From an optimization exercise on the open Yosys and OpenROAD flow, aimed at small area, a short achievable clock period and few clock cycles per item; shortcuts taken in it are not production practice. At most, simulation tests tie the RTL to the original design; equivalence was not proved. Some runs may be left out. An edit can pass the tests and still lose a function that they never use. The RTL of runs 2 to 7 was laid out without a check of its function. Power and IR drop assume default switching activity.

==> design/flow/design.v <==
module booth_multiplier(
    input        clk,
    input        reset_n,
    input        op_start,
    input        op_clear,
    input  [31:0] multiplier,
    input  [31:0] multiplicand,
    output reg    op_done,
    output reg [63:0] result
);
    localparam IDLE  = 2'b00;	 
    localparam CALC  = 2'b01;  
    localparam SHIFT = 2'b10;  
    localparam DONE  = 2'b11;	 
    reg [1:0] state;
    reg [64:0] p_reg;  
    reg [31:0] m_reg;  
    reg        q_0;    
    reg [5:0]  count;  
    wire [64:0] add_val;
    wire [64:0] sub_val;
    assign add_val = {m_reg[31], m_reg, 32'b0};
    assign sub_val = {(~{m_reg[31], m_reg} + 33'd1), 32'b0};  
    always @(posedge clk or negedge reset_n) begin
        if (!reset_n) begin
            state   <= IDLE;
            p_reg   <= 0;
            m_reg   <= 0;
            q_0     <= 0;
            count   <= 0;
            op_done <= 0;
            result  <= 0;
        end
        else if (op_clear) begin
            state   <= IDLE;
            p_reg   <= 0;
            m_reg   <= 0;
            q_0     <= 0;
            count   <= 0;
            op_done <= 0;
            result  <= 0;
        end
        else begin
            case (state)
                IDLE: begin
                    op_done <= 0;
                    if (op_start) begin
                        m_reg <= multiplicand;
                        p_reg <= {33'b0, multiplier};  
                        q_0   <= 0;
                        count <= 0;
                        state <= CALC;  
                    end
                end
                CALC: begin
                    case ({p_reg[0], q_0})
                        2'b01: p_reg <= p_reg + add_val;  
                        2'b10: p_reg <= p_reg + sub_val;  
                        default: p_reg <= p_reg;          
                    endcase
                    state <= SHIFT;  
                end
                SHIFT: begin
                    {p_reg, q_0} <= {p_reg[64], p_reg[64:1], p_reg[0]};
                    if (count == 31) begin
                        state <= DONE;
                    end else begin
                        count <= count + 1;
                        state <= CALC;  
                    end
                end
                DONE: begin
                    result  <= p_reg[63:0];
                    op_done <= 1;
                end
            endcase
        end
    end
endmodule
==> design/flow/run.sh <==
#!/bin/bash
# synth_recipe.tcl (not shown) runs the flow's synth.tcl, then flattens the netlist and writes it again
# the make line also repeats each setting of config.mk as NAME=value (left out here)
make -C /OpenROAD-flow-scripts/flow DESIGN_CONFIG=/design/flow/config.mk WORK_HOME=/design/flow/orfs CLKGATE_MAP_FILE= SYNTH_SCRIPT=/design/flow/synth_recipe.tcl finish
==> design/flow/config.mk <==
export PLATFORM = sky130hd
export DESIGN_NAME = booth_multiplier
export DESIGN_NICKNAME = booth_multiplier
export VERILOG_FILES = /design/flow/design.v
export SDC_FILE = /design/flow/constraint.sdc
export NUM_CORES = 4
export LEC_CHECK = 0
export CAP_MARGIN = 20
export CORE_MARGIN = 2
export CORE_UTILIZATION = 40
export PLACE_DENSITY = 0.6
export SLEW_MARGIN = 20
==> design/flow/constraint.sdc <==
create_clock -name core_clock -period 5.0 [get_ports {clk}]
set_input_delay 1.0000 -clock core_clock [delete_from_list [all_inputs] [get_ports {clk}]]
set_output_delay 1.0000 -clock core_clock [all_outputs]
set_load 0.01 [all_outputs]
run_1/cts.png
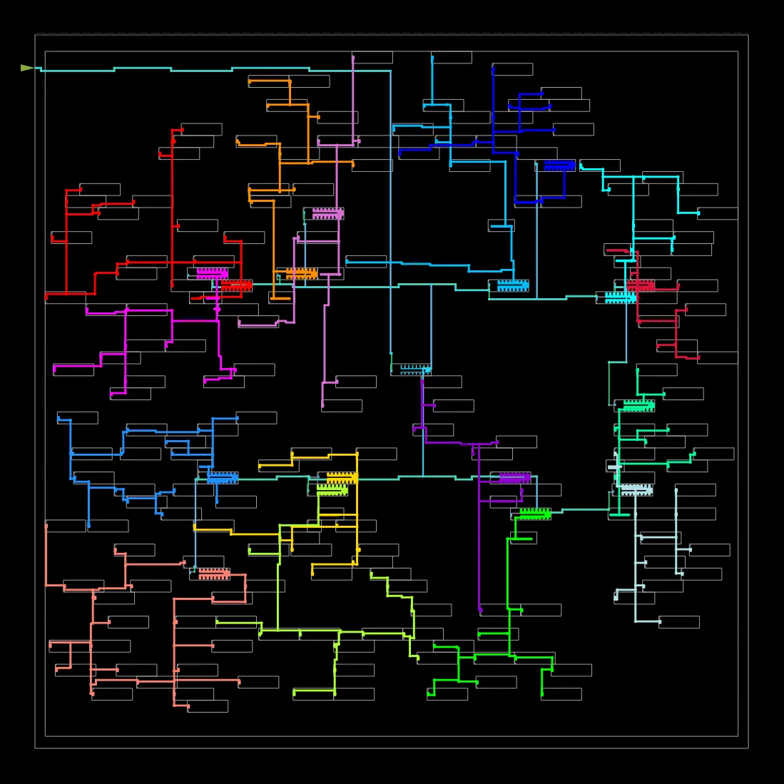
num sequential: 171
htree depth: 4
clock sinks: 171
CTS root buf: clkbuf_16

run_1/port_trees.png
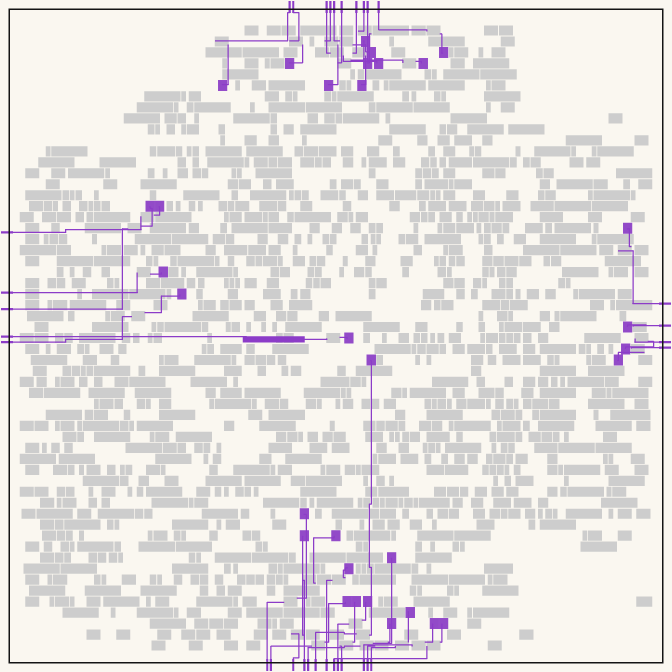
legend:
  multiplicand:
    colour: purple
    direction: input
    edge: 13 south, 10 north, 5 west, 4 east
    end_cells: 32
    buffers: 32
    wire: 965 um

==> metrics.csv, run 1 <==
stage;metric;value;unit
grt;antenna_found_initial;1;
synthesis;syn_avg_cell_area;9.17;sq um
detailed_routing;post-route-drc-count;0;
setup_path;cp.required;5.35;ns
floorplan;nWellTaps;324;
floorplan;die_y;161;um
setup_path;regToRegSetupSlack;0.67;ns
grt;grt_pass1_wl;43100;um
synthesis;synthAdderAreaFrac;0.0575;
power_and_ir_drop;clockPowerShare;0.301;
cells_and_area;layout_common_cells;171 x dfrtp_1, 130 x clkdlybuf4s50_1, 122 x nand2_1;
synthesis;synthesis.nets;1195;
place;hpwl;17900;um
synthesis;synth_compound_area_frac;0.187;
power_and_ir_drop;p_comb_frac;0.339;
synthesis;synth_top_cell_area_share;0.431;
setup_path;startpoint_type;flip-flop;
cells_and_area;buffers_excl_clock;144;
synthesis;synth_warnings;1;
cells_and_area;top_area_cell_class;multi-input combinational cells;
place;portBuffers;132;
timing;fin_crit_sh;0.867;
grt;grt_pass1_vias;8312;
detailed_routing;vias;8208;
synthesis;synth-edff-count;0;
floorplan;die_w;161;um
cells_and_area;largest_reg_flops;65;
run;maxCapViolCount;0;
detailed_routing;drtAntennaViolNets;0;
grt;grt_remaining_overflow;0;
grt;met2_usage;0.341;
setup_path;crit_path_start;m_reg[3];
timing;rsz0062_at_grt;no;
timing;worst_pin_slew;1.00;ns
setup_path;critPathCapture;p_reg[64];
clock_tree;clk_latency;0.45;ns
synthesis;synth_area;9920;sq um
setup_path;reg2reg_depth;16;
floorplan;coreArea;24300;sq um
grt;track_usage;0.206;
setup_path;critPathArrivalTime;4.68;ns
detailed_routing;finalWirelength;25900;um
clock_tree;postCtsHoldBufs;0;
place;place_congestion;0.871;
synthesis;synth-seq-area-share;0.431;
timing;finalMaxSlewViolations;0;
grt;grt_start_max_net_pins;106;
floorplan;start_util;0.408;
timing;setup_viol;0;
floorplan;ios;133;
timing;fin_setup_tns;0;ns
detailed_routing;met2_length;12000;um
power_and_ir_drop;p_seq_frac;0.360;
synthesis;post-synth-top-count-cell;dfrtp_1;
synthesis;synthFlopType;dfrtp_1;
cells_and_area;nonClkBufAreaFrac;0.118;
power_and_ir_drop;powerDensity;385;nW/um^2
run_status;status;no timing/DRC/antenna violations;
cells_and_area;n_all_inverters;19;
setup_path;r2r-end;p_reg[64];
synthesis;yosys.area.top_type;dfrtp_1;
clock_tree;postCtsSetupRepairBufs;0;
grt;grtUsageMet1;0.271;
worst_hold_path;holdCritPathClass;primary input to asynchronous set/reset pin;
synthesis;synthMuxAreaShare;0.0666;
detailed_routing;wl_met3;1480;um
cells_and_area;multi_input_area_share;0.440;
clock_tree;cts_tree;yes;
power_and_ir_drop;vdd_drop_max;0.000237;V
timing;whs;0.453;ns
synthesis;synth_area_leaders;dfrtp_1 43%, mux2i_1 6.7%, o21ai_0 6.1%, ha_1 5.5%, nand2_1 4.6%;
timing;fmax;0.231;GHz
cells_and_area;num-multi-input-gates;831;
synthesis;syn_inst;1082;
power_and_ir_drop;pg_comb;1590;uW
synthesis;synth_seq_cells;171;
cells_and_area;diodes;0;
cells_and_area;fillCellCount;2313;
cells_and_area;clkCellAreaFrac;0.0522;
detailed_routing;post_drt_via_cell_ratio;5.40;
setup_path;rr_startpoint;m_reg[3];
detailed_routing;wl_met1;12000;um
cells_and_area;nets;1297;
grt;grt_busiest_layer;met2;
synthesis;synth_top_family_by_area;compound AO/OA/AOI/OAI gates;
cells_and_area;seq_area;4280;sq um
timing;finClkSkew;0.0141;ns
power_and_ir_drop;power_leakage;0.00526;uW
setup_path;critPathKind;flip-flop to flip-flop;
clock_tree;cts_made_buffers;17;
power_and_ir_drop;clk-power;1420;uW
cells_and_area;seq-cell-share;0.350;
power_and_ir_drop;maxPowerGroup;registers;
cells_and_area;multiInputGateArea;5380;sq um
floorplan;fp-row-count;57;
cells_and_area;layout-drive-gt1-share;0.0526;
power_and_ir_drop;switchingPower;1880;uW
Testbench counts for the RTL of run 1, summed over its fixed seeds: cycles 107,192, items 1,600.
run_1/m3.png
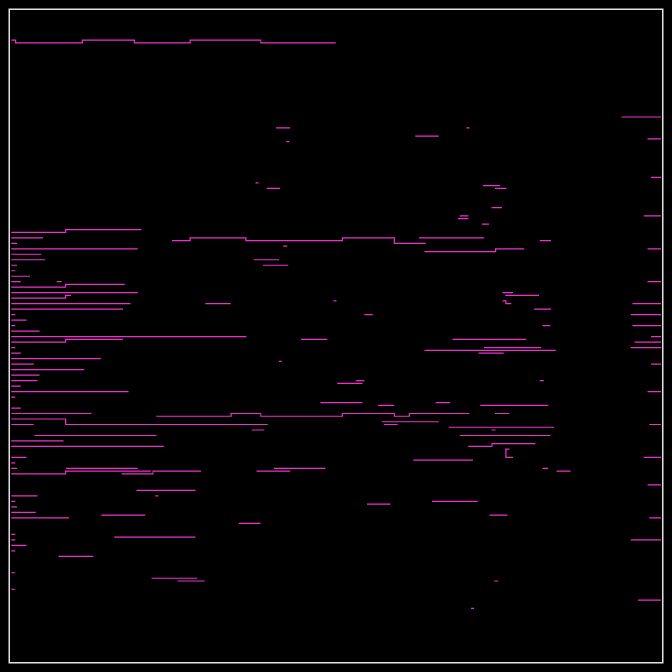
wire length on this layer: 1480 um
share of all routed wire: 5.7%

[run 1: cell families after synthesis]
| kind of cell | count (synthesis) |
|---|---|
| AND/OR/NAND/NOR | 362 |
| AO/OA/AOI/OAI | 301 |
| multiplexers | 66 |
| buffers and inverters | 80 |
| XOR/XNOR | 57 |
| flip-flops | 171 |
| adder cells (fa/ha/maj) | 45 |
[run 1: critical path, stage by stage (launching register included)]
cell and delay [ns]:
dfrtp_1 0.44, or4_4 0.59, nor4_4 0.19, or3b_1 0.42, nor2_2 0.17, a21o_4 0.17, o21a_4 0.15, o21ai_0 0.10
xor2_1 0.16, ha_1 0.35, a21o_1 0.20, a211oi_1 0.32, nor3_1 0.11, a211oi_1 0.24, a21boi_0 0.15, o21a_1 0.20
o41ai_2 0.26
[run 1: through the flow]
stage | power, uW | instance area, sq um | setup slack (ns) | std cells | util
after CTS | 4720 | 12200 | 0.656 | 1520 | 0.501
after global placement | 3300 | 11500 | 0.834 | 1488 | 0.475
after detailed placement | 3310 | 11500 | 0.681 | 1488 | 0.475
after floorplan | 2840 | 9920 | 1.10 | 1082 | -
after global routing | 5010 | 12200 | 0.284 | 1521 | 0.502
final | 4700 | 12200 | 0.666 | 1521 | 0.502
run_1/closeup.png
Bar = 10 um. Window x 68 to 93, y 101 to 126 um. Cells in grey, sequential cells in the stronger grey; small squares are vias.
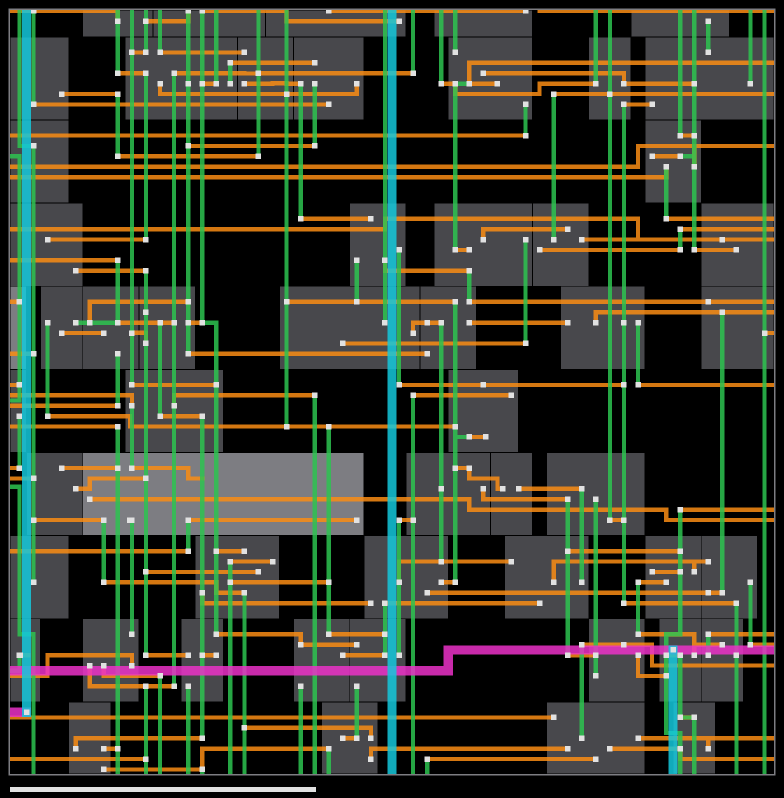

--- run 2 (changed files replaced; the others as in run 1) ---
==> design/flow/design.v <==
module booth_multiplier(
    input         clk,
    input         reset_n,
    input         op_start,
    input         op_clear,
    input  [31:0] multiplier,
    input  [31:0] multiplicand,
    output        op_done,
    output [63:0] result
);
  reg busy, done;
  reg [3:0] cnt;
  wire last = (cnt == 8);
  reg  [31:0] m_q;             
  reg  [31:0] lo_q;            
  reg  [31:0] s_q, c_q;       
  reg         bq;              
  reg         cy_q;            
  assign op_done = done;
  assign result  = {s_q[31:0], lo_q};
  wire [1:0] ng;
  wire [32:0] e0;
  wire one0 = lo_q[0] ^ bq;
  wire two0 = (lo_q[1] & ~lo_q[0] & ~bq) | (~lo_q[1] & lo_q[0] & bq);
  assign ng[0] = lo_q[1];
  wire [32:0] mg0 = ({33{one0}} & {m_q[31], m_q}) | ({33{two0}} & {m_q, 1'b0});
  wire [32:0] pp0 = mg0 ^ {33{ng[0]}};
  assign e0 = {~pp0[32], pp0[31:0]};
  wire [32:0] e1;
  wire one1 = lo_q[2] ^ lo_q[1];
  wire two1 = (lo_q[3] & ~lo_q[2] & ~lo_q[1]) | (~lo_q[3] & lo_q[2] & lo_q[1]);
  assign ng[1] = lo_q[3];
  wire [32:0] mg1 = ({33{one1}} & {m_q[31], m_q}) | ({33{two1}} & {m_q, 1'b0});
  wire [32:0] pp1 = mg1 ^ {33{ng[1]}};
  assign e1 = {~pp1[32], pp1[31:0]};
  wire fs1;
  wire fc2;
  wire fs3;
  wire fc4;
  wire fs5;
  wire fc6;
  wire fs7;
  wire fc8;
  wire fs9;
  wire fc10;
  wire fs11;
  wire fc12;
  wire fs13;
  wire fc14;
  wire fs15;
  wire fc16;
  wire fs17;
  wire fc18;
  wire fs19;
  wire fc20;
  wire fs21;
  wire fc22;
  wire fs23;
  wire fc24;
  wire fs25;
  wire fc26;
  wire fs27;
  wire fc28;
  wire fs29;
  wire fc30;
  wire fs31;
  wire fc32;
  wire fs33;
  wire fc34;
  wire fs35;
  wire fc36;
  wire fs37;
  wire fc38;
  wire fs39;
  wire fc40;
  wire fs41;
  wire fc42;
  wire fs43;
  wire fc44;
  wire fs45;
  wire fc46;
  wire fs47;
  wire fc48;
  wire fs49;
  wire fc50;
  wire fs51;
  wire fc52;
  wire fs53;
  wire fc54;
  wire fs55;
  wire fc56;
  wire fs57;
  wire fc58;
  wire fs59;
  wire fc60;
  wire fs61;
  wire fc62;
  wire fs63;
  wire fc64;
  wire fs65;
  wire fc66;
  wire fs67;
  wire fc68;
  wire fs69;
  wire fc70;
  wire fs71;
  wire fc72;
  wire fs73;
  wire fc74;
  wire fs75;
  wire fc76;
  wire fs77;
  wire fc78;
  wire fs79;
  wire fc80;
  wire fs81;
  wire fc82;
  wire fs83;
  wire fc84;
  wire fs85;
  wire fc86;
  wire fs87;
  wire fc88;
  wire fs89;
  wire fc90;
  wire fs91;
  wire fc92;
  wire fs93;
  wire fc94;
  wire fs95;
  wire fc96;
  wire fs97;
  wire fc98;
  wire fs99;
  wire fc100;
  wire fs101;
  wire fc102;
  wire fs103;
  wire fc104;
  wire fs105;
  wire fc106;
  wire fs107;
  wire fc108;
  wire fs109;
  wire fc110;
  wire fs111;
  wire fc112;
  wire fs113;
  wire fc114;
  wire fs115;
  wire fc116;
  wire fs117;
  wire fc118;
  wire fs119;
  wire fc120;
  wire fs121;
  wire fc122;
  wire fs123;
  wire fc124;
  wire fs125;
  wire fc126;
  wire fs127;
  wire fc128;
  wire fs129;
  wire fc130;
  wire fs131;
  wire fc132;
  wire fs133;
  wire fc134;
  wire fs135;
  wire fc136;
  wire fs137;
  wire fc138;
  wire fs139;
  wire fc140;
  wire fs141;
  wire fc142;
  wire fs143;
  wire fc144;
  wire fs145;
  wire fc146;
  wire fs147;
  wire fc148;
  wire fs149;
  wire fc150;
  wire fs151;
  wire fc152;
  wire fs153;
  wire fc154;
  wire fs155;
  wire fc156;
  wire fs157;
  wire fc158;
  wire fs159;
  wire fc160;
  wire fs161;
  wire fc162;
  wire fs163;
  wire fc164;
  wire fs165;
  wire fc166;
  wire fs167;
  wire fc168;
  wire fs169;
  wire fc170;
  wire fs171;
  wire fc172;
  wire fs173;
  wire fc174;
  wire fs175;
  wire fc176;
  wire fs177;
  wire fc178;
  wire fs179;
  wire fc180;
  wire fs181;
  wire fc182;
  wire fs183;
  wire fc184;
  wire fs185;
  wire fc186;
  wire fs187;
  wire fc188;
  wire fs189;
  wire fc190;
  wire fs191;
  wire fc192;
  wire fs193;
  wire fc194;
  assign fs1 = c_q[0] ^ cy_q ^ s_q[0];
  assign fc2 = (c_q[0] & cy_q) | (s_q[0] & (c_q[0] ^ cy_q));
  assign fs3 = ng[0] ^ fs1 ^ e0[0];
  assign fc4 = (ng[0] & fs1) | (e0[0] & (ng[0] ^ fs1));
  assign fs5 = c_q[1] ^ s_q[1] ^ fc2;
  assign fc6 = (c_q[1] & s_q[1]) | (fc2 & (c_q[1] ^ s_q[1]));
  assign fs7 = e0[1] ^ fs5 ^ fc4;
  assign fc8 = (e0[1] & fs5) | (fc4 & (e0[1] ^ fs5));
  assign fs9 = c_q[2] ^ s_q[2] ^ ng[1];
  assign fc10 = (c_q[2] & s_q[2]) | (ng[1] & (c_q[2] ^ s_q[2]));
  assign fs11 = e0[2] ^ e1[0] ^ fs9;
  assign fc12 = (e0[2] & e1[0]) | (fs9 & (e0[2] ^ e1[0]));
  assign fs13 = fc6 ^ fs11 ^ fc8;
  assign fc14 = (fc6 & fs11) | (fc8 & (fc6 ^ fs11));
  assign fs15 = c_q[3] ^ s_q[3] ^ e0[3];
  assign fc16 = (c_q[3] & s_q[3]) | (e0[3] & (c_q[3] ^ s_q[3]));
  assign fs17 = e1[1] ^ fc10 ^ fs15;
  assign fc18 = (e1[1] & fc10) | (fs15 & (e1[1] ^ fc10));
  assign fs19 = fc12 ^ fs17 ^ fc14;
  assign fc20 = (fc12 & fs17) | (fc14 & (fc12 ^ fs17));
  assign fs21 = c_q[4] ^ s_q[4] ^ e0[4];
  assign fc22 = (c_q[4] & s_q[4]) | (e0[4] & (c_q[4] ^ s_q[4]));
  assign fs23 = e1[2] ^ fc16 ^ fs21;
  assign fc24 = (e1[2] & fc16) | (fs21 & (e1[2] ^ fc16));
  assign fs25 = fc18 ^ fs23 ^ fc20;
  assign fc26 = (fc18 & fs23) | (fc20 & (fc18 ^ fs23));
  assign fs27 = c_q[5] ^ s_q[5] ^ e0[5];
  assign fc28 = (c_q[5] & s_q[5]) | (e0[5] & (c_q[5] ^ s_q[5]));
  assign fs29 = e1[3] ^ fc22 ^ fs27;
  assign fc30 = (e1[3] & fc22) | (fs27 & (e1[3] ^ fc22));
  assign fs31 = fc24 ^ fs29 ^ fc26;
  assign fc32 = (fc24 & fs29) | (fc26 & (fc24 ^ fs29));
  assign fs33 = c_q[6] ^ s_q[6] ^ e0[6];
  assign fc34 = (c_q[6] & s_q[6]) | (e0[6] & (c_q[6] ^ s_q[6]));
  assign fs35 = e1[4] ^ fc28 ^ fs33;
  assign fc36 = (e1[4] & fc28) | (fs33 & (e1[4] ^ fc28));
  assign fs37 = fc30 ^ fs35 ^ fc32;
  assign fc38 = (fc30 & fs35) | (fc32 & (fc30 ^ fs35));
  assign fs39 = c_q[7] ^ s_q[7] ^ e0[7];
  assign fc40 = (c_q[7] & s_q[7]) | (e0[7] & (c_q[7] ^ s_q[7]));
  assign fs41 = e1[5] ^ fc34 ^ fs39;
  assign fc42 = (e1[5] & fc34) | (fs39 & (e1[5] ^ fc34));
  assign fs43 = fc36 ^ fs41 ^ fc38;
  assign fc44 = (fc36 & fs41) | (fc38 & (fc36 ^ fs41));
  assign fs45 = c_q[8] ^ s_q[8] ^ e0[8];
  assign fc46 = (c_q[8] & s_q[8]) | (e0[8] & (c_q[8] ^ s_q[8]));
  assign fs47 = e1[6] ^ fc40 ^ fs45;
  assign fc48 = (e1[6] & fc40) | (fs45 & (e1[6] ^ fc40));
  assign fs49 = fc42 ^ fs47 ^ fc44;
  assign fc50 = (fc42 & fs47) | (fc44 & (fc42 ^ fs47));
  assign fs51 = c_q[9] ^ s_q[9] ^ e0[9];
  assign fc52 = (c_q[9] & s_q[9]) | (e0[9] & (c_q[9] ^ s_q[9]));
  assign fs53 = e1[7] ^ fc46 ^ fs51;
  assign fc54 = (e1[7] & fc46) | (fs51 & (e1[7] ^ fc46));
  assign fs55 = fc48 ^ fs53 ^ fc50;
  assign fc56 = (fc48 & fs53) | (fc50 & (fc48 ^ fs53));
  assign fs57 = c_q[10] ^ s_q[10] ^ e0[10];
  assign fc58 = (c_q[10] & s_q[10]) | (e0[10] & (c_q[10] ^ s_q[10]));
  assign fs59 = e1[8] ^ fc52 ^ fs57;
  assign fc60 = (e1[8] & fc52) | (fs57 & (e1[8] ^ fc52));
  assign fs61 = fc54 ^ fs59 ^ fc56;
  assign fc62 = (fc54 & fs59) | (fc56 & (fc54 ^ fs59));
  assign fs63 = c_q[11] ^ s_q[11] ^ e0[11];
  assign fc64 = (c_q[11] & s_q[11]) | (e0[11] & (c_q[11] ^ s_q[11]));
  assign fs65 = e1[9] ^ fc58 ^ fs63;
  assign fc66 = (e1[9] & fc58) | (fs63 & (e1[9] ^ fc58));
  assign fs67 = fc60 ^ fs65 ^ fc62;
  assign fc68 = (fc60 & fs65) | (fc62 & (fc60 ^ fs65));
  assign fs69 = c_q[12] ^ s_q[12] ^ e0[12];
  assign fc70 = (c_q[12] & s_q[12]) | (e0[12] & (c_q[12] ^ s_q[12]));
  assign fs71 = e1[10] ^ fc64 ^ fs69;
  assign fc72 = (e1[10] & fc64) | (fs69 & (e1[10] ^ fc64));
  assign fs73 = fc66 ^ fs71 ^ fc68;
  assign fc74 = (fc66 & fs71) | (fc68 & (fc66 ^ fs71));
  assign fs75 = c_q[13] ^ s_q[13] ^ e0[13];
  assign fc76 = (c_q[13] & s_q[13]) | (e0[13] & (c_q[13] ^ s_q[13]));
  assign fs77 = e1[11] ^ fc70 ^ fs75;
  assign fc78 = (e1[11] & fc70) | (fs75 & (e1[11] ^ fc70));
  assign fs79 = fc72 ^ fs77 ^ fc74;
  assign fc80 = (fc72 & fs77) | (fc74 & (fc72 ^ fs77));
  assign fs81 = c_q[14] ^ s_q[14] ^ e0[14];
  assign fc82 = (c_q[14] & s_q[14]) | (e0[14] & (c_q[14] ^ s_q[14]));
  assign fs83 = e1[12] ^ fc76 ^ fs81;
  assign fc84 = (e1[12] & fc76) | (fs81 & (e1[12] ^ fc76));
  assign fs85 = fc78 ^ fs83 ^ fc80;
  assign fc86 = (fc78 & fs83) | (fc80 & (fc78 ^ fs83));
  assign fs87 = c_q[15] ^ s_q[15] ^ e0[15];
  assign fc88 = (c_q[15] & s_q[15]) | (e0[15] & (c_q[15] ^ s_q[15]));
  assign fs89 = e1[13] ^ fc82 ^ fs87;
  assign fc90 = (e1[13] & fc82) | (fs87 & (e1[13] ^ fc82));
  assign fs91 = fc84 ^ fs89 ^ fc86;
  assign fc92 = (fc84 & fs89) | (fc86 & (fc84 ^ fs89));
  assign fs93 = c_q[16] ^ s_q[16] ^ e0[16];
  assign fc94 = (c_q[16] & s_q[16]) | (e0[16] & (c_q[16] ^ s_q[16]));
  assign fs95 = e1[14] ^ fc88 ^ fs93;
  assign fc96 = (e1[14] & fc88) | (fs93 & (e1[14] ^ fc88));
  assign fs97 = fc90 ^ fs95 ^ fc92;
  assign fc98 = (fc90 & fs95) | (fc92 & (fc90 ^ fs95));
  assign fs99 = c_q[17] ^ s_q[17] ^ e0[17];
  assign fc100 = (c_q[17] & s_q[17]) | (e0[17] & (c_q[17] ^ s_q[17]));
  assign fs101 = e1[15] ^ fc94 ^ fs99;
  assign fc102 = (e1[15] & fc94) | (fs99 & (e1[15] ^ fc94));
  assign fs103 = fc96 ^ fs101 ^ fc98;
  assign fc104 = (fc96 & fs101) | (fc98 & (fc96 ^ fs101));
  assign fs105 = c_q[18] ^ s_q[18] ^ e0[18];
  assign fc106 = (c_q[18] & s_q[18]) | (e0[18] & (c_q[18] ^ s_q[18]));
  assign fs107 = e1[16] ^ fc100 ^ fs105;
  assign fc108 = (e1[16] & fc100) | (fs105 & (e1[16] ^ fc100));
  assign fs109 = fc102 ^ fs107 ^ fc104;
  assign fc110 = (fc102 & fs107) | (fc104 & (fc102 ^ fs107));
  assign fs111 = c_q[19] ^ s_q[19] ^ e0[19];
  assign fc112 = (c_q[19] & s_q[19]) | (e0[19] & (c_q[19] ^ s_q[19]));
  assign fs113 = e1[17] ^ fc106 ^ fs111;
  assign fc114 = (e1[17] & fc106) | (fs111 & (e1[17] ^ fc106));
  assign fs115 = fc108 ^ fs113 ^ fc110;
  assign fc116 = (fc108 & fs113) | (fc110 & (fc108 ^ fs113));
  assign fs117 = c_q[20] ^ s_q[20] ^ e0[20];
  assign fc118 = (c_q[20] & s_q[20]) | (e0[20] & (c_q[20] ^ s_q[20]));
  assign fs119 = e1[18] ^ fc112 ^ fs117;
  assign fc120 = (e1[18] & fc112) | (fs117 & (e1[18] ^ fc112));
  assign fs121 = fc114 ^ fs119 ^ fc116;
  assign fc122 = (fc114 & fs119) | (fc116 & (fc114 ^ fs119));
  assign fs123 = c_q[21] ^ s_q[21] ^ e0[21];
  assign fc124 = (c_q[21] & s_q[21]) | (e0[21] & (c_q[21] ^ s_q[21]));
  assign fs125 = e1[19] ^ fc118 ^ fs123;
  assign fc126 = (e1[19] & fc118) | (fs123 & (e1[19] ^ fc118));
  assign fs127 = fc120 ^ fs125 ^ fc122;
  assign fc128 = (fc120 & fs125) | (fc122 & (fc120 ^ fs125));
  assign fs129 = c_q[22] ^ s_q[22] ^ e0[22];
  assign fc130 = (c_q[22] & s_q[22]) | (e0[22] & (c_q[22] ^ s_q[22]));
  assign fs131 = e1[20] ^ fc124 ^ fs129;
  assign fc132 = (e1[20] & fc124) | (fs129 & (e1[20] ^ fc124));
  assign fs133 = fc126 ^ fs131 ^ fc128;
  assign fc134 = (fc126 & fs131) | (fc128 & (fc126 ^ fs131));
  assign fs135 = c_q[23] ^ s_q[23] ^ e0[23];
  assign fc136 = (c_q[23] & s_q[23]) | (e0[23] & (c_q[23] ^ s_q[23]));
  assign fs137 = e1[21] ^ fc130 ^ fs135;
  assign fc138 = (e1[21] & fc130) | (fs135 & (e1[21] ^ fc130));
  assign fs139 = fc132 ^ fs137 ^ fc134;
  assign fc140 = (fc132 & fs137) | (fc134 & (fc132 ^ fs137));
  assign fs141 = c_q[24] ^ s_q[24] ^ e0[24];
  assign fc142 = (c_q[24] & s_q[24]) | (e0[24] & (c_q[24] ^ s_q[24]));
  assign fs143 = e1[22] ^ fc136 ^ fs141;
  assign fc144 = (e1[22] & fc136) | (fs141 & (e1[22] ^ fc136));
  assign fs145 = fc138 ^ fs143 ^ fc140;
  assign fc146 = (fc138 & fs143) | (fc140 & (fc138 ^ fs143));
  assign fs147 = c_q[25] ^ s_q[25] ^ e0[25];
  assign fc148 = (c_q[25] & s_q[25]) | (e0[25] & (c_q[25] ^ s_q[25]));
  assign fs149 = e1[23] ^ fc142 ^ fs147;
  assign fc150 = (e1[23] & fc142) | (fs147 & (e1[23] ^ fc142));
  assign fs151 = fc144 ^ fs149 ^ fc146;
  assign fc152 = (fc144 & fs149) | (fc146 & (fc144 ^ fs149));
  assign fs153 = c_q[26] ^ s_q[26] ^ e0[26];
  assign fc154 = (c_q[26] & s_q[26]) | (e0[26] & (c_q[26] ^ s_q[26]));
  assign fs155 = e1[24] ^ fc148 ^ fs153;
  assign fc156 = (e1[24] & fc148) | (fs153 & (e1[24] ^ fc148));
  assign fs157 = fc150 ^ fs155 ^ fc152;
  assign fc158 = (fc150 & fs155) | (fc152 & (fc150 ^ fs155));
  assign fs159 = c_q[27] ^ s_q[27] ^ e0[27];
  assign fc160 = (c_q[27] & s_q[27]) | (e0[27] & (c_q[27] ^ s_q[27]));
  assign fs161 = e1[25] ^ fc154 ^ fs159;
  assign fc162 = (e1[25] & fc154) | (fs159 & (e1[25] ^ fc154));
  assign fs163 = fc156 ^ fs161 ^ fc158;
  assign fc164 = (fc156 & fs161) | (fc158 & (fc156 ^ fs161));
  assign fs165 = c_q[28] ^ s_q[28] ^ e0[28];
  assign fc166 = (c_q[28] & s_q[28]) | (e0[28] & (c_q[28] ^ s_q[28]));
  assign fs167 = e1[26] ^ fc160 ^ fs165;
  assign fc168 = (e1[26] & fc160) | (fs165 & (e1[26] ^ fc160));
  assign fs169 = fc162 ^ fs167 ^ fc164;
  assign fc170 = (fc162 & fs167) | (fc164 & (fc162 ^ fs167));
  assign fs171 = c_q[29] ^ s_q[29] ^ e0[29];
  assign fc172 = (c_q[29] & s_q[29]) | (e0[29] & (c_q[29] ^ s_q[29]));
  assign fs173 = e1[27] ^ fc166 ^ fs171;
  assign fc174 = (e1[27] & fc166) | (fs171 & (e1[27] ^ fc166));
  assign fs175 = fc168 ^ fs173 ^ fc170;
  assign fc176 = (fc168 & fs173) | (fc170 & (fc168 ^ fs173));
  assign fs177 = c_q[30] ^ s_q[30] ^ e0[30];
  assign fc178 = (c_q[30] & s_q[30]) | (e0[30] & (c_q[30] ^ s_q[30]));
  assign fs179 = e1[28] ^ fc172 ^ fs177;
  assign fc180 = (e1[28] & fc172) | (fs177 & (e1[28] ^ fc172));
  assign fs181 = fc174 ^ fs179 ^ fc176;
  assign fc182 = (fc174 & fs179) | (fc176 & (fc174 ^ fs179));
  assign fs183 = c_q[31] ^ s_q[31] ^ e0[31];
  assign fc184 = (c_q[31] & s_q[31]) | (e0[31] & (c_q[31] ^ s_q[31]));
  assign fs185 = e1[29] ^ fc178 ^ fs183;
  assign fc186 = (e1[29] & fc178) | (fs183 & (e1[29] ^ fc178));
  assign fs187 = fc180 ^ fs185 ^ fc182;
  assign fc188 = (fc180 & fs185) | (fc182 & (fc180 ^ fs185));
  assign fs189 = e0[32] ^ e1[30] ^ fc184;
  assign fc190 = (e0[32] & e1[30]) | (fc184 & (e0[32] ^ e1[30]));
  assign fs191 = fs189 ^ fc186 ^ fc188;
  assign fc192 = (fs189 & fc186) | (fc188 & (fs189 ^ fc186));
  assign fs193 = e1[31] ^ fc190 ^ fc192;
  assign fc194 = (e1[31] & fc190) | (fc192 & (e1[31] ^ fc190));
  wire [35:0] sn = {1'b0, e1[32], fs193, fs191, fs187, fs181, fs175, fs169, fs163, fs157, fs151, fs145, fs139, fs133, fs127, fs121, fs115, fs109, fs103, fs97, fs91, fs85, fs79, fs73, fs67, fs61, fs55, fs49, fs43, fs37, fs31, fs25, fs19, fs13, fs7, fs3};
  wire [35:0] cn = {1'b0, fc194, 1'b0, 1'b0, 1'b0, 1'b0, 1'b0, 1'b0, 1'b0, 1'b0, 1'b0, 1'b0, 1'b0, 1'b0, 1'b0, 1'b0, 1'b0, 1'b0, 1'b0, 1'b0, 1'b0, 1'b0, 1'b0, 1'b0, 1'b0, 1'b0, 1'b0, 1'b0, 1'b0, 1'b0, 1'b0, 1'b0, 1'b0, 1'b0, 1'b0, 1'b0};
  wire [4:0] lowsum = sn[3:0] + cn[3:0];
  wire [31:0] hi = s_q[31:0] + c_q[31:0] + 32'hAAAAAAAB + {31'b0, cy_q};
  always @(posedge clk or negedge reset_n) begin
    if (!reset_n) begin
      busy <= 1'b0;
      done <= 1'b0;
    end else if (op_clear) begin
      busy <= 1'b0;
      done <= 1'b0;
    end else if (!busy && !done) begin
      busy <= op_start;
    end else if (busy && last) begin
      busy <= 1'b0;
      done <= 1'b1;
    end
  end
  always @(posedge clk) begin
    if (!busy) begin
      cnt <= 0;
    end else begin
      cnt <= cnt + 1'b1;
    end
    if (!busy && !done) begin
      m_q  <= multiplicand;
      lo_q <= multiplier;
      s_q  <= 0;
      c_q  <= 0;
      bq   <= 1'b0;
      cy_q <= 1'b0;
    end else if (busy && !last) begin
      lo_q <= {lowsum[3:0], lo_q[31:4]};
      bq   <= lo_q[3];
      cy_q <= lowsum[4];
      s_q  <= sn[35:4];
      c_q  <= cn[35:4];
    end else if (busy) begin
      s_q  <= hi;
    end
  end
endmodule
run_2/closeup.png
Bar = 10 um. Window x 67 to 92, y 99 to 124 um. Cells in grey, sequential cells in the stronger grey; small squares are vias.
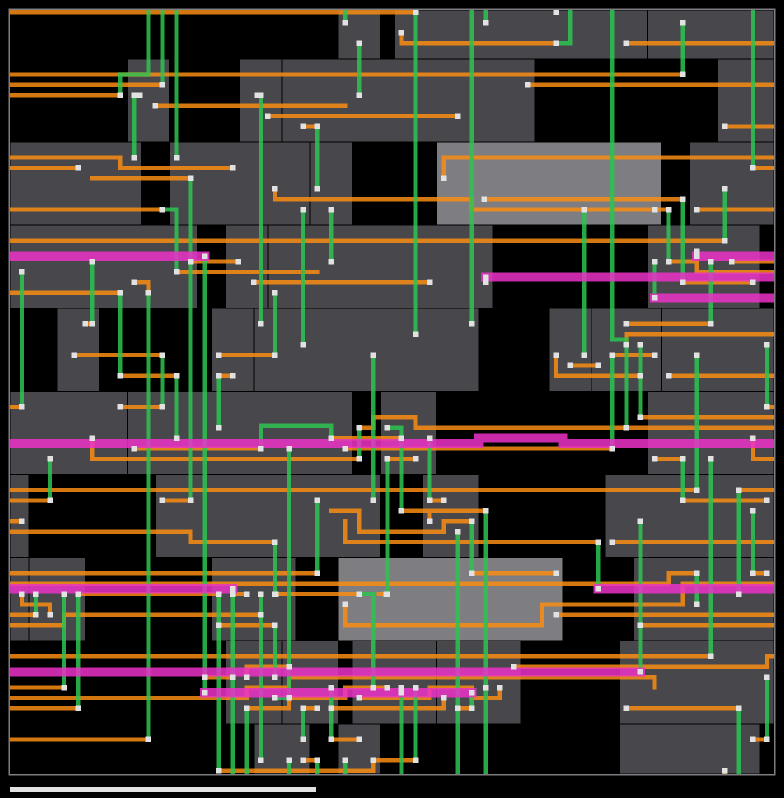
legend:
  M1:
    colour: orange
  M2:
    colour: green
  M3:
    colour: magenta
sequential cells in the window: 2
cells with their middle in the window: 38
netlist names of flops here include: c_q (1), s_q (1)
most frequent: fa_1 (9), ha_1 (5), inv_1 (4)

run_2/port_trees.png
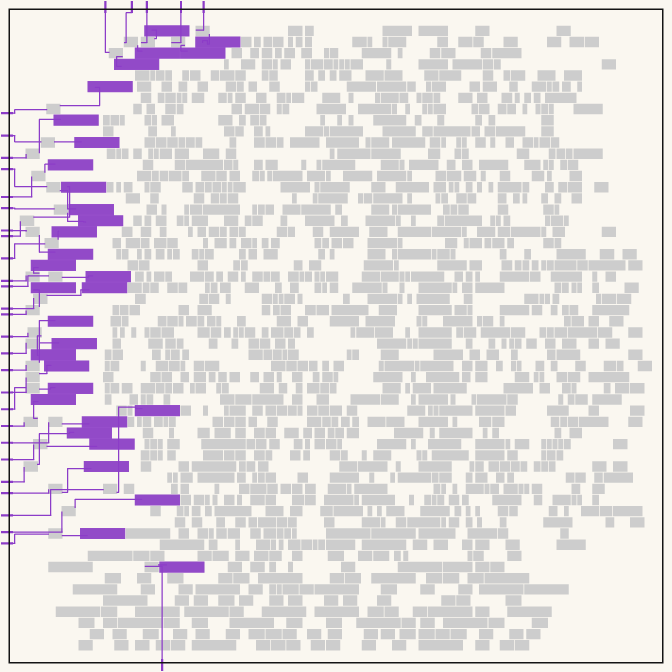
legend:
  multiplicand:
    colour: purple
    direction: input
    edge: 26 west, 5 north, 1 south
    end_cells: 32
    buffers: 32
    wire: 583 um

==> metrics.csv, run 2 <==
stage;metric;value;unit;change
run_status;status;finished with violations;;
run_status;so.violations;setup timing;;
power_and_ir_drop;clk-power;726;uW;-49%
grt;grt_pass1_vias;8125;;-2.2%
power_and_ir_drop;powerDensity;463;nW/um^2;+20%
synthesis;synth-edff-count;64;;+64
setup_path;startpoint_type;flip-flop;;
setup_path;cp.required;5.25;ns;-0.10 ns
setup_path;cp.depth;43;;+27
cells_and_area;multi_input_area_share;0.499;;+0.0593
floorplan;nWellTaps;319;;-1.5%
grt;track_usage;0.223;;+0.0167
grt;grt_remaining_overflow;0;;unchanged
setup_path;rr_startpoint;lo_q[0];;
clock_tree;cts_made_buffers;9;;-8
clock_tree;clk_latency;0.37;ns;-0.08 ns
synthesis;post-synth-top-count-cell;a21oi_1;;
place;hpwl;20500;um;+15%
cells_and_area;seq-cell-share;0.221;;-0.129
floorplan;fp-row-count;56;;-1.8%
cells_and_area;diodes;0;;unchanged
power_and_ir_drop;power.total;5720;uW;+22%
power_and_ir_drop;power_leakage;0.00489;uW;-7.1%
setup_path;critPathArrivalTime;13.64;ns;+8.96 ns
detailed_routing;post_drt_via_cell_ratio;5.55;;+2.9%
power_and_ir_drop;vdd_drop_max;0.000165;V;-30%
cells_and_area;nets;1433;;+10%
place;placed_area;12000;sq um;+4.0%
cells_and_area;fillCellCount;2220;;-4.0%
grt;grt_pass1_wl;45500;um;+5.5%
grt;grt_start_max_net_pins;126;;+19%
timing;setup_viol;26;;+26
synthesis;synth_area;9580;sq um;-3.4%
synthesis;synth_top_family_by_area;compound AO/OA/AOI/OAI gates;;
setup_path;path_delay_family;adder cells;;
cells_and_area;seq_area;2730;sq um;-36%
synthesis;synthMuxAreaShare;0.0384;;-0.0282
synthesis;synth_seq_cells;104;;-39%
setup_path;crit_path_start;lo_q[0];;
timing;timing.final.ws_setup;-8.39;ns;-9.06 ns
power_and_ir_drop;switchingPower;2500;uW;+34%
power_and_ir_drop;pg_comb;3780;uW;+140%
setup_path;cpPeakStageDelay;0.54;ns;-0.05 ns
cells_and_area;top_area_cell_class;multi-input combinational cells;;
grt;antenna_found_initial;0;;-1
power_and_ir_drop;p_comb_frac;0.661;;+0.322
cells_and_area;fin_cells;1591;;+4.6%
place;place_congestion;0.884;;+1.5%
floorplan;die_w;159;um;-1.7%
cells_and_area;num-multi-input-gates;790;;-4.9%
floorplan;ios;133;;unchanged
floorplan;coreArea;23500;sq um;-3.5%
cells_and_area;final_core_util;0.526;;+0.0244
setup_path;critPathMostFrequentCell;fa_2;;
synthesis;syn_avg_cell_area;8.73;sq um;-4.8%
timing;fmax;0.0747;GHz;-68%
timing;fin_setup_tns;-113.39;ns;-113.39 ns
timing;fin_crit_sh;2.68;;+1.81
cells_and_area;layout_common_cells;148 x buf_4, 132 x clkdlybuf4s50_1, 114 x a21oi_1;;
cells_and_area;n_all_inverters;79;;+60
run_2/cts.png
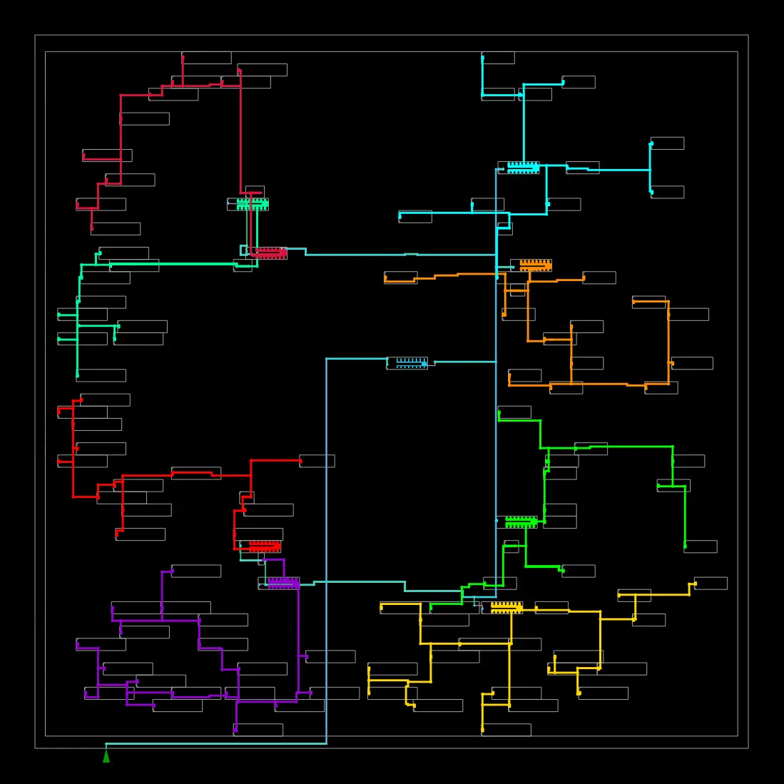
num sequential: 104
clock sinks: 104
htree depth: 3

run_2/ff_map.png
Bar = 50 um. Other sequential cells in the stronger grey, the rest of the logic in the fainter grey.
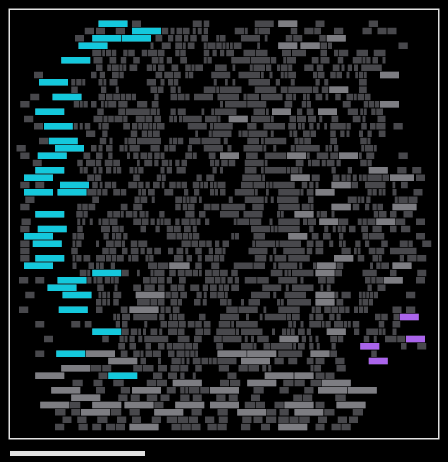
legend:
  cnt:
    colour: purple
    placed_flops: 4
    where: south-east
  m_q:
    colour: cyan
    placed_flops: 32
    where: a vertical strip on the left
not coloured: 68

==> run 2: cell count changes in the layout (fill, tap and decap cells not counted), moves of 52 or more <==
cell	previous run	this run
dfrtp_1	171	2
buf_4	11	148
o21ai_0	120	33
a21oi_1	45	114
edfxtp_1	0	64
mux2i_1	66	3
o22ai_1	0	61
inv_1	19	71
==> run 2: worst min path at each step <==
stage / end / slack [ns] / cells after the start
finish: cnt[0] / 0.48 / 1
global route: cnt[0] / 0.50 / 1
global placement: cnt[0] / 0.45 / 1
CTS: cnt[0] / 0.49 / 1
floorplan: cnt[0] / 0.44 / 1
detailed placement: cnt[0] / 0.46 / 1
==> run 2: repair_timing <==
item	4_1_cts	5_1_grt
endpoints found under the setup margin	26	26
hold endpoints to repair	0	0
cloned	0	0
resized for setup	4	12
setup buffers	2	1
pin swaps	3	10
==> run 2: layer usage <==
metal	vias up	global-route usage	part of all wire
met4	0	0.0434	0.0086
met5	-	0	0
met2	276	0.316	0.43
met1	4285	0.357	0.50
li1	4260	-	-
met3	15	0.0324	0.062
run_2/m3.png
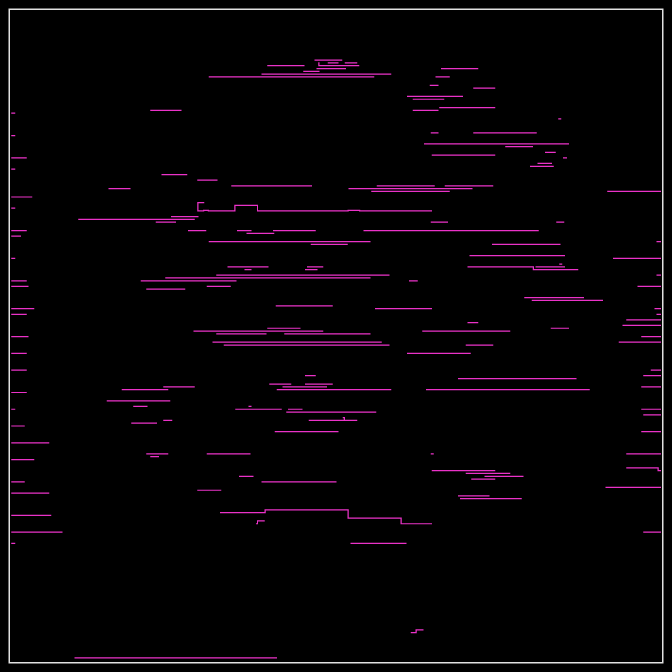

## Run 3: files that changed since run 2, shown whole
==> design/flow/design.v <==
module booth_multiplier(
    input         clk,
    input         reset_n,
    input         op_start,
    input         op_clear,
    input  [31:0] multiplier,
    input  [31:0] multiplicand,
    output        op_done,
    output [63:0] result
);
  reg busy, done;
  reg [3:0] cnt;
  wire last = (cnt == 8);
  reg  [31:0] m_q;             
  reg  [31:0] lo_q;            
  reg  [31:0] s_q, c_q;       
  reg         bq;              
  reg         cy_q;            
  assign op_done = done;
  assign result  = {s_q[31:0], lo_q};
  wire [1:0] ng;
  wire [32:0] e0;
  wire one0 = lo_q[0] ^ bq;
  wire two0 = (lo_q[1] & ~lo_q[0] & ~bq) | (~lo_q[1] & lo_q[0] & bq);
  assign ng[0] = lo_q[1];
  wire [32:0] mg0 = ({33{one0}} & {m_q[31], m_q}) | ({33{two0}} & {m_q, 1'b0});
  wire [32:0] pp0 = mg0 ^ {33{ng[0]}};
  assign e0 = {~pp0[32], pp0[31:0]};
  wire [32:0] e1;
  wire one1 = lo_q[2] ^ lo_q[1];
  wire two1 = (lo_q[3] & ~lo_q[2] & ~lo_q[1]) | (~lo_q[3] & lo_q[2] & lo_q[1]);
  assign ng[1] = lo_q[3];
  wire [32:0] mg1 = ({33{one1}} & {m_q[31], m_q}) | ({33{two1}} & {m_q, 1'b0});
  wire [32:0] pp1 = mg1 ^ {33{ng[1]}};
  assign e1 = {~pp1[32], pp1[31:0]};
  wire fs1;
  wire fc2;
  wire hs3;
  wire hc4;
  wire fs5;
  wire fc6;
  wire hs7;
  wire hc8;
  wire fs9;
  wire fc10;
  wire fs11;
  wire fc12;
  wire hs13;
  wire hc14;
  wire fs15;
  wire fc16;
  wire fs17;
  wire fc18;
  wire hs19;
  wire hc20;
  wire fs21;
  wire fc22;
  wire fs23;
  wire fc24;
  wire hs25;
  wire hc26;
  wire fs27;
  wire fc28;
  wire fs29;
  wire fc30;
  wire hs31;
  wire hc32;
  wire fs33;
  wire fc34;
  wire fs35;
  wire fc36;
  wire hs37;
  wire hc38;
  wire fs39;
  wire fc40;
  wire fs41;
  wire fc42;
  wire hs43;
  wire hc44;
  wire fs45;
  wire fc46;
  wire fs47;
  wire fc48;
  wire hs49;
  wire hc50;
  wire fs51;
  wire fc52;
  wire fs53;
  wire fc54;
  wire hs55;
  wire hc56;
  wire fs57;
  wire fc58;
  wire fs59;
  wire fc60;
  wire hs61;
  wire hc62;
  wire fs63;
  wire fc64;
  wire fs65;
  wire fc66;
  wire hs67;
  wire hc68;
  wire fs69;
  wire fc70;
  wire fs71;
  wire fc72;
  wire hs73;
  wire hc74;
  wire fs75;
  wire fc76;
  wire fs77;
  wire fc78;
  wire hs79;
  wire hc80;
  wire fs81;
  wire fc82;
  wire fs83;
  wire fc84;
  wire hs85;
  wire hc86;
  wire fs87;
  wire fc88;
  wire fs89;
  wire fc90;
  wire hs91;
  wire hc92;
  wire fs93;
  wire fc94;
  wire fs95;
  wire fc96;
  wire hs97;
  wire hc98;
  wire fs99;
  wire fc100;
  wire fs101;
  wire fc102;
  wire hs103;
  wire hc104;
  wire fs105;
  wire fc106;
  wire fs107;
  wire fc108;
  wire hs109;
  wire hc110;
  wire fs111;
  wire fc112;
  wire fs113;
  wire fc114;
  wire hs115;
  wire hc116;
  wire fs117;
  wire fc118;
  wire fs119;
  wire fc120;
  wire hs121;
  wire hc122;
  wire fs123;
  wire fc124;
  wire fs125;
  wire fc126;
  wire hs127;
  wire hc128;
  wire fs129;
  wire fc130;
  wire fs131;
  wire fc132;
  wire hs133;
  wire hc134;
  wire fs135;
  wire fc136;
  wire fs137;
  wire fc138;
  wire hs139;
  wire hc140;
  wire fs141;
  wire fc142;
  wire fs143;
  wire fc144;
  wire hs145;
  wire hc146;
  wire fs147;
  wire fc148;
  wire fs149;
  wire fc150;
  wire hs151;
  wire hc152;
  wire fs153;
  wire fc154;
  wire fs155;
  wire fc156;
  wire hs157;
  wire hc158;
  wire fs159;
  wire fc160;
  wire fs161;
  wire fc162;
  wire hs163;
  wire hc164;
  wire fs165;
  wire fc166;
  wire fs167;
  wire fc168;
  wire hs169;
  wire hc170;
  wire fs171;
  wire fc172;
  wire fs173;
  wire fc174;
  wire hs175;
  wire hc176;
  wire fs177;
  wire fc178;
  wire fs179;
  wire fc180;
  wire hs181;
  wire hc182;
  wire fs183;
  wire fc184;
  wire fs185;
  wire fc186;
  wire hs187;
  wire hc188;
  wire fs189;
  wire fc190;
  wire hs191;
  wire hc192;
  wire hs193;
  wire hc194;
  assign fs1 = c_q[0] ^ cy_q ^ s_q[0];
  assign fc2 = (c_q[0] & cy_q) | (s_q[0] & (c_q[0] ^ cy_q));
  assign hs3 = ng[0] ^ fs1;
  assign hc4 = ng[0] & fs1;
  assign fs5 = c_q[1] ^ s_q[1] ^ fc2;
  assign fc6 = (c_q[1] & s_q[1]) | (fc2 & (c_q[1] ^ s_q[1]));
  assign hs7 = e0[1] ^ hc4;
  assign hc8 = e0[1] & hc4;
  assign fs9 = c_q[2] ^ s_q[2] ^ ng[1];
  assign fc10 = (c_q[2] & s_q[2]) | (ng[1] & (c_q[2] ^ s_q[2]));
  assign fs11 = e0[2] ^ e1[0] ^ fs9;
  assign fc12 = (e0[2] & e1[0]) | (fs9 & (e0[2] ^ e1[0]));
  assign hs13 = fc6 ^ hc8;
  assign hc14 = fc6 & hc8;
  assign fs15 = c_q[3] ^ s_q[3] ^ e0[3];
  assign fc16 = (c_q[3] & s_q[3]) | (e0[3] & (c_q[3] ^ s_q[3]));
  assign fs17 = e1[1] ^ fc10 ^ fs15;
  assign fc18 = (e1[1] & fc10) | (fs15 & (e1[1] ^ fc10));
  assign hs19 = fc12 ^ hc14;
  assign hc20 = fc12 & hc14;
  assign fs21 = c_q[4] ^ s_q[4] ^ e0[4];
  assign fc22 = (c_q[4] & s_q[4]) | (e0[4] & (c_q[4] ^ s_q[4]));
  assign fs23 = e1[2] ^ fc16 ^ fs21;
  assign fc24 = (e1[2] & fc16) | (fs21 & (e1[2] ^ fc16));
  assign hs25 = fc18 ^ hc20;
  assign hc26 = fc18 & hc20;
  assign fs27 = c_q[5] ^ s_q[5] ^ e0[5];
  assign fc28 = (c_q[5] & s_q[5]) | (e0[5] & (c_q[5] ^ s_q[5]));
  assign fs29 = e1[3] ^ fc22 ^ fs27;
  assign fc30 = (e1[3] & fc22) | (fs27 & (e1[3] ^ fc22));
  assign hs31 = fc24 ^ fs29;
  assign hc32 = fc24 & fs29;
  assign fs33 = c_q[6] ^ s_q[6] ^ e0[6];
  assign fc34 = (c_q[6] & s_q[6]) | (e0[6] & (c_q[6] ^ s_q[6]));
  assign fs35 = e1[4] ^ fc28 ^ fs33;
  assign fc36 = (e1[4] & fc28) | (fs33 & (e1[4] ^ fc28));
  assign hs37 = fc30 ^ fs35;
  assign hc38 = fc30 & fs35;
  assign fs39 = c_q[7] ^ s_q[7] ^ e0[7];
  assign fc40 = (c_q[7] & s_q[7]) | (e0[7] & (c_q[7] ^ s_q[7]));
  assign fs41 = e1[5] ^ fc34 ^ fs39;
  assign fc42 = (e1[5] & fc34) | (fs39 & (e1[5] ^ fc34));
  assign hs43 = fc36 ^ fs41;
  assign hc44 = fc36 & fs41;
  assign fs45 = c_q[8] ^ s_q[8] ^ e0[8];
  assign fc46 = (c_q[8] & s_q[8]) | (e0[8] & (c_q[8] ^ s_q[8]));
  assign fs47 = e1[6] ^ fc40 ^ fs45;
  assign fc48 = (e1[6] & fc40) | (fs45 & (e1[6] ^ fc40));
  assign hs49 = fc42 ^ fs47;
  assign hc50 = fc42 & fs47;
  assign fs51 = c_q[9] ^ s_q[9] ^ e0[9];
  assign fc52 = (c_q[9] & s_q[9]) | (e0[9] & (c_q[9] ^ s_q[9]));
  assign fs53 = e1[7] ^ fc46 ^ fs51;
  assign fc54 = (e1[7] & fc46) | (fs51 & (e1[7] ^ fc46));
  assign hs55 = fc48 ^ fs53;
  assign hc56 = fc48 & fs53;
  assign fs57 = c_q[10] ^ s_q[10] ^ e0[10];
  assign fc58 = (c_q[10] & s_q[10]) | (e0[10] & (c_q[10] ^ s_q[10]));
  assign fs59 = e1[8] ^ fc52 ^ fs57;
  assign fc60 = (e1[8] & fc52) | (fs57 & (e1[8] ^ fc52));
  assign hs61 = fc54 ^ fs59;
  assign hc62 = fc54 & fs59;
  assign fs63 = c_q[11] ^ s_q[11] ^ e0[11];
  assign fc64 = (c_q[11] & s_q[11]) | (e0[11] & (c_q[11] ^ s_q[11]));
  assign fs65 = e1[9] ^ fc58 ^ fs63;
  assign fc66 = (e1[9] & fc58) | (fs63 & (e1[9] ^ fc58));
  assign hs67 = fc60 ^ fs65;
  assign hc68 = fc60 & fs65;
  assign fs69 = c_q[12] ^ s_q[12] ^ e0[12];
  assign fc70 = (c_q[12] & s_q[12]) | (e0[12] & (c_q[12] ^ s_q[12]));
  assign fs71 = e1[10] ^ fc64 ^ fs69;
  assign fc72 = (e1[10] & fc64) | (fs69 & (e1[10] ^ fc64));
  assign hs73 = fc66 ^ fs71;
  assign hc74 = fc66 & fs71;
  assign fs75 = c_q[13] ^ s_q[13] ^ e0[13];
  assign fc76 = (c_q[13] & s_q[13]) | (e0[13] & (c_q[13] ^ s_q[13]));
  assign fs77 = e1[11] ^ fc70 ^ fs75;
  assign fc78 = (e1[11] & fc70) | (fs75 & (e1[11] ^ fc70));
  assign hs79 = fc72 ^ fs77;
  assign hc80 = fc72 & fs77;
  assign fs81 = c_q[14] ^ s_q[14] ^ e0[14];
  assign fc82 = (c_q[14] & s_q[14]) | (e0[14] & (c_q[14] ^ s_q[14]));
  assign fs83 = e1[12] ^ fc76 ^ fs81;
  assign fc84 = (e1[12] & fc76) | (fs81 & (e1[12] ^ fc76));
  assign hs85 = fc78 ^ fs83;
  assign hc86 = fc78 & fs83;
  assign fs87 = c_q[15] ^ s_q[15] ^ e0[15];
  assign fc88 = (c_q[15] & s_q[15]) | (e0[15] & (c_q[15] ^ s_q[15]));
  assign fs89 = e1[13] ^ fc82 ^ fs87;
  assign fc90 = (e1[13] & fc82) | (fs87 & (e1[13] ^ fc82));
  assign hs91 = fc84 ^ fs89;
  assign hc92 = fc84 & fs89;
  assign fs93 = c_q[16] ^ s_q[16] ^ e0[16];
  assign fc94 = (c_q[16] & s_q[16]) | (e0[16] & (c_q[16] ^ s_q[16]));
  assign fs95 = e1[14] ^ fc88 ^ fs93;
  assign fc96 = (e1[14] & fc88) | (fs93 & (e1[14] ^ fc88));
  assign hs97 = fc90 ^ fs95;
  assign hc98 = fc90 & fs95;
  assign fs99 = c_q[17] ^ s_q[17] ^ e0[17];
  assign fc100 = (c_q[17] & s_q[17]) | (e0[17] & (c_q[17] ^ s_q[17]));
  assign fs101 = e1[15] ^ fc94 ^ fs99;
  assign fc102 = (e1[15] & fc94) | (fs99 & (e1[15] ^ fc94));
  assign hs103 = fc96 ^ fs101;
  assign hc104 = fc96 & fs101;
  assign fs105 = c_q[18] ^ s_q[18] ^ e0[18];
  assign fc106 = (c_q[18] & s_q[18]) | (e0[18] & (c_q[18] ^ s_q[18]));
  assign fs107 = e1[16] ^ fc100 ^ fs105;
  assign fc108 = (e1[16] & fc100) | (fs105 & (e1[16] ^ fc100));
  assign hs109 = fc102 ^ fs107;
  assign hc110 = fc102 & fs107;
  assign fs111 = c_q[19] ^ s_q[19] ^ e0[19];
  assign fc112 = (c_q[19] & s_q[19]) | (e0[19] & (c_q[19] ^ s_q[19]));
  assign fs113 = e1[17] ^ fc106 ^ fs111;
  assign fc114 = (e1[17] & fc106) | (fs111 & (e1[17] ^ fc106));
  assign hs115 = fc108 ^ fs113;
  assign hc116 = fc108 & fs113;
  assign fs117 = c_q[20] ^ s_q[20] ^ e0[20];
  assign fc118 = (c_q[20] & s_q[20]) | (e0[20] & (c_q[20] ^ s_q[20]));
  assign fs119 = e1[18] ^ fc112 ^ fs117;
  assign fc120 = (e1[18] & fc112) | (fs117 & (e1[18] ^ fc112));
  assign hs121 = fc114 ^ fs119;
  assign hc122 = fc114 & fs119;
  assign fs123 = c_q[21] ^ s_q[21] ^ e0[21];
  assign fc124 = (c_q[21] & s_q[21]) | (e0[21] & (c_q[21] ^ s_q[21]));
  assign fs125 = e1[19] ^ fc118 ^ fs123;
  assign fc126 = (e1[19] & fc118) | (fs123 & (e1[19] ^ fc118));
  assign hs127 = fc120 ^ fs125;
  assign hc128 = fc120 & fs125;
  assign fs129 = c_q[22] ^ s_q[22] ^ e0[22];
  assign fc130 = (c_q[22] & s_q[22]) | (e0[22] & (c_q[22] ^ s_q[22]));
  assign fs131 = e1[20] ^ fc124 ^ fs129;
  assign fc132 = (e1[20] & fc124) | (fs129 & (e1[20] ^ fc124));
  assign hs133 = fc126 ^ fs131;
  assign hc134 = fc126 & fs131;
  assign fs135 = c_q[23] ^ s_q[23] ^ e0[23];
  assign fc136 = (c_q[23] & s_q[23]) | (e0[23] & (c_q[23] ^ s_q[23]));
  assign fs137 = e1[21] ^ fc130 ^ fs135;
  assign fc138 = (e1[21] & fc130) | (fs135 & (e1[21] ^ fc130));
  assign hs139 = fc132 ^ fs137;
  assign hc140 = fc132 & fs137;
  assign fs141 = c_q[24] ^ s_q[24] ^ e0[24];
  assign fc142 = (c_q[24] & s_q[24]) | (e0[24] & (c_q[24] ^ s_q[24]));
  assign fs143 = e1[22] ^ fc136 ^ fs141;
  assign fc144 = (e1[22] & fc136) | (fs141 & (e1[22] ^ fc136));
  assign hs145 = fc138 ^ fs143;
  assign hc146 = fc138 & fs143;
  assign fs147 = c_q[25] ^ s_q[25] ^ e0[25];
  assign fc148 = (c_q[25] & s_q[25]) | (e0[25] & (c_q[25] ^ s_q[25]));
  assign fs149 = e1[23] ^ fc142 ^ fs147;
  assign fc150 = (e1[23] & fc142) | (fs147 & (e1[23] ^ fc142));
  assign hs151 = fc144 ^ fs149;
  assign hc152 = fc144 & fs149;
  assign fs153 = c_q[26] ^ s_q[26] ^ e0[26];
  assign fc154 = (c_q[26] & s_q[26]) | (e0[26] & (c_q[26] ^ s_q[26]));
  assign fs155 = e1[24] ^ fc148 ^ fs153;
  assign fc156 = (e1[24] & fc148) | (fs153 & (e1[24] ^ fc148));
  assign hs157 = fc150 ^ fs155;
  assign hc158 = fc150 & fs155;
  assign fs159 = c_q[27] ^ s_q[27] ^ e0[27];
  assign fc160 = (c_q[27] & s_q[27]) | (e0[27] & (c_q[27] ^ s_q[27]));
  assign fs161 = e1[25] ^ fc154 ^ fs159;
  assign fc162 = (e1[25] & fc154) | (fs159 & (e1[25] ^ fc154));
  assign hs163 = fc156 ^ fs161;
  assign hc164 = fc156 & fs161;
  assign fs165 = c_q[28] ^ s_q[28] ^ e0[28];
  assign fc166 = (c_q[28] & s_q[28]) | (e0[28] & (c_q[28] ^ s_q[28]));
  assign fs167 = e1[26] ^ fc160 ^ fs165;
  assign fc168 = (e1[26] & fc160) | (fs165 & (e1[26] ^ fc160));
  assign hs169 = fc162 ^ fs167;
  assign hc170 = fc162 & fs167;
  assign fs171 = c_q[29] ^ s_q[29] ^ e0[29];
  assign fc172 = (c_q[29] & s_q[29]) | (e0[29] & (c_q[29] ^ s_q[29]));
  assign fs173 = e1[27] ^ fc166 ^ fs171;
  assign fc174 = (e1[27] & fc166) | (fs171 & (e1[27] ^ fc166));
  assign hs175 = fc168 ^ fs173;
  assign hc176 = fc168 & fs173;
  assign fs177 = c_q[30] ^ s_q[30] ^ e0[30];
  assign fc178 = (c_q[30] & s_q[30]) | (e0[30] & (c_q[30] ^ s_q[30]));
  assign fs179 = e1[28] ^ fc172 ^ fs177;
  assign fc180 = (e1[28] & fc172) | (fs177 & (e1[28] ^ fc172));
  assign hs181 = fc174 ^ fs179;
  assign hc182 = fc174 & fs179;
  assign fs183 = c_q[31] ^ s_q[31] ^ e0[31];
  assign fc184 = (c_q[31] & s_q[31]) | (e0[31] & (c_q[31] ^ s_q[31]));
  assign fs185 = e1[29] ^ fc178 ^ fs183;
  assign fc186 = (e1[29] & fc178) | (fs183 & (e1[29] ^ fc178));
  assign hs187 = fc180 ^ fs185;
  assign hc188 = fc180 & fs185;
  assign fs189 = e0[32] ^ e1[30] ^ fc184;
  assign fc190 = (e0[32] & e1[30]) | (fc184 & (e0[32] ^ e1[30]));
  assign hs191 = fs189 ^ fc186;
  assign hc192 = fs189 & fc186;
  assign hs193 = e1[31] ^ fc190;
  assign hc194 = e1[31] & fc190;
  wire [35:0] sn = {1'b0, e1[32], hc192, hc188, hc182, hc176, hc170, hc164, hc158, hc152, hc146, hc140, hc134, hc128, hc122, hc116, hc110, hc104, hc98, hc92, hc86, hc80, hc74, hc68, hc62, hc56, hc50, hc44, hc38, hc32, hc26, fs23, fs17, fs11, fs5, e0[0]};
  wire [35:0] cn = {1'b0, hc194, hs193, hs191, hs187, hs181, hs175, hs169, hs163, hs157, hs151, hs145, hs139, hs133, hs127, hs121, hs115, hs109, hs103, hs97, hs91, hs85, hs79, hs73, hs67, hs61, hs55, hs49, hs43, hs37, hs31, hs25, hs19, hs13, hs7, hs3};
  wire [4:0] lowsum = sn[3:0] + cn[3:0];
  wire [31:0] hi = s_q[31:0] + c_q[31:0] + 32'hAAAAAAAB + {31'b0, cy_q};
  always @(posedge clk or negedge reset_n) begin
    if (!reset_n) begin
      busy <= 1'b0;
      done <= 1'b0;
    end else if (op_clear) begin
      busy <= 1'b0;
      done <= 1'b0;
    end else if (!busy && !done) begin
      busy <= op_start;
    end else if (busy && last) begin
      busy <= 1'b0;
      done <= 1'b1;
    end
  end
  always @(posedge clk) begin
    if (!busy) begin
      cnt <= 0;
    end else begin
      cnt <= cnt + 1'b1;
    end
    if (!busy && !done) begin
      m_q  <= multiplicand;
      lo_q <= multiplier;
      s_q  <= 0;
      c_q  <= 0;
      bq   <= 1'b0;
      cy_q <= 1'b0;
    end else if (busy && !last) begin
      lo_q <= {lowsum[3:0], lo_q[31:4]};
      bq   <= lo_q[3];
      cy_q <= lowsum[4];
      s_q  <= sn[35:4];
      c_q  <= cn[35:4];
    end else if (busy) begin
      s_q  <= hi;
    end
  end
endmodule
run_3/m3.png
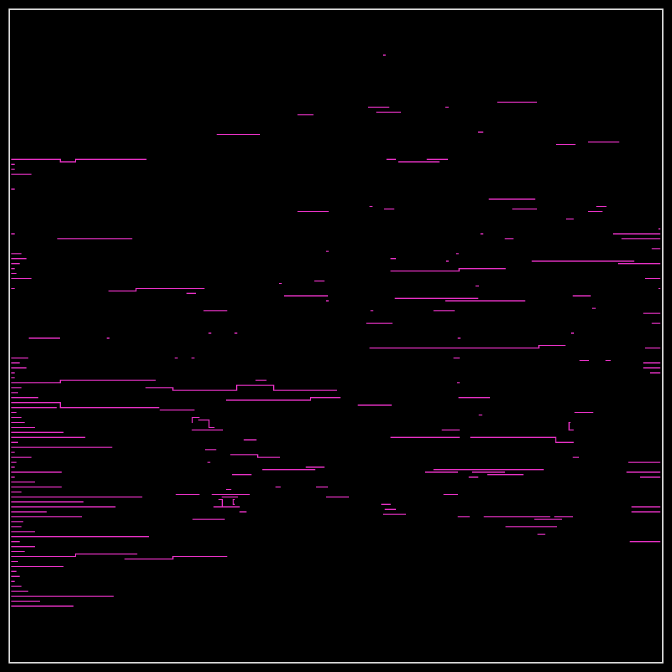
longest straight run: 46.2 um
share of all routed wire: 4.4%
wire length on this layer: 1520 um
main direction: horizontal
nets with wire on the layer: 151

run_3/ff_map.png
Bar = 50 um. Other sequential cells in the stronger grey, the rest of the logic in the fainter grey.
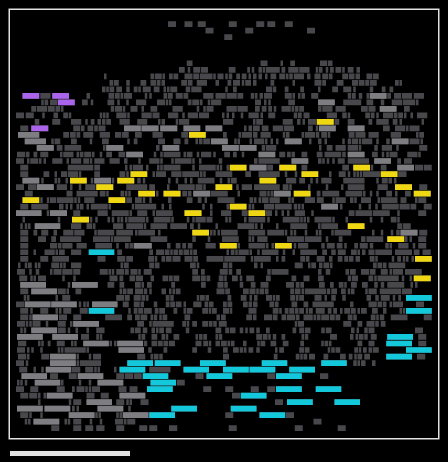
legend:
  m_q:
    colour: cyan
    placed_flops: 32
    where: a horizontal strip, bottom
  cnt:
    colour: purple
    placed_flops: 4
    where: north-west
  c_q:
    colour: yellow
    placed_flops: 31
    where: a horizontal strip, middle
not coloured: 68

run_3/port_trees.png
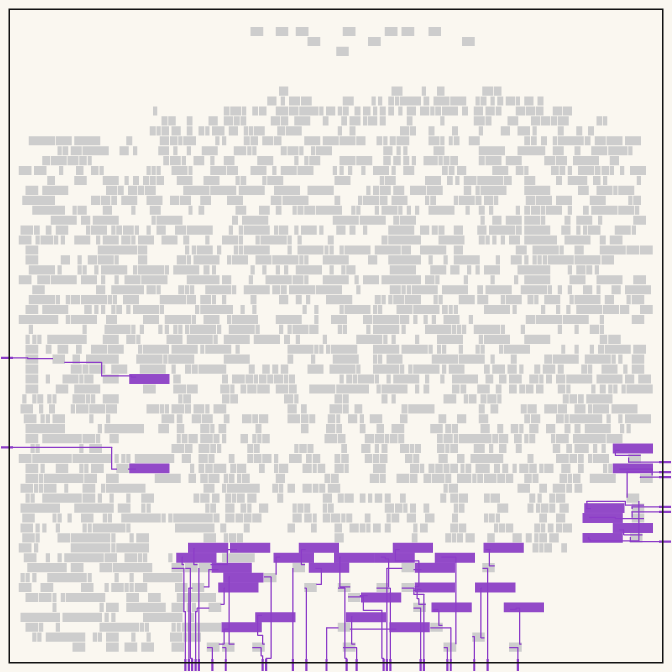
legend:
  multiplicand:
    colour: purple
    direction: input
    edge: 24 south, 6 east, 2 west
    end_cells: 32
    buffers: 32
    wire: 885 um

run_3/closeup.png
Bar = 10 um. Window x 77 to 102, y 113 to 138 um. Cells in grey, sequential cells in the stronger grey; small squares are vias.
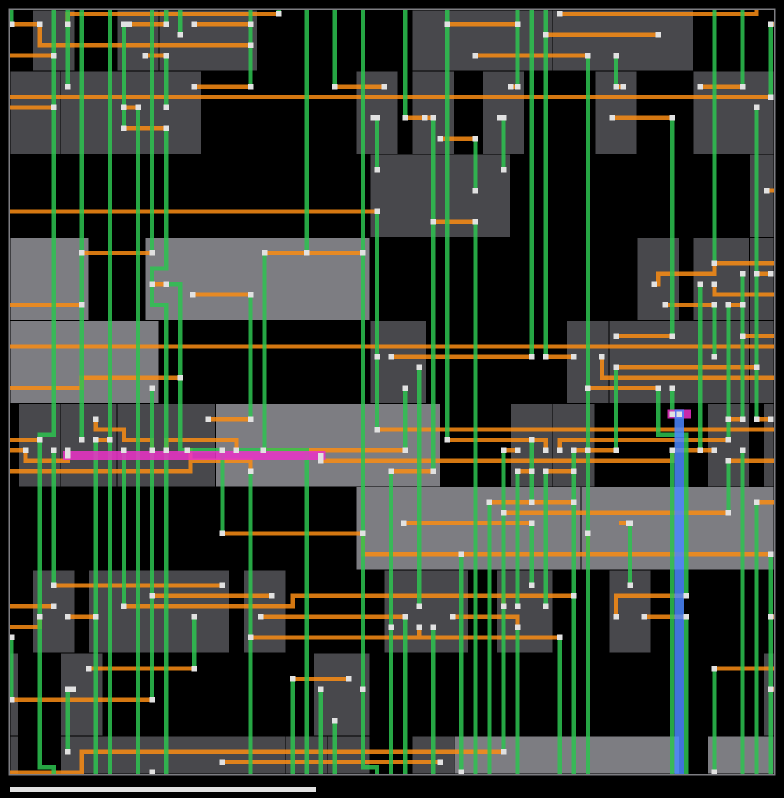
legend:
  M4:
    colour: blue
  M3:
    colour: magenta
  M1:
    colour: orange
  M2:
    colour: green
cells with their middle in the window: 37
netlist names of flops here include: s_q (4), c_q (1)
sequential cells in the window: 5
most frequent: inv_1 (9), nand2_1 (8), ha_1 (7)

==> metrics.csv, run 3 <==
stage;metric;value;unit;change
run_status;status;no timing/DRC/antenna violations;;
setup_path;rr_startpoint;lo_q[1];;
grt;met2_usage;0.407;;+0.0909
setup_path;critPathArrivalTime;4.01;ns;-9.63 ns
grt;grt_remaining_overflow;0;;unchanged
grt;antenna_found_initial;1;;+1
grt;grtUsageMet1;0.271;;-0.0865
floorplan;coreArea;29800;sq um;+27%
floorplan;ios;133;;unchanged
cells_and_area;fin_cells;1958;;+23%
timing;fmax;0.269;GHz;+260%
cells_and_area;nets;1787;;+25%
setup_path;startpoint_type;flip-flop;;
clock_tree;cts.sinks;135;;+30%
place;place_inst;1926;;
worst_hold_path;hold_depth;1;;unchanged
setup_path;path_delay_family;adder cells;;
cells_and_area;diodes;0;;unchanged
grt;grt_pass1_wl;56100;um;+23%
place;placed_area;13700;sq um;+14%
synthesis;synth_seq_cells;135;;+30%
floorplan;die_y;179;um;
synthesis;synth-edff-count;64;;unchanged
detailed_routing;top_layer_used;met4;;
synthesis;synth_area;12200;sq um;+27%
setup_path;cpPeakStageDelay;0.68;ns;+0.14 ns
setup_path;crit_path_start;lo_q[1];;
detailed_routing;wl_met3;1520;um;-14%
setup_path;reg2reg_depth;12;;
power_and_ir_drop;power_leakage;0.00621;uW;+27%
timing;worst_pin_slew;1.08;ns;
synthesis;post-synth-top-count-cell;nand2_1;;
timing;fin_crit_sh;0.743;;-1.93
cells_and_area;final_core_util;0.480;;-0.0463
grt;grt_busiest_layer;met2;;
worst_hold_path;hold_path_end;cnt[0];;
cells_and_area;layout_common_cells;223 x nand2_1, 202 x inv_1, 132 x clkdlybuf4s50_1;;
clock_tree;clk_latency;0.44;ns;+0.07 ns
power_and_ir_drop;vdd_drop_max;0.000282;V;+71%
timing;setup_viol;0;;-100%
setup_path;cp.depth;12;;-72%
setup_path;cp.required;5.29;ns;+0.04 ns
timing;rsz0062_at_grt;no;;
detailed_routing;wl_met1;14700;um;+2.4%
detailed_routing;met2_length;17700;um;+47%
floorplan;die_w;179;um;+13%
grt;grt_pass1_vias;10700;;+31%
power_and_ir_drop;power.total;6760;uW;+18%
place;hpwl;26000;um;+27%
grt;global_route.usage.met3;0.0418;;+0.00938
clock_tree;postCtsSetupRepairBufs;0;;-2
synthesis;syn_avg_cell_area;8.08;sq um;-7.5%
clock_tree;htreeDepth;4;;+1
worst_hold_path;holdCritStartpoint;cnt[0];;
grt;grt_start_max_net_pins;150;;+19%
timing;timing.final.ws_setup;1.28;ns;+9.67 ns
grt;track_usage;0.227;;+0.00358
-- run 3: cell count changes after synthesis, moves of 18 or more --
cell      before  now
xnor2_1        2   24
inv_1         77  202
o21ai_0       43   79
o31ai_1       32   50
nor2_1        91   56
a221oi_1      30    4
dfxtp_1       38   69
nand2_1       82  223
a22oi_1        4   43
ha_1          34  100
mux2_2        30    0
-- run 3: layout make-up --
type                    count  area, sq um
multi-input cells        1047         7620
flip-flops and latches    135         3350
clock inverters            15          169
clock buffers              17          425
inverters                 203          763
well taps                 390          488
fillers                  2939        15500
repair buffers            151         1490
-- run 3: power breakdown --
part	switching, uW	internal (uW)
Sequential	268	1380
Clock	555	746
Combinational	2200	1600
Total	3020	3730
-- run 3: cells by family (layout without fill, tap and decap cells) --
kind of cell,after synthesis,after routing,synth area share
fa+ha+maj,198,198,0.236
compound gates,432,432,0.225
buf+inv,328,386,0.101
flops,135,135,0.275
xor+xnor,36,36,0.0258
mux,4,4,0.00328
simple gates,377,377,0.135
run_3/cts.png
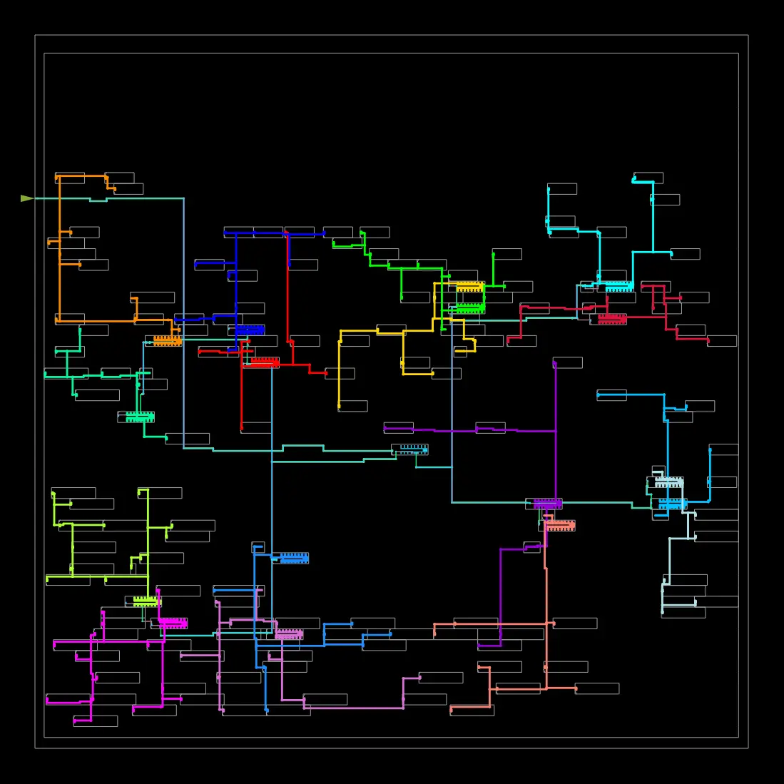

## Run 4: large edit since run 3, in outline
design/flow/design.v: 465 -> 727 lines; modules unchanged: 0
  booth_multiplier: edited, 465 -> 727 lines
run_4/cts.png
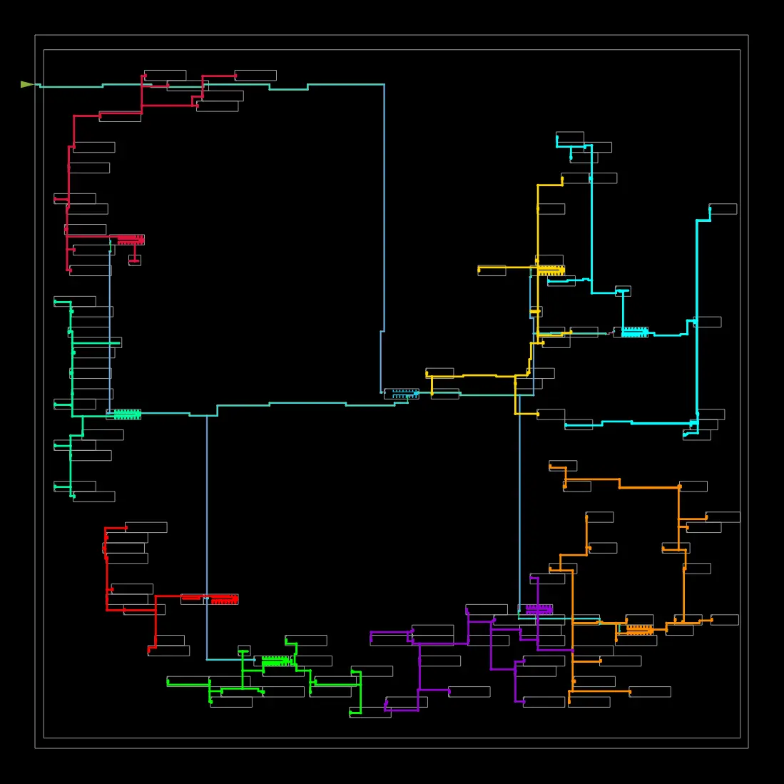
num sequential: 105
CTS Buf Count: 9
clock sinks: 105

run_4/ff_map.png
Bar = 50 um. Other sequential cells in the stronger grey, the rest of the logic in the fainter grey.
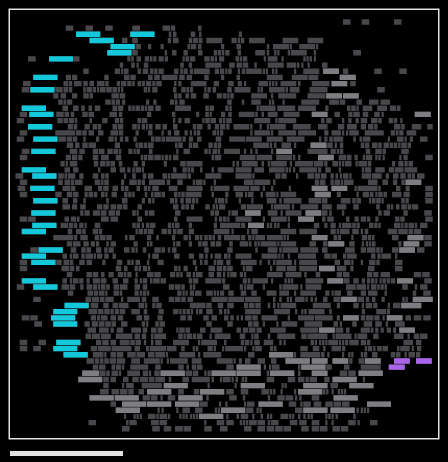
legend:
  cnt:
    colour: purple
    placed_flops: 3
  m_q:
    colour: cyan
    placed_flops: 32
    where: a vertical strip on the left
not coloured: 70

run_4/port_trees.png
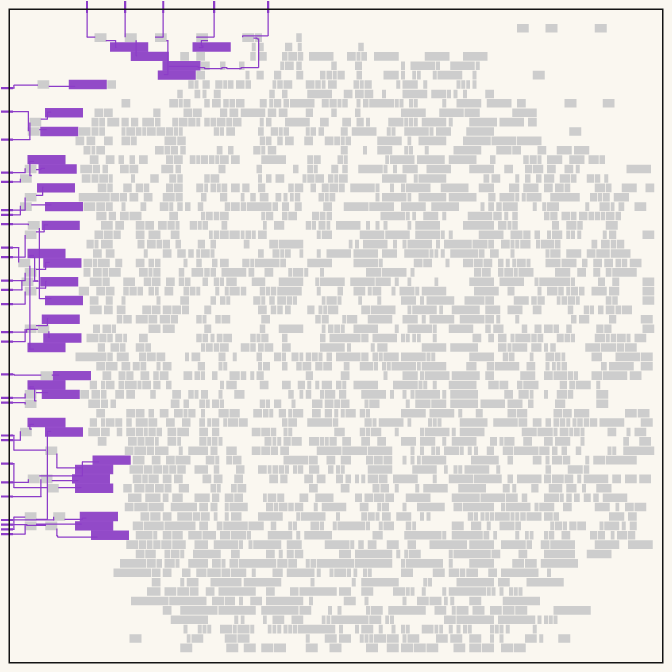
legend:
  multiplicand:
    colour: purple
    direction: input
    edge: 27 west, 5 north
    end_cells: 32
    buffers: 32
    wire: 581 um

run_4/closeup.png
Bar = 10 um. Window x 82 to 107, y 120 to 145 um. Cells in grey, sequential cells in the stronger grey; small squares are vias.
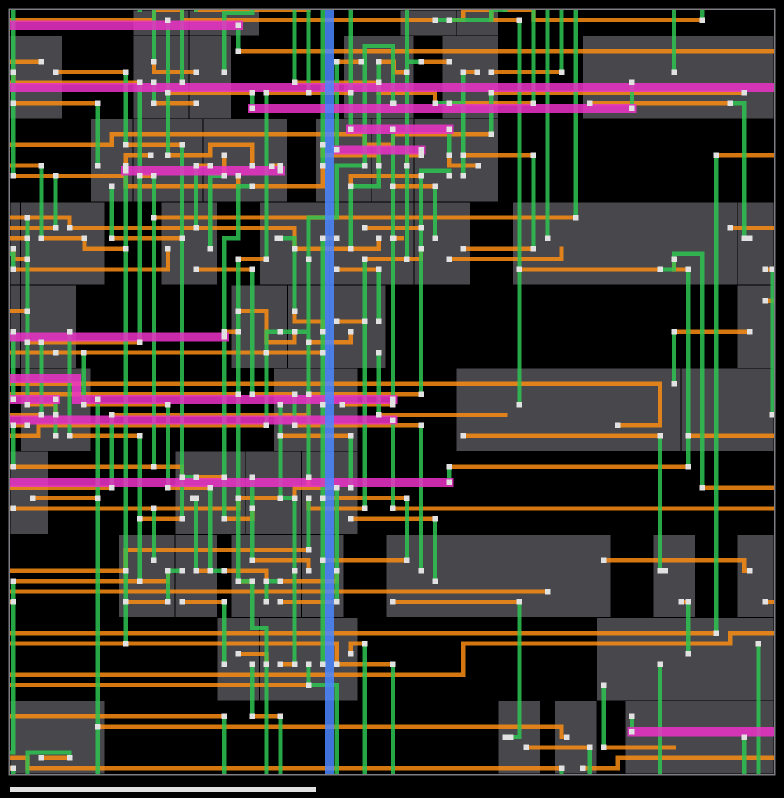
legend:
  M2:
    colour: green
  M1:
    colour: orange
  M3:
    colour: magenta
  M4:
    colour: blue
most frequent: a21oi_1 (7), nor2_1 (7)
cells with their middle in the window: 43
sequential cells in the window: 0

==> metrics.csv, run 4 <==
stage;metric;value;unit;change
synthesis;synth_xor_area_frac;0.0128;;-0.0130
grt;met2_usage;0.364;;-0.0428
grt;grtUsageMet1;0.379;;+0.108
timing;timing.final.ws_setup;-8.14;ns;-9.42 ns
timing;fmax;0.0761;GHz;-72%
detailed_routing;wl_met1;21200;um;+45%
synthesis;post-synth-top-count-cell;a21oi_1;;
setup_path;cpPeakStageDelay;0.55;ns;-0.13 ns
cells_and_area;fin_cells;2365;;+21%
cells_and_area;nets;2171;;+21%
timing;setup_viol;25;;+25
timing;worst_pin_slew;0.943;ns;-0.134 ns
cells_and_area;multiInputGateArea;9810;sq um;+29%
place;preCtsSetupSlack;-8.41;ns;
clock_tree;postCtsSetupRepairBufs;3;;+3
detailed_routing;top_layer_used;met4;;
synthesis;synth-edff-count;64;;unchanged
synthesis;synth_area;13700;sq um;+12%
power_and_ir_drop;power_leakage;0.00706;uW;+14%
setup_path;startpoint_type;flip-flop;;
cells_and_area;layout_common_cells;201 x buf_4, 178 x a21oi_1, 170 x nand2_1;;
timing;fin_crit_sh;2.63;;+1.88
power_and_ir_drop;power.total;11900;uW;+76%
setup_path;cp.required;5.26;ns;-0.03 ns
run_status;status;finished with violations;;
synthesis;synthSimpleGateAreaFrac;0.136;;+0.000936
grt;track_usage;0.246;;+0.0192
setup_path;critPathArrivalTime;13.40;ns;+9.39 ns
synthesis;synthAdderAreaFrac;0.268;;+0.0328
synthesis;yosys.area.top_type;fa_1;;
run_status;so.violations;setup timing;;
setup_path;path_delay_family;adder cells;;
place;hpwl;33500;um;+29%
floorplan;die_y;189;um;+5.7%
setup_path;path_max_fanout;5;;
setup_path;cpMaxStageDelayCell;fa_1;;
place;placed_area;16400;sq um;+20%
grt;global_route.usage.met3;0.0334;;-0.00841
power_and_ir_drop;vdd_drop_max;0.000534;V;+89%
floorplan;die_w;189;um;+5.7%
clock_tree;htreeDepth;3;;-1
worst_hold_path;holdCritPathClass;flip-flop to flip-flop;;
grt;antenna_found_initial;0;;-1
floorplan;ios;133;;unchanged
grt;grt_pass1_vias;12400;;+16%
cells_and_area;seq_area;2750;sq um;-18%
timing;rsz0062_at_grt;yes;;
place;place_inst;2345;;+22%
floorplan;coreArea;33600;sq um;+13%
synthesis;synth_compound_area_frac;0.275;;+0.0499
synthesis;synth_top_family_by_area;compound AO/OA/AOI/OAI gates;;
synthesis;syn_avg_cell_area;7.79;sq um;-3.6%
clock_tree;clk_latency;0.39;ns;-0.05 ns
cells_and_area;diodes;0;;unchanged
synthesis;synth_seq_cells;105;;-22%
grt;grt_pass1_wl;69500;um;+24%
grt;grt_remaining_overflow;0;;unchanged
grt;grt_busiest_layer;met1;;
place;portBuffers;132;;
cells_and_area;layout-drive-gt1-share;0.171;;
synthesis;synthMuxAreaShare;0.00467;;+0.00138
grt;grt_start_max_net_pins;62;;-59%
detailed_routing;wl_met3;3070;um;+100%
cells_and_area;final_core_util;0.506;;+0.0259
detailed_routing;met2_length;18800;um;+6.0%
cells_and_area;fillCellCount;3203;;+9.0%
run 4: cell count changes after synthesis, moves of 45 or more:
cell | previous run | this run
nor2_1 | 56 | 151
o22ai_1 | 62 | 117
clkbuf_1 | 108 | 154
fa_1 | 64 | 129
a21oi_1 | 126 | 185
nand2_1 | 223 | 178
run 4: area by class of cell:
cell class	instances	area share
clock buffer	10	0.0147
clock inverter	6	0.00368
inverter	176	0.0391
multi-input combinational	1280	0.577
sequential	105	0.162
tap	448	0.0329
timing repair buffer	340	0.171
run 4: path summary, 6_finish.rpt:
| path | from | endpoint | slack (ns) | cells past startpoint |
|---|---|---|---|---|
| worst max-delay path | lo_q[1] | s_q[26] | -8.14 | 45 |
| worst min-delay path | cnt[0] | cnt[0] | 0.47 | 1 |
| worst max register to register | lo_q[1] | s_q[26] | -8.14 | 45 |
| worst min register to register | cnt[0] | cnt[0] | 0.47 | 1 |
| max in group asynchronous | reset_n | done | 4.12 | 1 |
| min in group asynchronous | reset_n | busy | 0.76 | 1 |
run 4: report_power, final:
part	switching [uW]	leakage (uW)	total [uW]	internal, uW
Combinational	5230	0.00590	9860	4630
Clock	393	0.000154	777	384
Sequential	144	0.00101	1280	1140
Total	5760	0.00706	11900	6160
run_4/m3.png
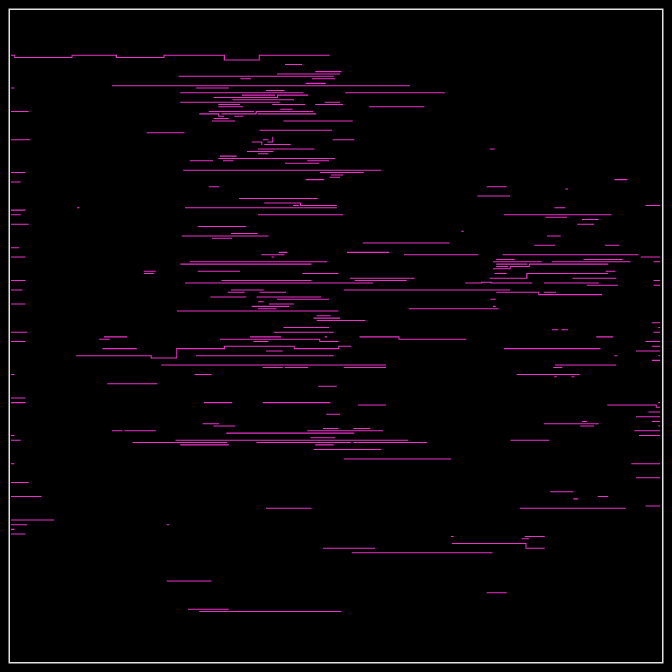

--- run 5: outline of the changes from run 4 ---
design/flow/design.v: 727 -> 727 lines; modules unchanged: 0
  booth_multiplier: edited, 727 -> 727 lines
run_5/m3.png
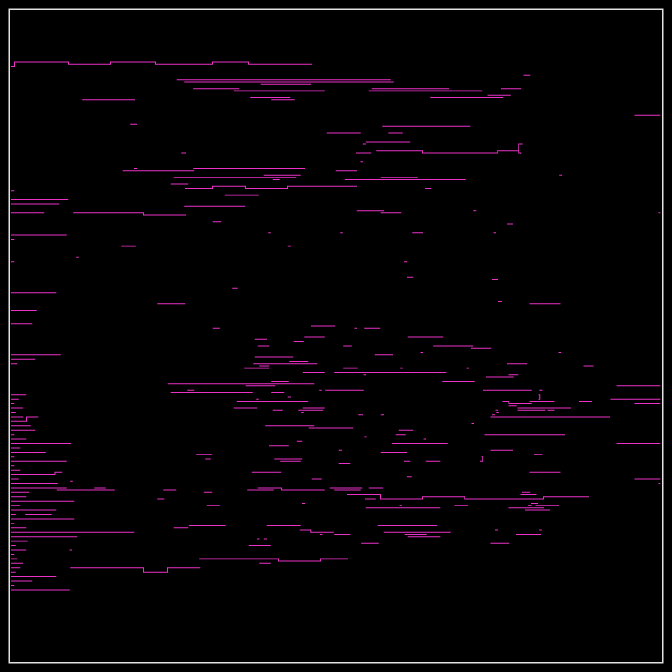
wire length on this layer: 2410 um
longest straight run: 65.3 um
share of all routed wire: 4.8%
nets with wire on the layer: 186
main direction: horizontal

run_5/port_trees.png
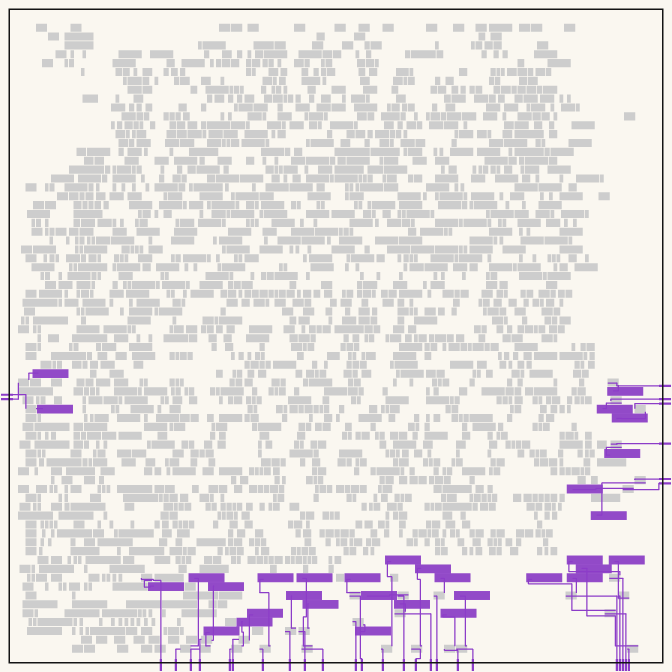
legend:
  multiplicand:
    colour: purple
    direction: input
    edge: 24 south, 6 east, 2 west
    end_cells: 32
    buffers: 32
    wire: 900 um

==> metrics.csv, run 5 <==
stage;metric;value;unit;change
run_status;status;no timing/DRC/antenna violations;;
timing;worst_pin_slew;0.944;ns;+0.000250 ns
synthesis;syn_avg_cell_area;7.93;sq um;+1.8%
floorplan;die_y;200;um;+5.8%
synthesis;synthSimpleGateAreaFrac;0.117;;-0.0187
grt;grtUsageMet1;0.332;;-0.0468
grt;met2_usage;0.445;;+0.0815
synthesis;synthAdderAreaFrac;0.269;;+0.000992
cells_and_area;nets;2221;;+2.3%
power_and_ir_drop;vdd_drop_max;0.000394;V;-26%
grt;grt_start_max_net_pins;88;;+42%
synthesis;synth-edff-count;64;;unchanged
floorplan;coreArea;37800;sq um;+12%
worst_hold_path;holdCritPathClass;flip-flop to flip-flop;;
cells_and_area;buffers_excl_clock;171;;-50%
setup_path;cpMaxStageDelayCell;edfxtp_1;;
synthesis;synth_xor_area_frac;0.0240;;+0.0112
place;placed_area;16900;sq um;+2.8%
synthesis;synth_area;15300;sq um;+12%
synthesis;synth_seq_cells;133;;+27%
synthesis;yosys.area.top_type;fa_1;;
cells_and_area;clockBufferCount;23;;+13
grt;track_usage;0.260;;+0.0142
cells_and_area;seq-cell-share;0.189;;+0.0274
grt;grt_pass1_wl;79400;um;+14%
grt;antenna_found_initial;0;;unchanged
floorplan;die_w;200;um;+5.8%
cells_and_area;n_all_inverters;209;;+19%
timing;setup_viol;0;;-100%
synthesis;post-synth-top-count-cell;inv_1;;
place;place_congestion;0.886;;
cells_and_area;layout_common_cells;208 x inv_1, 205 x nand2_1, 167 x a21oi_1;;
clock_tree;postCtsSetupRepairBufs;0;;-3
cells_and_area;multi_input_area_share;0.600;;+0.0230
cells_and_area;fillCellCount;3727;;+16%
place;preCtsSetupSlack;0.410;ns;+8.82 ns
detailed_routing;top_layer_used;met4;;
setup_path;cpPeakStageDelay;0.61;ns;+0.06 ns
grt;grt_remaining_overflow;0;;unchanged
timing;fin_crit_sh;0.882;;-1.75
cells_and_area;clkCellAreaFrac;0.0346;;+0.0162
cells_and_area;top_area_cell_class;multi-input combinational cells;;
cells_and_area;final_core_util;0.464;;-0.0422
grt;grt_busiest_layer;met2;;
detailed_routing;wl_met1;21300;um;+0.24%
timing;fmax;0.227;GHz;+200%
timing;timing.final.ws_setup;0.590;ns;+8.73 ns
cells_and_area;seq_area;3310;sq um;+20%
cells_and_area;num-multi-input-gates;1389;;+8.5%
place;portBuffers;132;;unchanged
grt;global_route.usage.met3;0.0430;;+0.00965
floorplan;ios;133;;unchanged
power_and_ir_drop;power_leakage;0.00721;uW;+2.2%
cells_and_area;diodes;0;;unchanged
grt;grt_pass1_vias;13700;;+11%
setup_path;path_delay_family;adder cells;;
run_5/closeup.png
Bar = 10 um. Window x 87 to 112, y 127 to 152 um. Cells in grey, sequential cells in the stronger grey; small squares are vias.
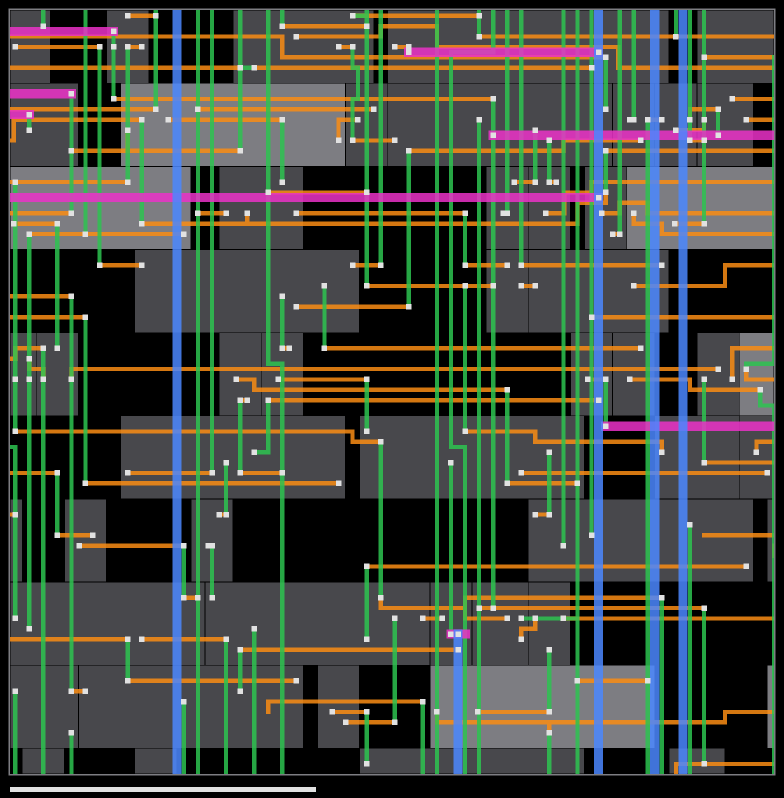
legend:
  M4:
    colour: blue
  M3:
    colour: magenta
  M1:
    colour: orange
  M2:
    colour: green
most frequent: inv_1 (14), fa_1 (8), nand2_1 (5)
cells with their middle in the window: 40
netlist names of flops here include: c_q (3), s_q (1)
sequential cells in the window: 4

run_5/cts.png
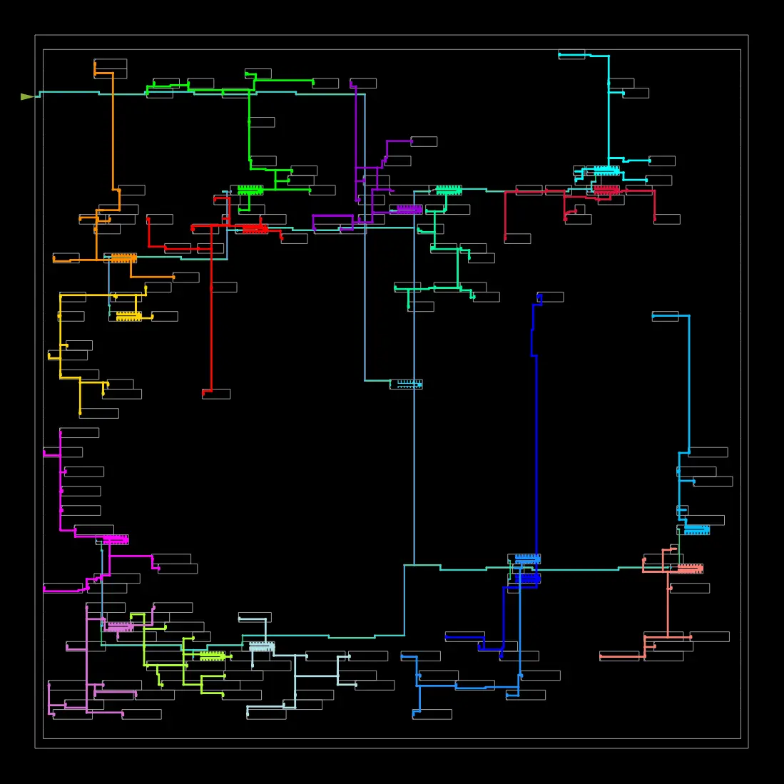
CTS Buf Count: 17
num sequential: 133
htree depth: 4
clock sinks: 133

## run 5: changes by cell type after synthesis, sizes merged, moves of 11 or more
cell	before	now
ha	62	108
o21ai	102	141
inv	175	209
a22oi	72	100
dfxtp	39	67
nand2	178	205
nor2	152	126
clkbuf	154	176
a21oi	185	167
a221oi	34	19
buf	41	29
xnor2	9	21
a211oi	5	16
## run 5: through the flow
step	hold slack (ns)	instances
6_report	0.456	2445
5_1_grt	0.478	2445
4_1_cts	0.460	2445
3_5_place_dp	0.446	2413
3_3_place_gp	0.432	2413
2_1_floorplan	0.420	1936
## run 5: where the power goes
group | leakage [uW] | total [uW] | switching, uW | internal (uW)
Combinational | 0.00568 | 8060 | 4670 | 3390
Clock | 0.000300 | 1330 | 532 | 798
Sequential | 0.00123 | 1780 | 342 | 1440
## run 5: worst paths after layout
kind / start / to / slack [ns] / cells after the start
worst max-delay path: lo_q[1] / lo_q[31] / 0.59 / 15
worst min-delay path: cnt[0] / cnt[0] / 0.46 / 1
worst max register to register: lo_q[1] / lo_q[31] / 0.59 / 15
worst min register to register: cnt[0] / cnt[0] / 0.46 / 1
max in group asynchronous: reset_n / busy / 4.19 / 1
min in group asynchronous: reset_n / done / 0.70 / 1
run_5/ff_map.png
Bar = 50 um. Other sequential cells in the stronger grey, the rest of the logic in the fainter grey.
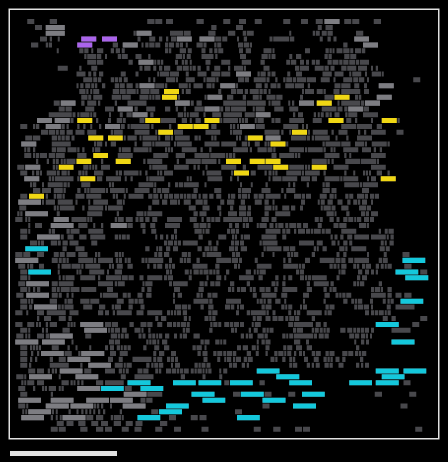

--- run 6 (diff from run 5) ---
--- a/design/flow/config.mk
+++ b/design/flow/config.mk
@@ -10,3 +10,4 @@
 export CORE_UTILIZATION = 40
 export PLACE_DENSITY = 0.6
+export SETUP_SLACK_MARGIN = 1.5
 export SLEW_MARGIN = 20
run_6/ff_map.png
Bar = 50 um. Other sequential cells in the stronger grey, the rest of the logic in the fainter grey.
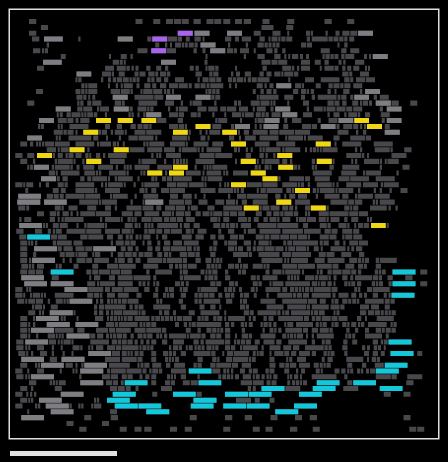
legend:
  c_q:
    colour: yellow
    placed_flops: 30
  m_q:
    colour: cyan
    placed_flops: 32
  cnt:
    colour: purple
    placed_flops: 3

run_6/port_trees.png
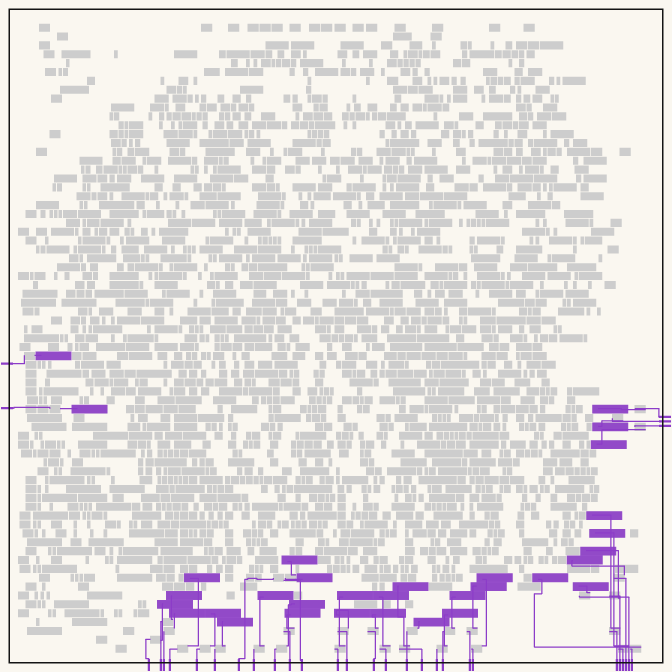
legend:
  multiplicand:
    colour: purple
    direction: input
    edge: 27 south, 3 east, 2 west
    end_cells: 32
    buffers: 32
    wire: 882 um

==> metrics.csv, run 6 <==
stage;metric;value;unit;change
setup_path;regToRegSetupSlack;1.19;ns;+0.60 ns
synthesis;synthAdderAreaFrac;0.269;;unchanged
synthesis;synthSimpleGateAreaFrac;0.117;;unchanged
power_and_ir_drop;power_leakage;0.00828;uW;+15%
power_and_ir_drop;pg_comb;10300;uW;+28%
grt;grt_remaining_overflow;0;;unchanged
power_and_ir_drop;switching_share;0.480;;-0.0167
power_and_ir_drop;seq-power;1740;uW;-2%
clock_tree;htreeDepth;4;;unchanged
place;portBuffers;132;;unchanged
synthesis;synth-edff-count;64;;unchanged
timing;setup_viol;0;;unchanged
power_and_ir_drop;clockPowerShare;0.094;;-0.025
worst_hold_path;holdCritPathClass;flip-flop to flip-flop;;
grt;grt_pass1_wl;84000;um;+5.9%
floorplan;coreArea;37800;sq um;unchanged
grt;grt_start_max_net_pins;74;;-16%
timing;whs;0.451;ns;-0.00488 ns
synthesis;synth_area;15300;sq um;unchanged
power_and_ir_drop;p_int;6920;uW;+23%
synthesis;synth_seq_cells;133;;unchanged
worst_hold_path;hold_depth;1;;unchanged
cells_and_area;fin_cells;2563;;+4.8%
timing;fin_crit_sh;0.762;;-0.120
grt;track_usage;0.278;;+0.0181
grt;antenna_found_initial;0;;unchanged
floorplan;ios;133;;unchanged
setup_path;cp.depth;18;;+3
synthesis;syn_avg_cell_area;7.93;sq um;unchanged
power_and_ir_drop;switchingPower;6370;uW;+15%
floorplan;die_w;200;um;unchanged
setup_path;reg2reg_depth;18;;+3
worst_hold_path;hold_path_end;cnt[0];;
synthesis;post-synth-top-count-cell;inv_1;;
power_and_ir_drop;vdd_drop_max;0.000551;V;+40%
run_status;status;no timing/DRC/antenna violations;;
cells_and_area;layout_common_cells;195 x nand2_1, 193 x inv_1, 150 x a21oi_1;;
setup_path;rr_startpoint;lo_q[0];;
cells_and_area;final_core_util;0.538;;+0.0737
setup_path;r2r-end;cy_q;;
setup_path;cpMaxStageDelayCell;fa_1;;
cells_and_area;nets;2339;;+5.3%
place;place_inst;2412;;-0.041%
grt;grt_pass1_vias;14200;;+4.2%
clock_tree;cts_made_buffers;17;;unchanged
power_and_ir_drop;maxPowerGroup;combinational cells;;
cells_and_area;fillCellCount;3443;;-7.6%
power_and_ir_drop;p_seq_frac;0.131;;-0.028
place;placed_area;17000;sq um;+0.41%
run_6/m3.png
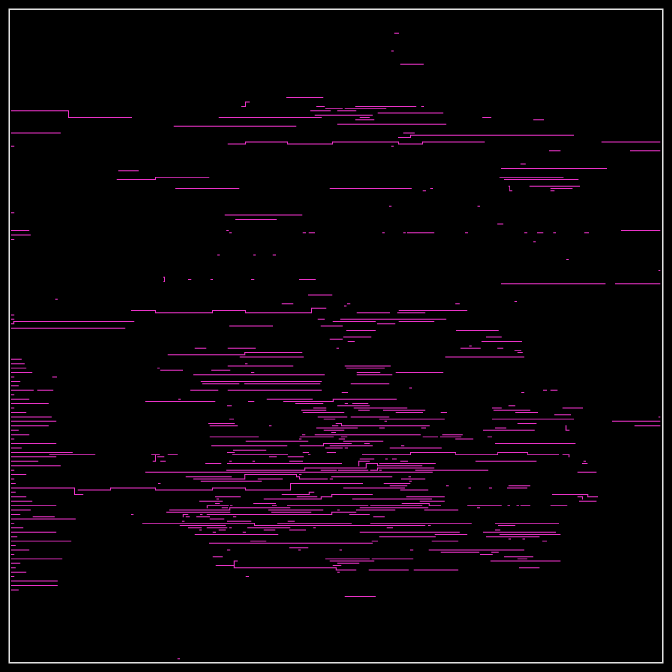
main direction: horizontal
share of all routed wire: 7.4%
nets with wire on the layer: 269
longest straight run: 87.9 um

run_6/cts.png
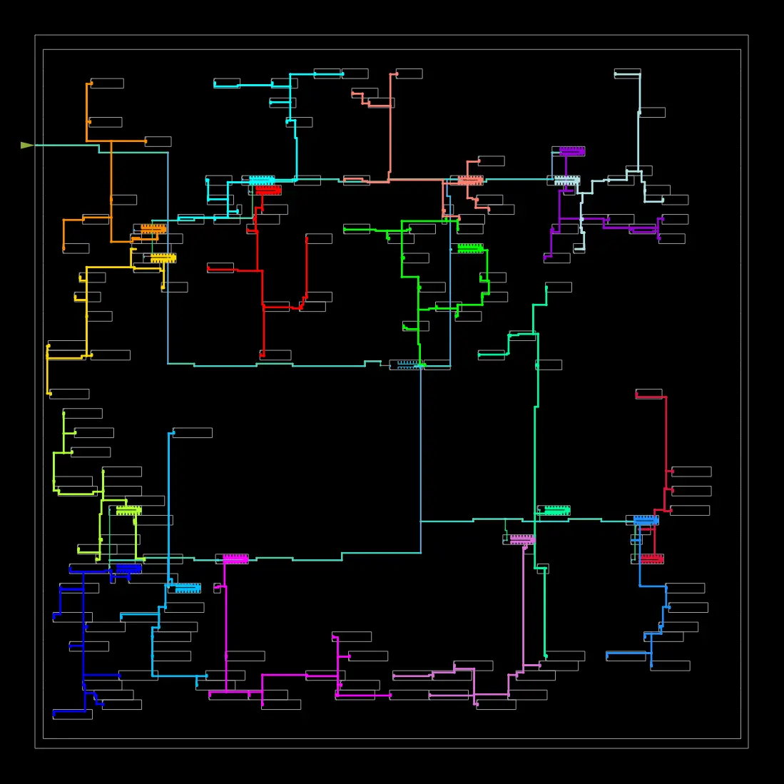

-- run 6: cell count changes in the layout (fill, tap and decap cells not counted), moves of 25 or more --
cell     change
fa_1        -33
fa_2        +33
o21ai_0     -42
a22oi_2     +27
ha_1        -31
o21ai_1     +25
a22oi_1     -27
buf_4       +59
-- run 6: final cells by class --
cell class	count	area (sq um)	area share
multi-input cells	1389	11700	0.575
inverters	209	786	0.0387
clock inverters	14	128	0.00629
well taps	511	639	0.0315
clock buffers	18	429	0.0211
flip-flops and latches	133	3320	0.163
repair buffers	289	3330	0.164
-- run 6: logic make-up after synthesis --
kind of cell    Yosys count
compound gates          660
simple gates            423
buf+inv                 414
fa+ha+maj               262
flops                   133
xor+xnor                 42
mux                       2
-- run 6: metal layers --
layer | share of wire | GRT usage | up-vias
met5 | 0 | 0 | -
met3 | 0.074 | 0.0454 | 166
met1 | 0.40 | 0.355 | 7254
met2 | 0.47 | 0.458 | 711
met4 | 0.059 | 0.140 | 0
li1 | - | - | 6981
-- run 6: repair_timing --
item                                    CTS  global route
endpoints found under the hold margin     0             0
pin swaps                                59            89
gates cloned                             13             7
setup buffers                            28            71
resized for setup                       192           194
hold buffers                              0             0
endpoints found under the setup margin   61            59
run_6/closeup.png
Bar = 10 um. Window x 87 to 112, y 127 to 152 um. Cells in grey, sequential cells in the stronger grey; small squares are vias.
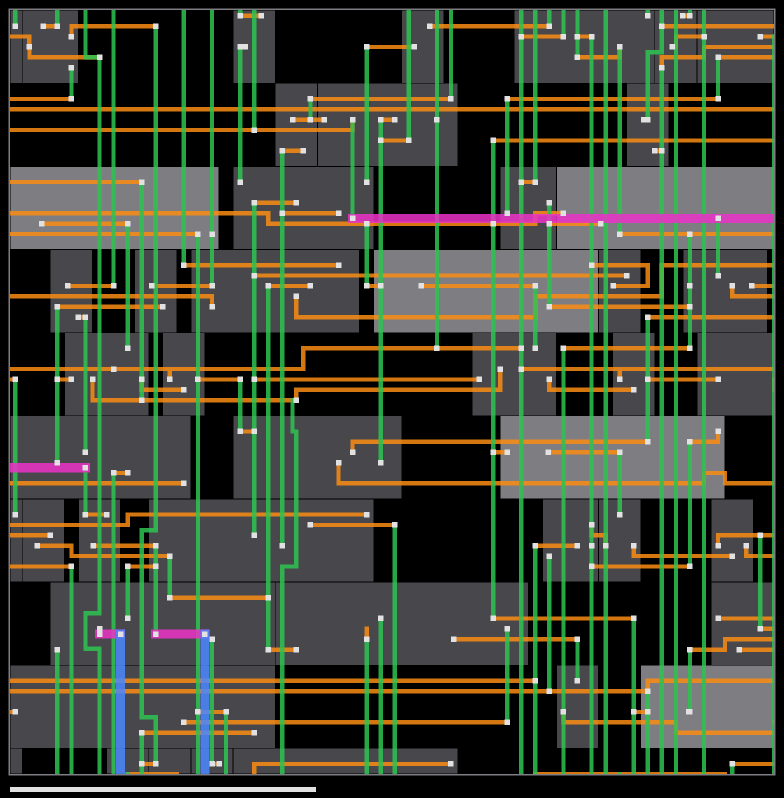

--- run 7 (diff from run 6) ---
--- a/design/flow/config.mk
+++ b/design/flow/config.mk
@@ -10,4 +10,4 @@
 export CORE_UTILIZATION = 40
 export PLACE_DENSITY = 0.6
-export SETUP_SLACK_MARGIN = 1.5
+export SETUP_SLACK_MARGIN = 2.5
 export SLEW_MARGIN = 20
run_7/closeup.png
Bar = 10 um. Window x 87 to 112, y 127 to 152 um. Cells in grey, sequential cells in the stronger grey; small squares are vias.
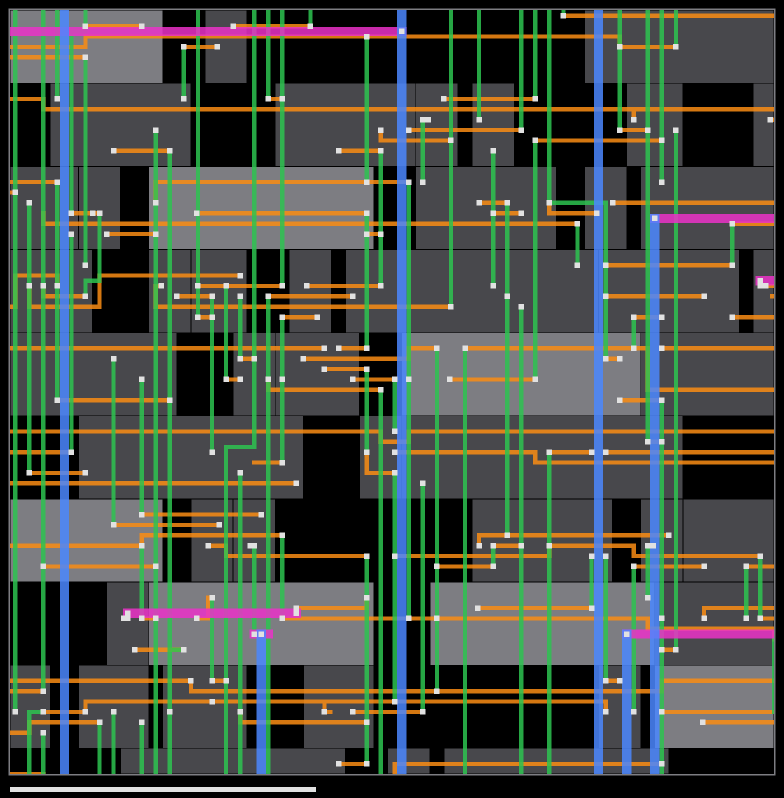
legend:
  M1:
    colour: orange
  M2:
    colour: green
  M3:
    colour: magenta
  M4:
    colour: blue
cells with their middle in the window: 40
most frequent: inv_1 (10), dfxtp_1 (5), ha_1 (4)
netlist names of flops here include: c_q (5), s_q (2)
sequential cells in the window: 7

run_7/cts.png
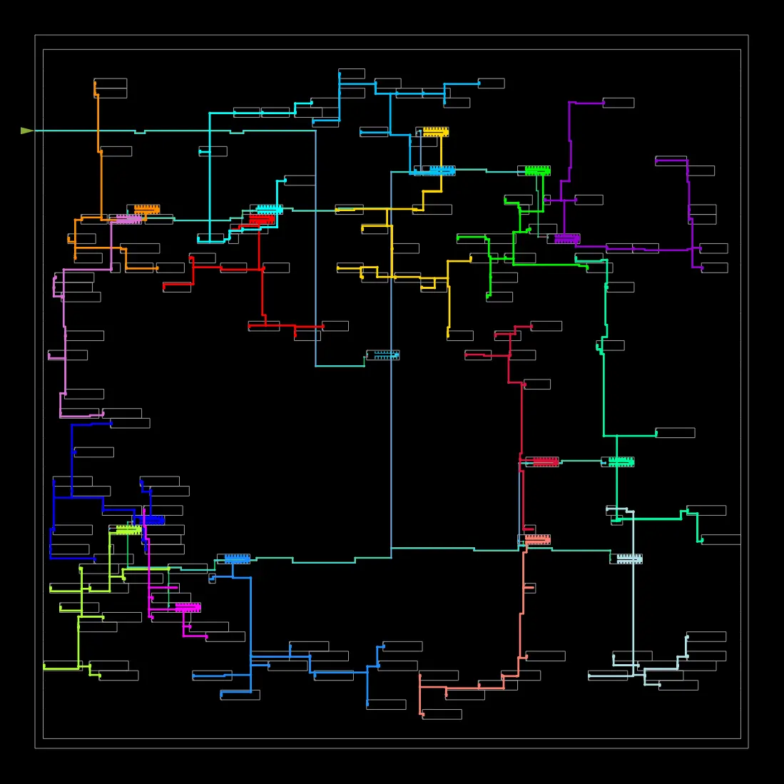

run_7/m3.png
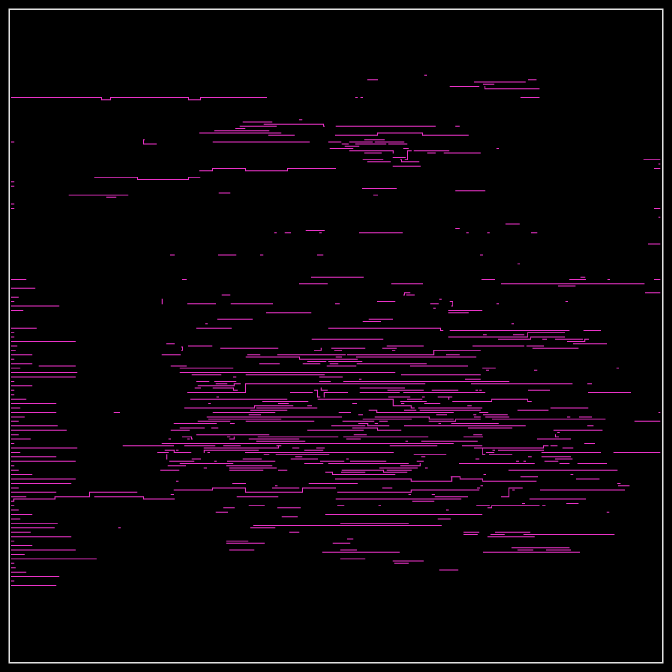
wire length on this layer: 4670 um
nets with wire on the layer: 299

run_7/port_trees.png
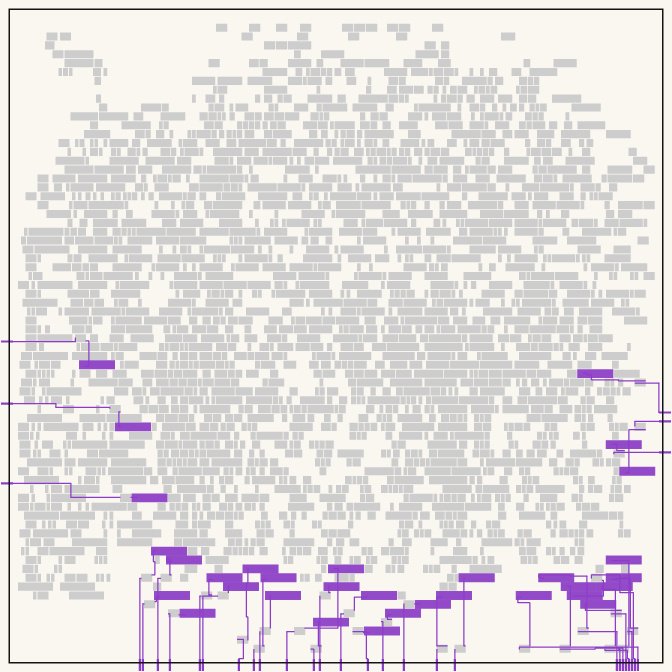
legend:
  multiplicand:
    colour: purple
    direction: input
    edge: 26 south, 3 west, 3 east
    end_cells: 32
    buffers: 32
    wire: 985 um

==> metrics.csv, run 7 <==
stage;metric;value;unit;change
clock_tree;postCtsSetupRepairBufs;49;;+75%
clock_tree;cts_made_buffers;17;;unchanged
timing;setup_viol;0;;unchanged
grt;track_usage;0.282;;+0.00362
power_and_ir_drop;seq-power;1780;uW;+2%
place;place_inst;2420;;+0.33%
setup_path;cpMaxStageDelayCell;fa_1;;
cells_and_area;fillCellCount;3222;;-6.4%
floorplan;die_w;200;um;unchanged
cells_and_area;clkCellAreaFrac;0.0272;;-0.000252
timing;fin_crit_sh;0.776;;+0.0133
power_and_ir_drop;p_int;8030;uW;+16%
setup_path;reg2reg_depth;13;;-5
setup_path;cp.buffers_inverters;3;;
power_and_ir_drop;maxPowerGroup;combinational cells;;
place;portBuffers;132;;unchanged
power_and_ir_drop;switching_share;0.469;;-0.0106
cells_and_area;multi_input_area_share;0.589;;+0.0147
cells_and_area;nonClkBufAreaFrac;0.157;;-0.00703
grt;met2_usage;0.460;;+0.00231
grt;grt_pass1_wl;86100;um;+2.5%
setup_path;rr_startpoint;lo_q[3];;
setup_path;cp.required;5.17;ns;
cells_and_area;seq-cell-share;0.159;;-0.00458
power_and_ir_drop;power_leakage;0.00841;uW;+1.5%
cells_and_area;nets;2349;;+0.43%
synthesis;synth-edff-count;64;;unchanged
place;placed_area;17300;sq um;+2.2%
floorplan;coreArea;37800;sq um;unchanged
clock_tree;htreeDepth;4;;unchanged
cells_and_area;clockBufferCount;17;;-1
worst_hold_path;hold_path_end;cnt[0];;
cells_and_area;final_core_util;0.563;;+0.0257
grt;grtUsageMet1;0.367;;+0.0122
timing;whs;0.458;ns;+0.00642 ns
worst_hold_path;hold_depth;1;;unchanged
run_status;status;no timing/DRC/antenna violations;;
synthesis;synth_area;15300;sq um;unchanged
power_and_ir_drop;vdd_drop_max;0.000730;V;+32%
grt;grt_remaining_overflow;0;;unchanged
grt;antenna_found_initial;0;;unchanged
cells_and_area;top_area_cell_class;multi-input combinational cells;;
setup_path;r2r-end;lo_q[31];;
power_and_ir_drop;clockPowerShare;0.086;;-0.008
power_and_ir_drop;p_seq_frac;0.118;;-0.013
setup_path;regToRegSetupSlack;1.12;ns;-0.07 ns
cells_and_area;seq_cell_count;133;;unchanged
cells_and_area;layout_common_cells;183 x nand2_1, 160 x inv_1, 138 x a21oi_1;;
setup_path;path_delay_family;adder cells;;
cells_and_area;seq_area;3380;sq um;+1.8%
clock_tree;cts_buffer_depth;2;;
cells_and_area;buffers_excl_clock;298;;+3.1%
floorplan;nWellTaps;511;;unchanged
grt;grt_pass1_vias;14800;;+3.7%
clock_tree;postCtsHoldBufs;0;;unchanged
worst_hold_path;holdCritPathClass;flip-flop to flip-flop;;
floorplan;ios;133;;unchanged
power_and_ir_drop;switchingPower;7090;uW;+11%
synthesis;syn_avg_cell_area;7.93;sq um;unchanged
grt;grt_start_max_net_pins;73;;-1.4%
run 7: worst max path at each step:
stage | cells after the start | to | slack (ns) | startpoint
3_3_place_gp | 14 | s_q[11] | 0.75 | lo_q[0]
4_1_cts | 14 | lo_q[31] | 1.09 | lo_q[0]
3_5_place_dp | 11 | s_q[14] | 0.70 | lo_q[0]
6_report | 13 | lo_q[31] | 1.12 | lo_q[3]
2_1_floorplan | 14 | lo_q[31] | 1.26 | lo_q[0]
5_1_grt | 15 | lo_q[31] | 0.99 | m_q[0]
run 7: kinds of logic after synthesis:
family          after synthesis  share of synthesized area
fa+ha+maj                   262                      0.269
mux                           2                    0.00147
buf+inv                     414                      0.101
xor+xnor                     42                     0.0240
flops                       133                      0.216
compound gates              660                      0.271
simple gates                423                      0.117
run 7: worst reg2reg max path, delay by kind of cell, from the launching register on:
family	cells	cell delay, ns
DFF	1	0.53
buffers and inverters	3	0.29
AOI/OAI and AO/OA	2	0.45
xor gates and xnor gates	2	0.31
and+or+nand+nor	1	0.19
adders and majority gates	5	1.82
run 7: layer usage:
metal  share of wire  vias to the layer above
li1                -                     6986
met1            0.41                     7424
met2            0.46                      796
met3           0.080                      173
met4           0.050                        0
met5               0                        -

[what the ideal ports hide]
The flow's constraints put no driver on any port. The routed layouts listed below were extracted and timed again, unchanged, in two steps.
Step 1 sets driving cells, clkbuf_16 on the clock port and buf_2 on the other inputs (assumed; they add their load-dependent delay and slew).
Step 2 adds t to the input delays and takes it off the output delays; t is the mean of the earliest and latest rising clock arrival at the registers after step 1. Input paths then give back, and output paths get back, about the clock's delay inside the block.
Three values: no drivers, after step 1, after step 2; two values: the first two.
run | t (ns) | setup slack, ns | latest minus earliest clock arrival (ns)
run 1 | 0.490 | 0.666 / 0.666 / 0.666 | 0.020 / 0.020
run 2 | 0.412 | -8.391 / -8.391 / -8.391 | 0.013 / 0.012
run 3 | 0.485 | 1.283 / 1.283 / 1.283 | 0.010 / 0.010
run 4 | 0.437 | -8.141 / -8.141 / -8.141 | 0.022 / 0.022
run 5 | 0.508 | 0.590 / 0.590 / 0.590 | 0.008 / 0.009
run 6 | 0.502 | 1.189 / 1.189 / 1.189 | 0.009 / 0.009
run 7 | 0.500 | 1.122 / 1.122 / 1.122 | 0.014 / 0.014
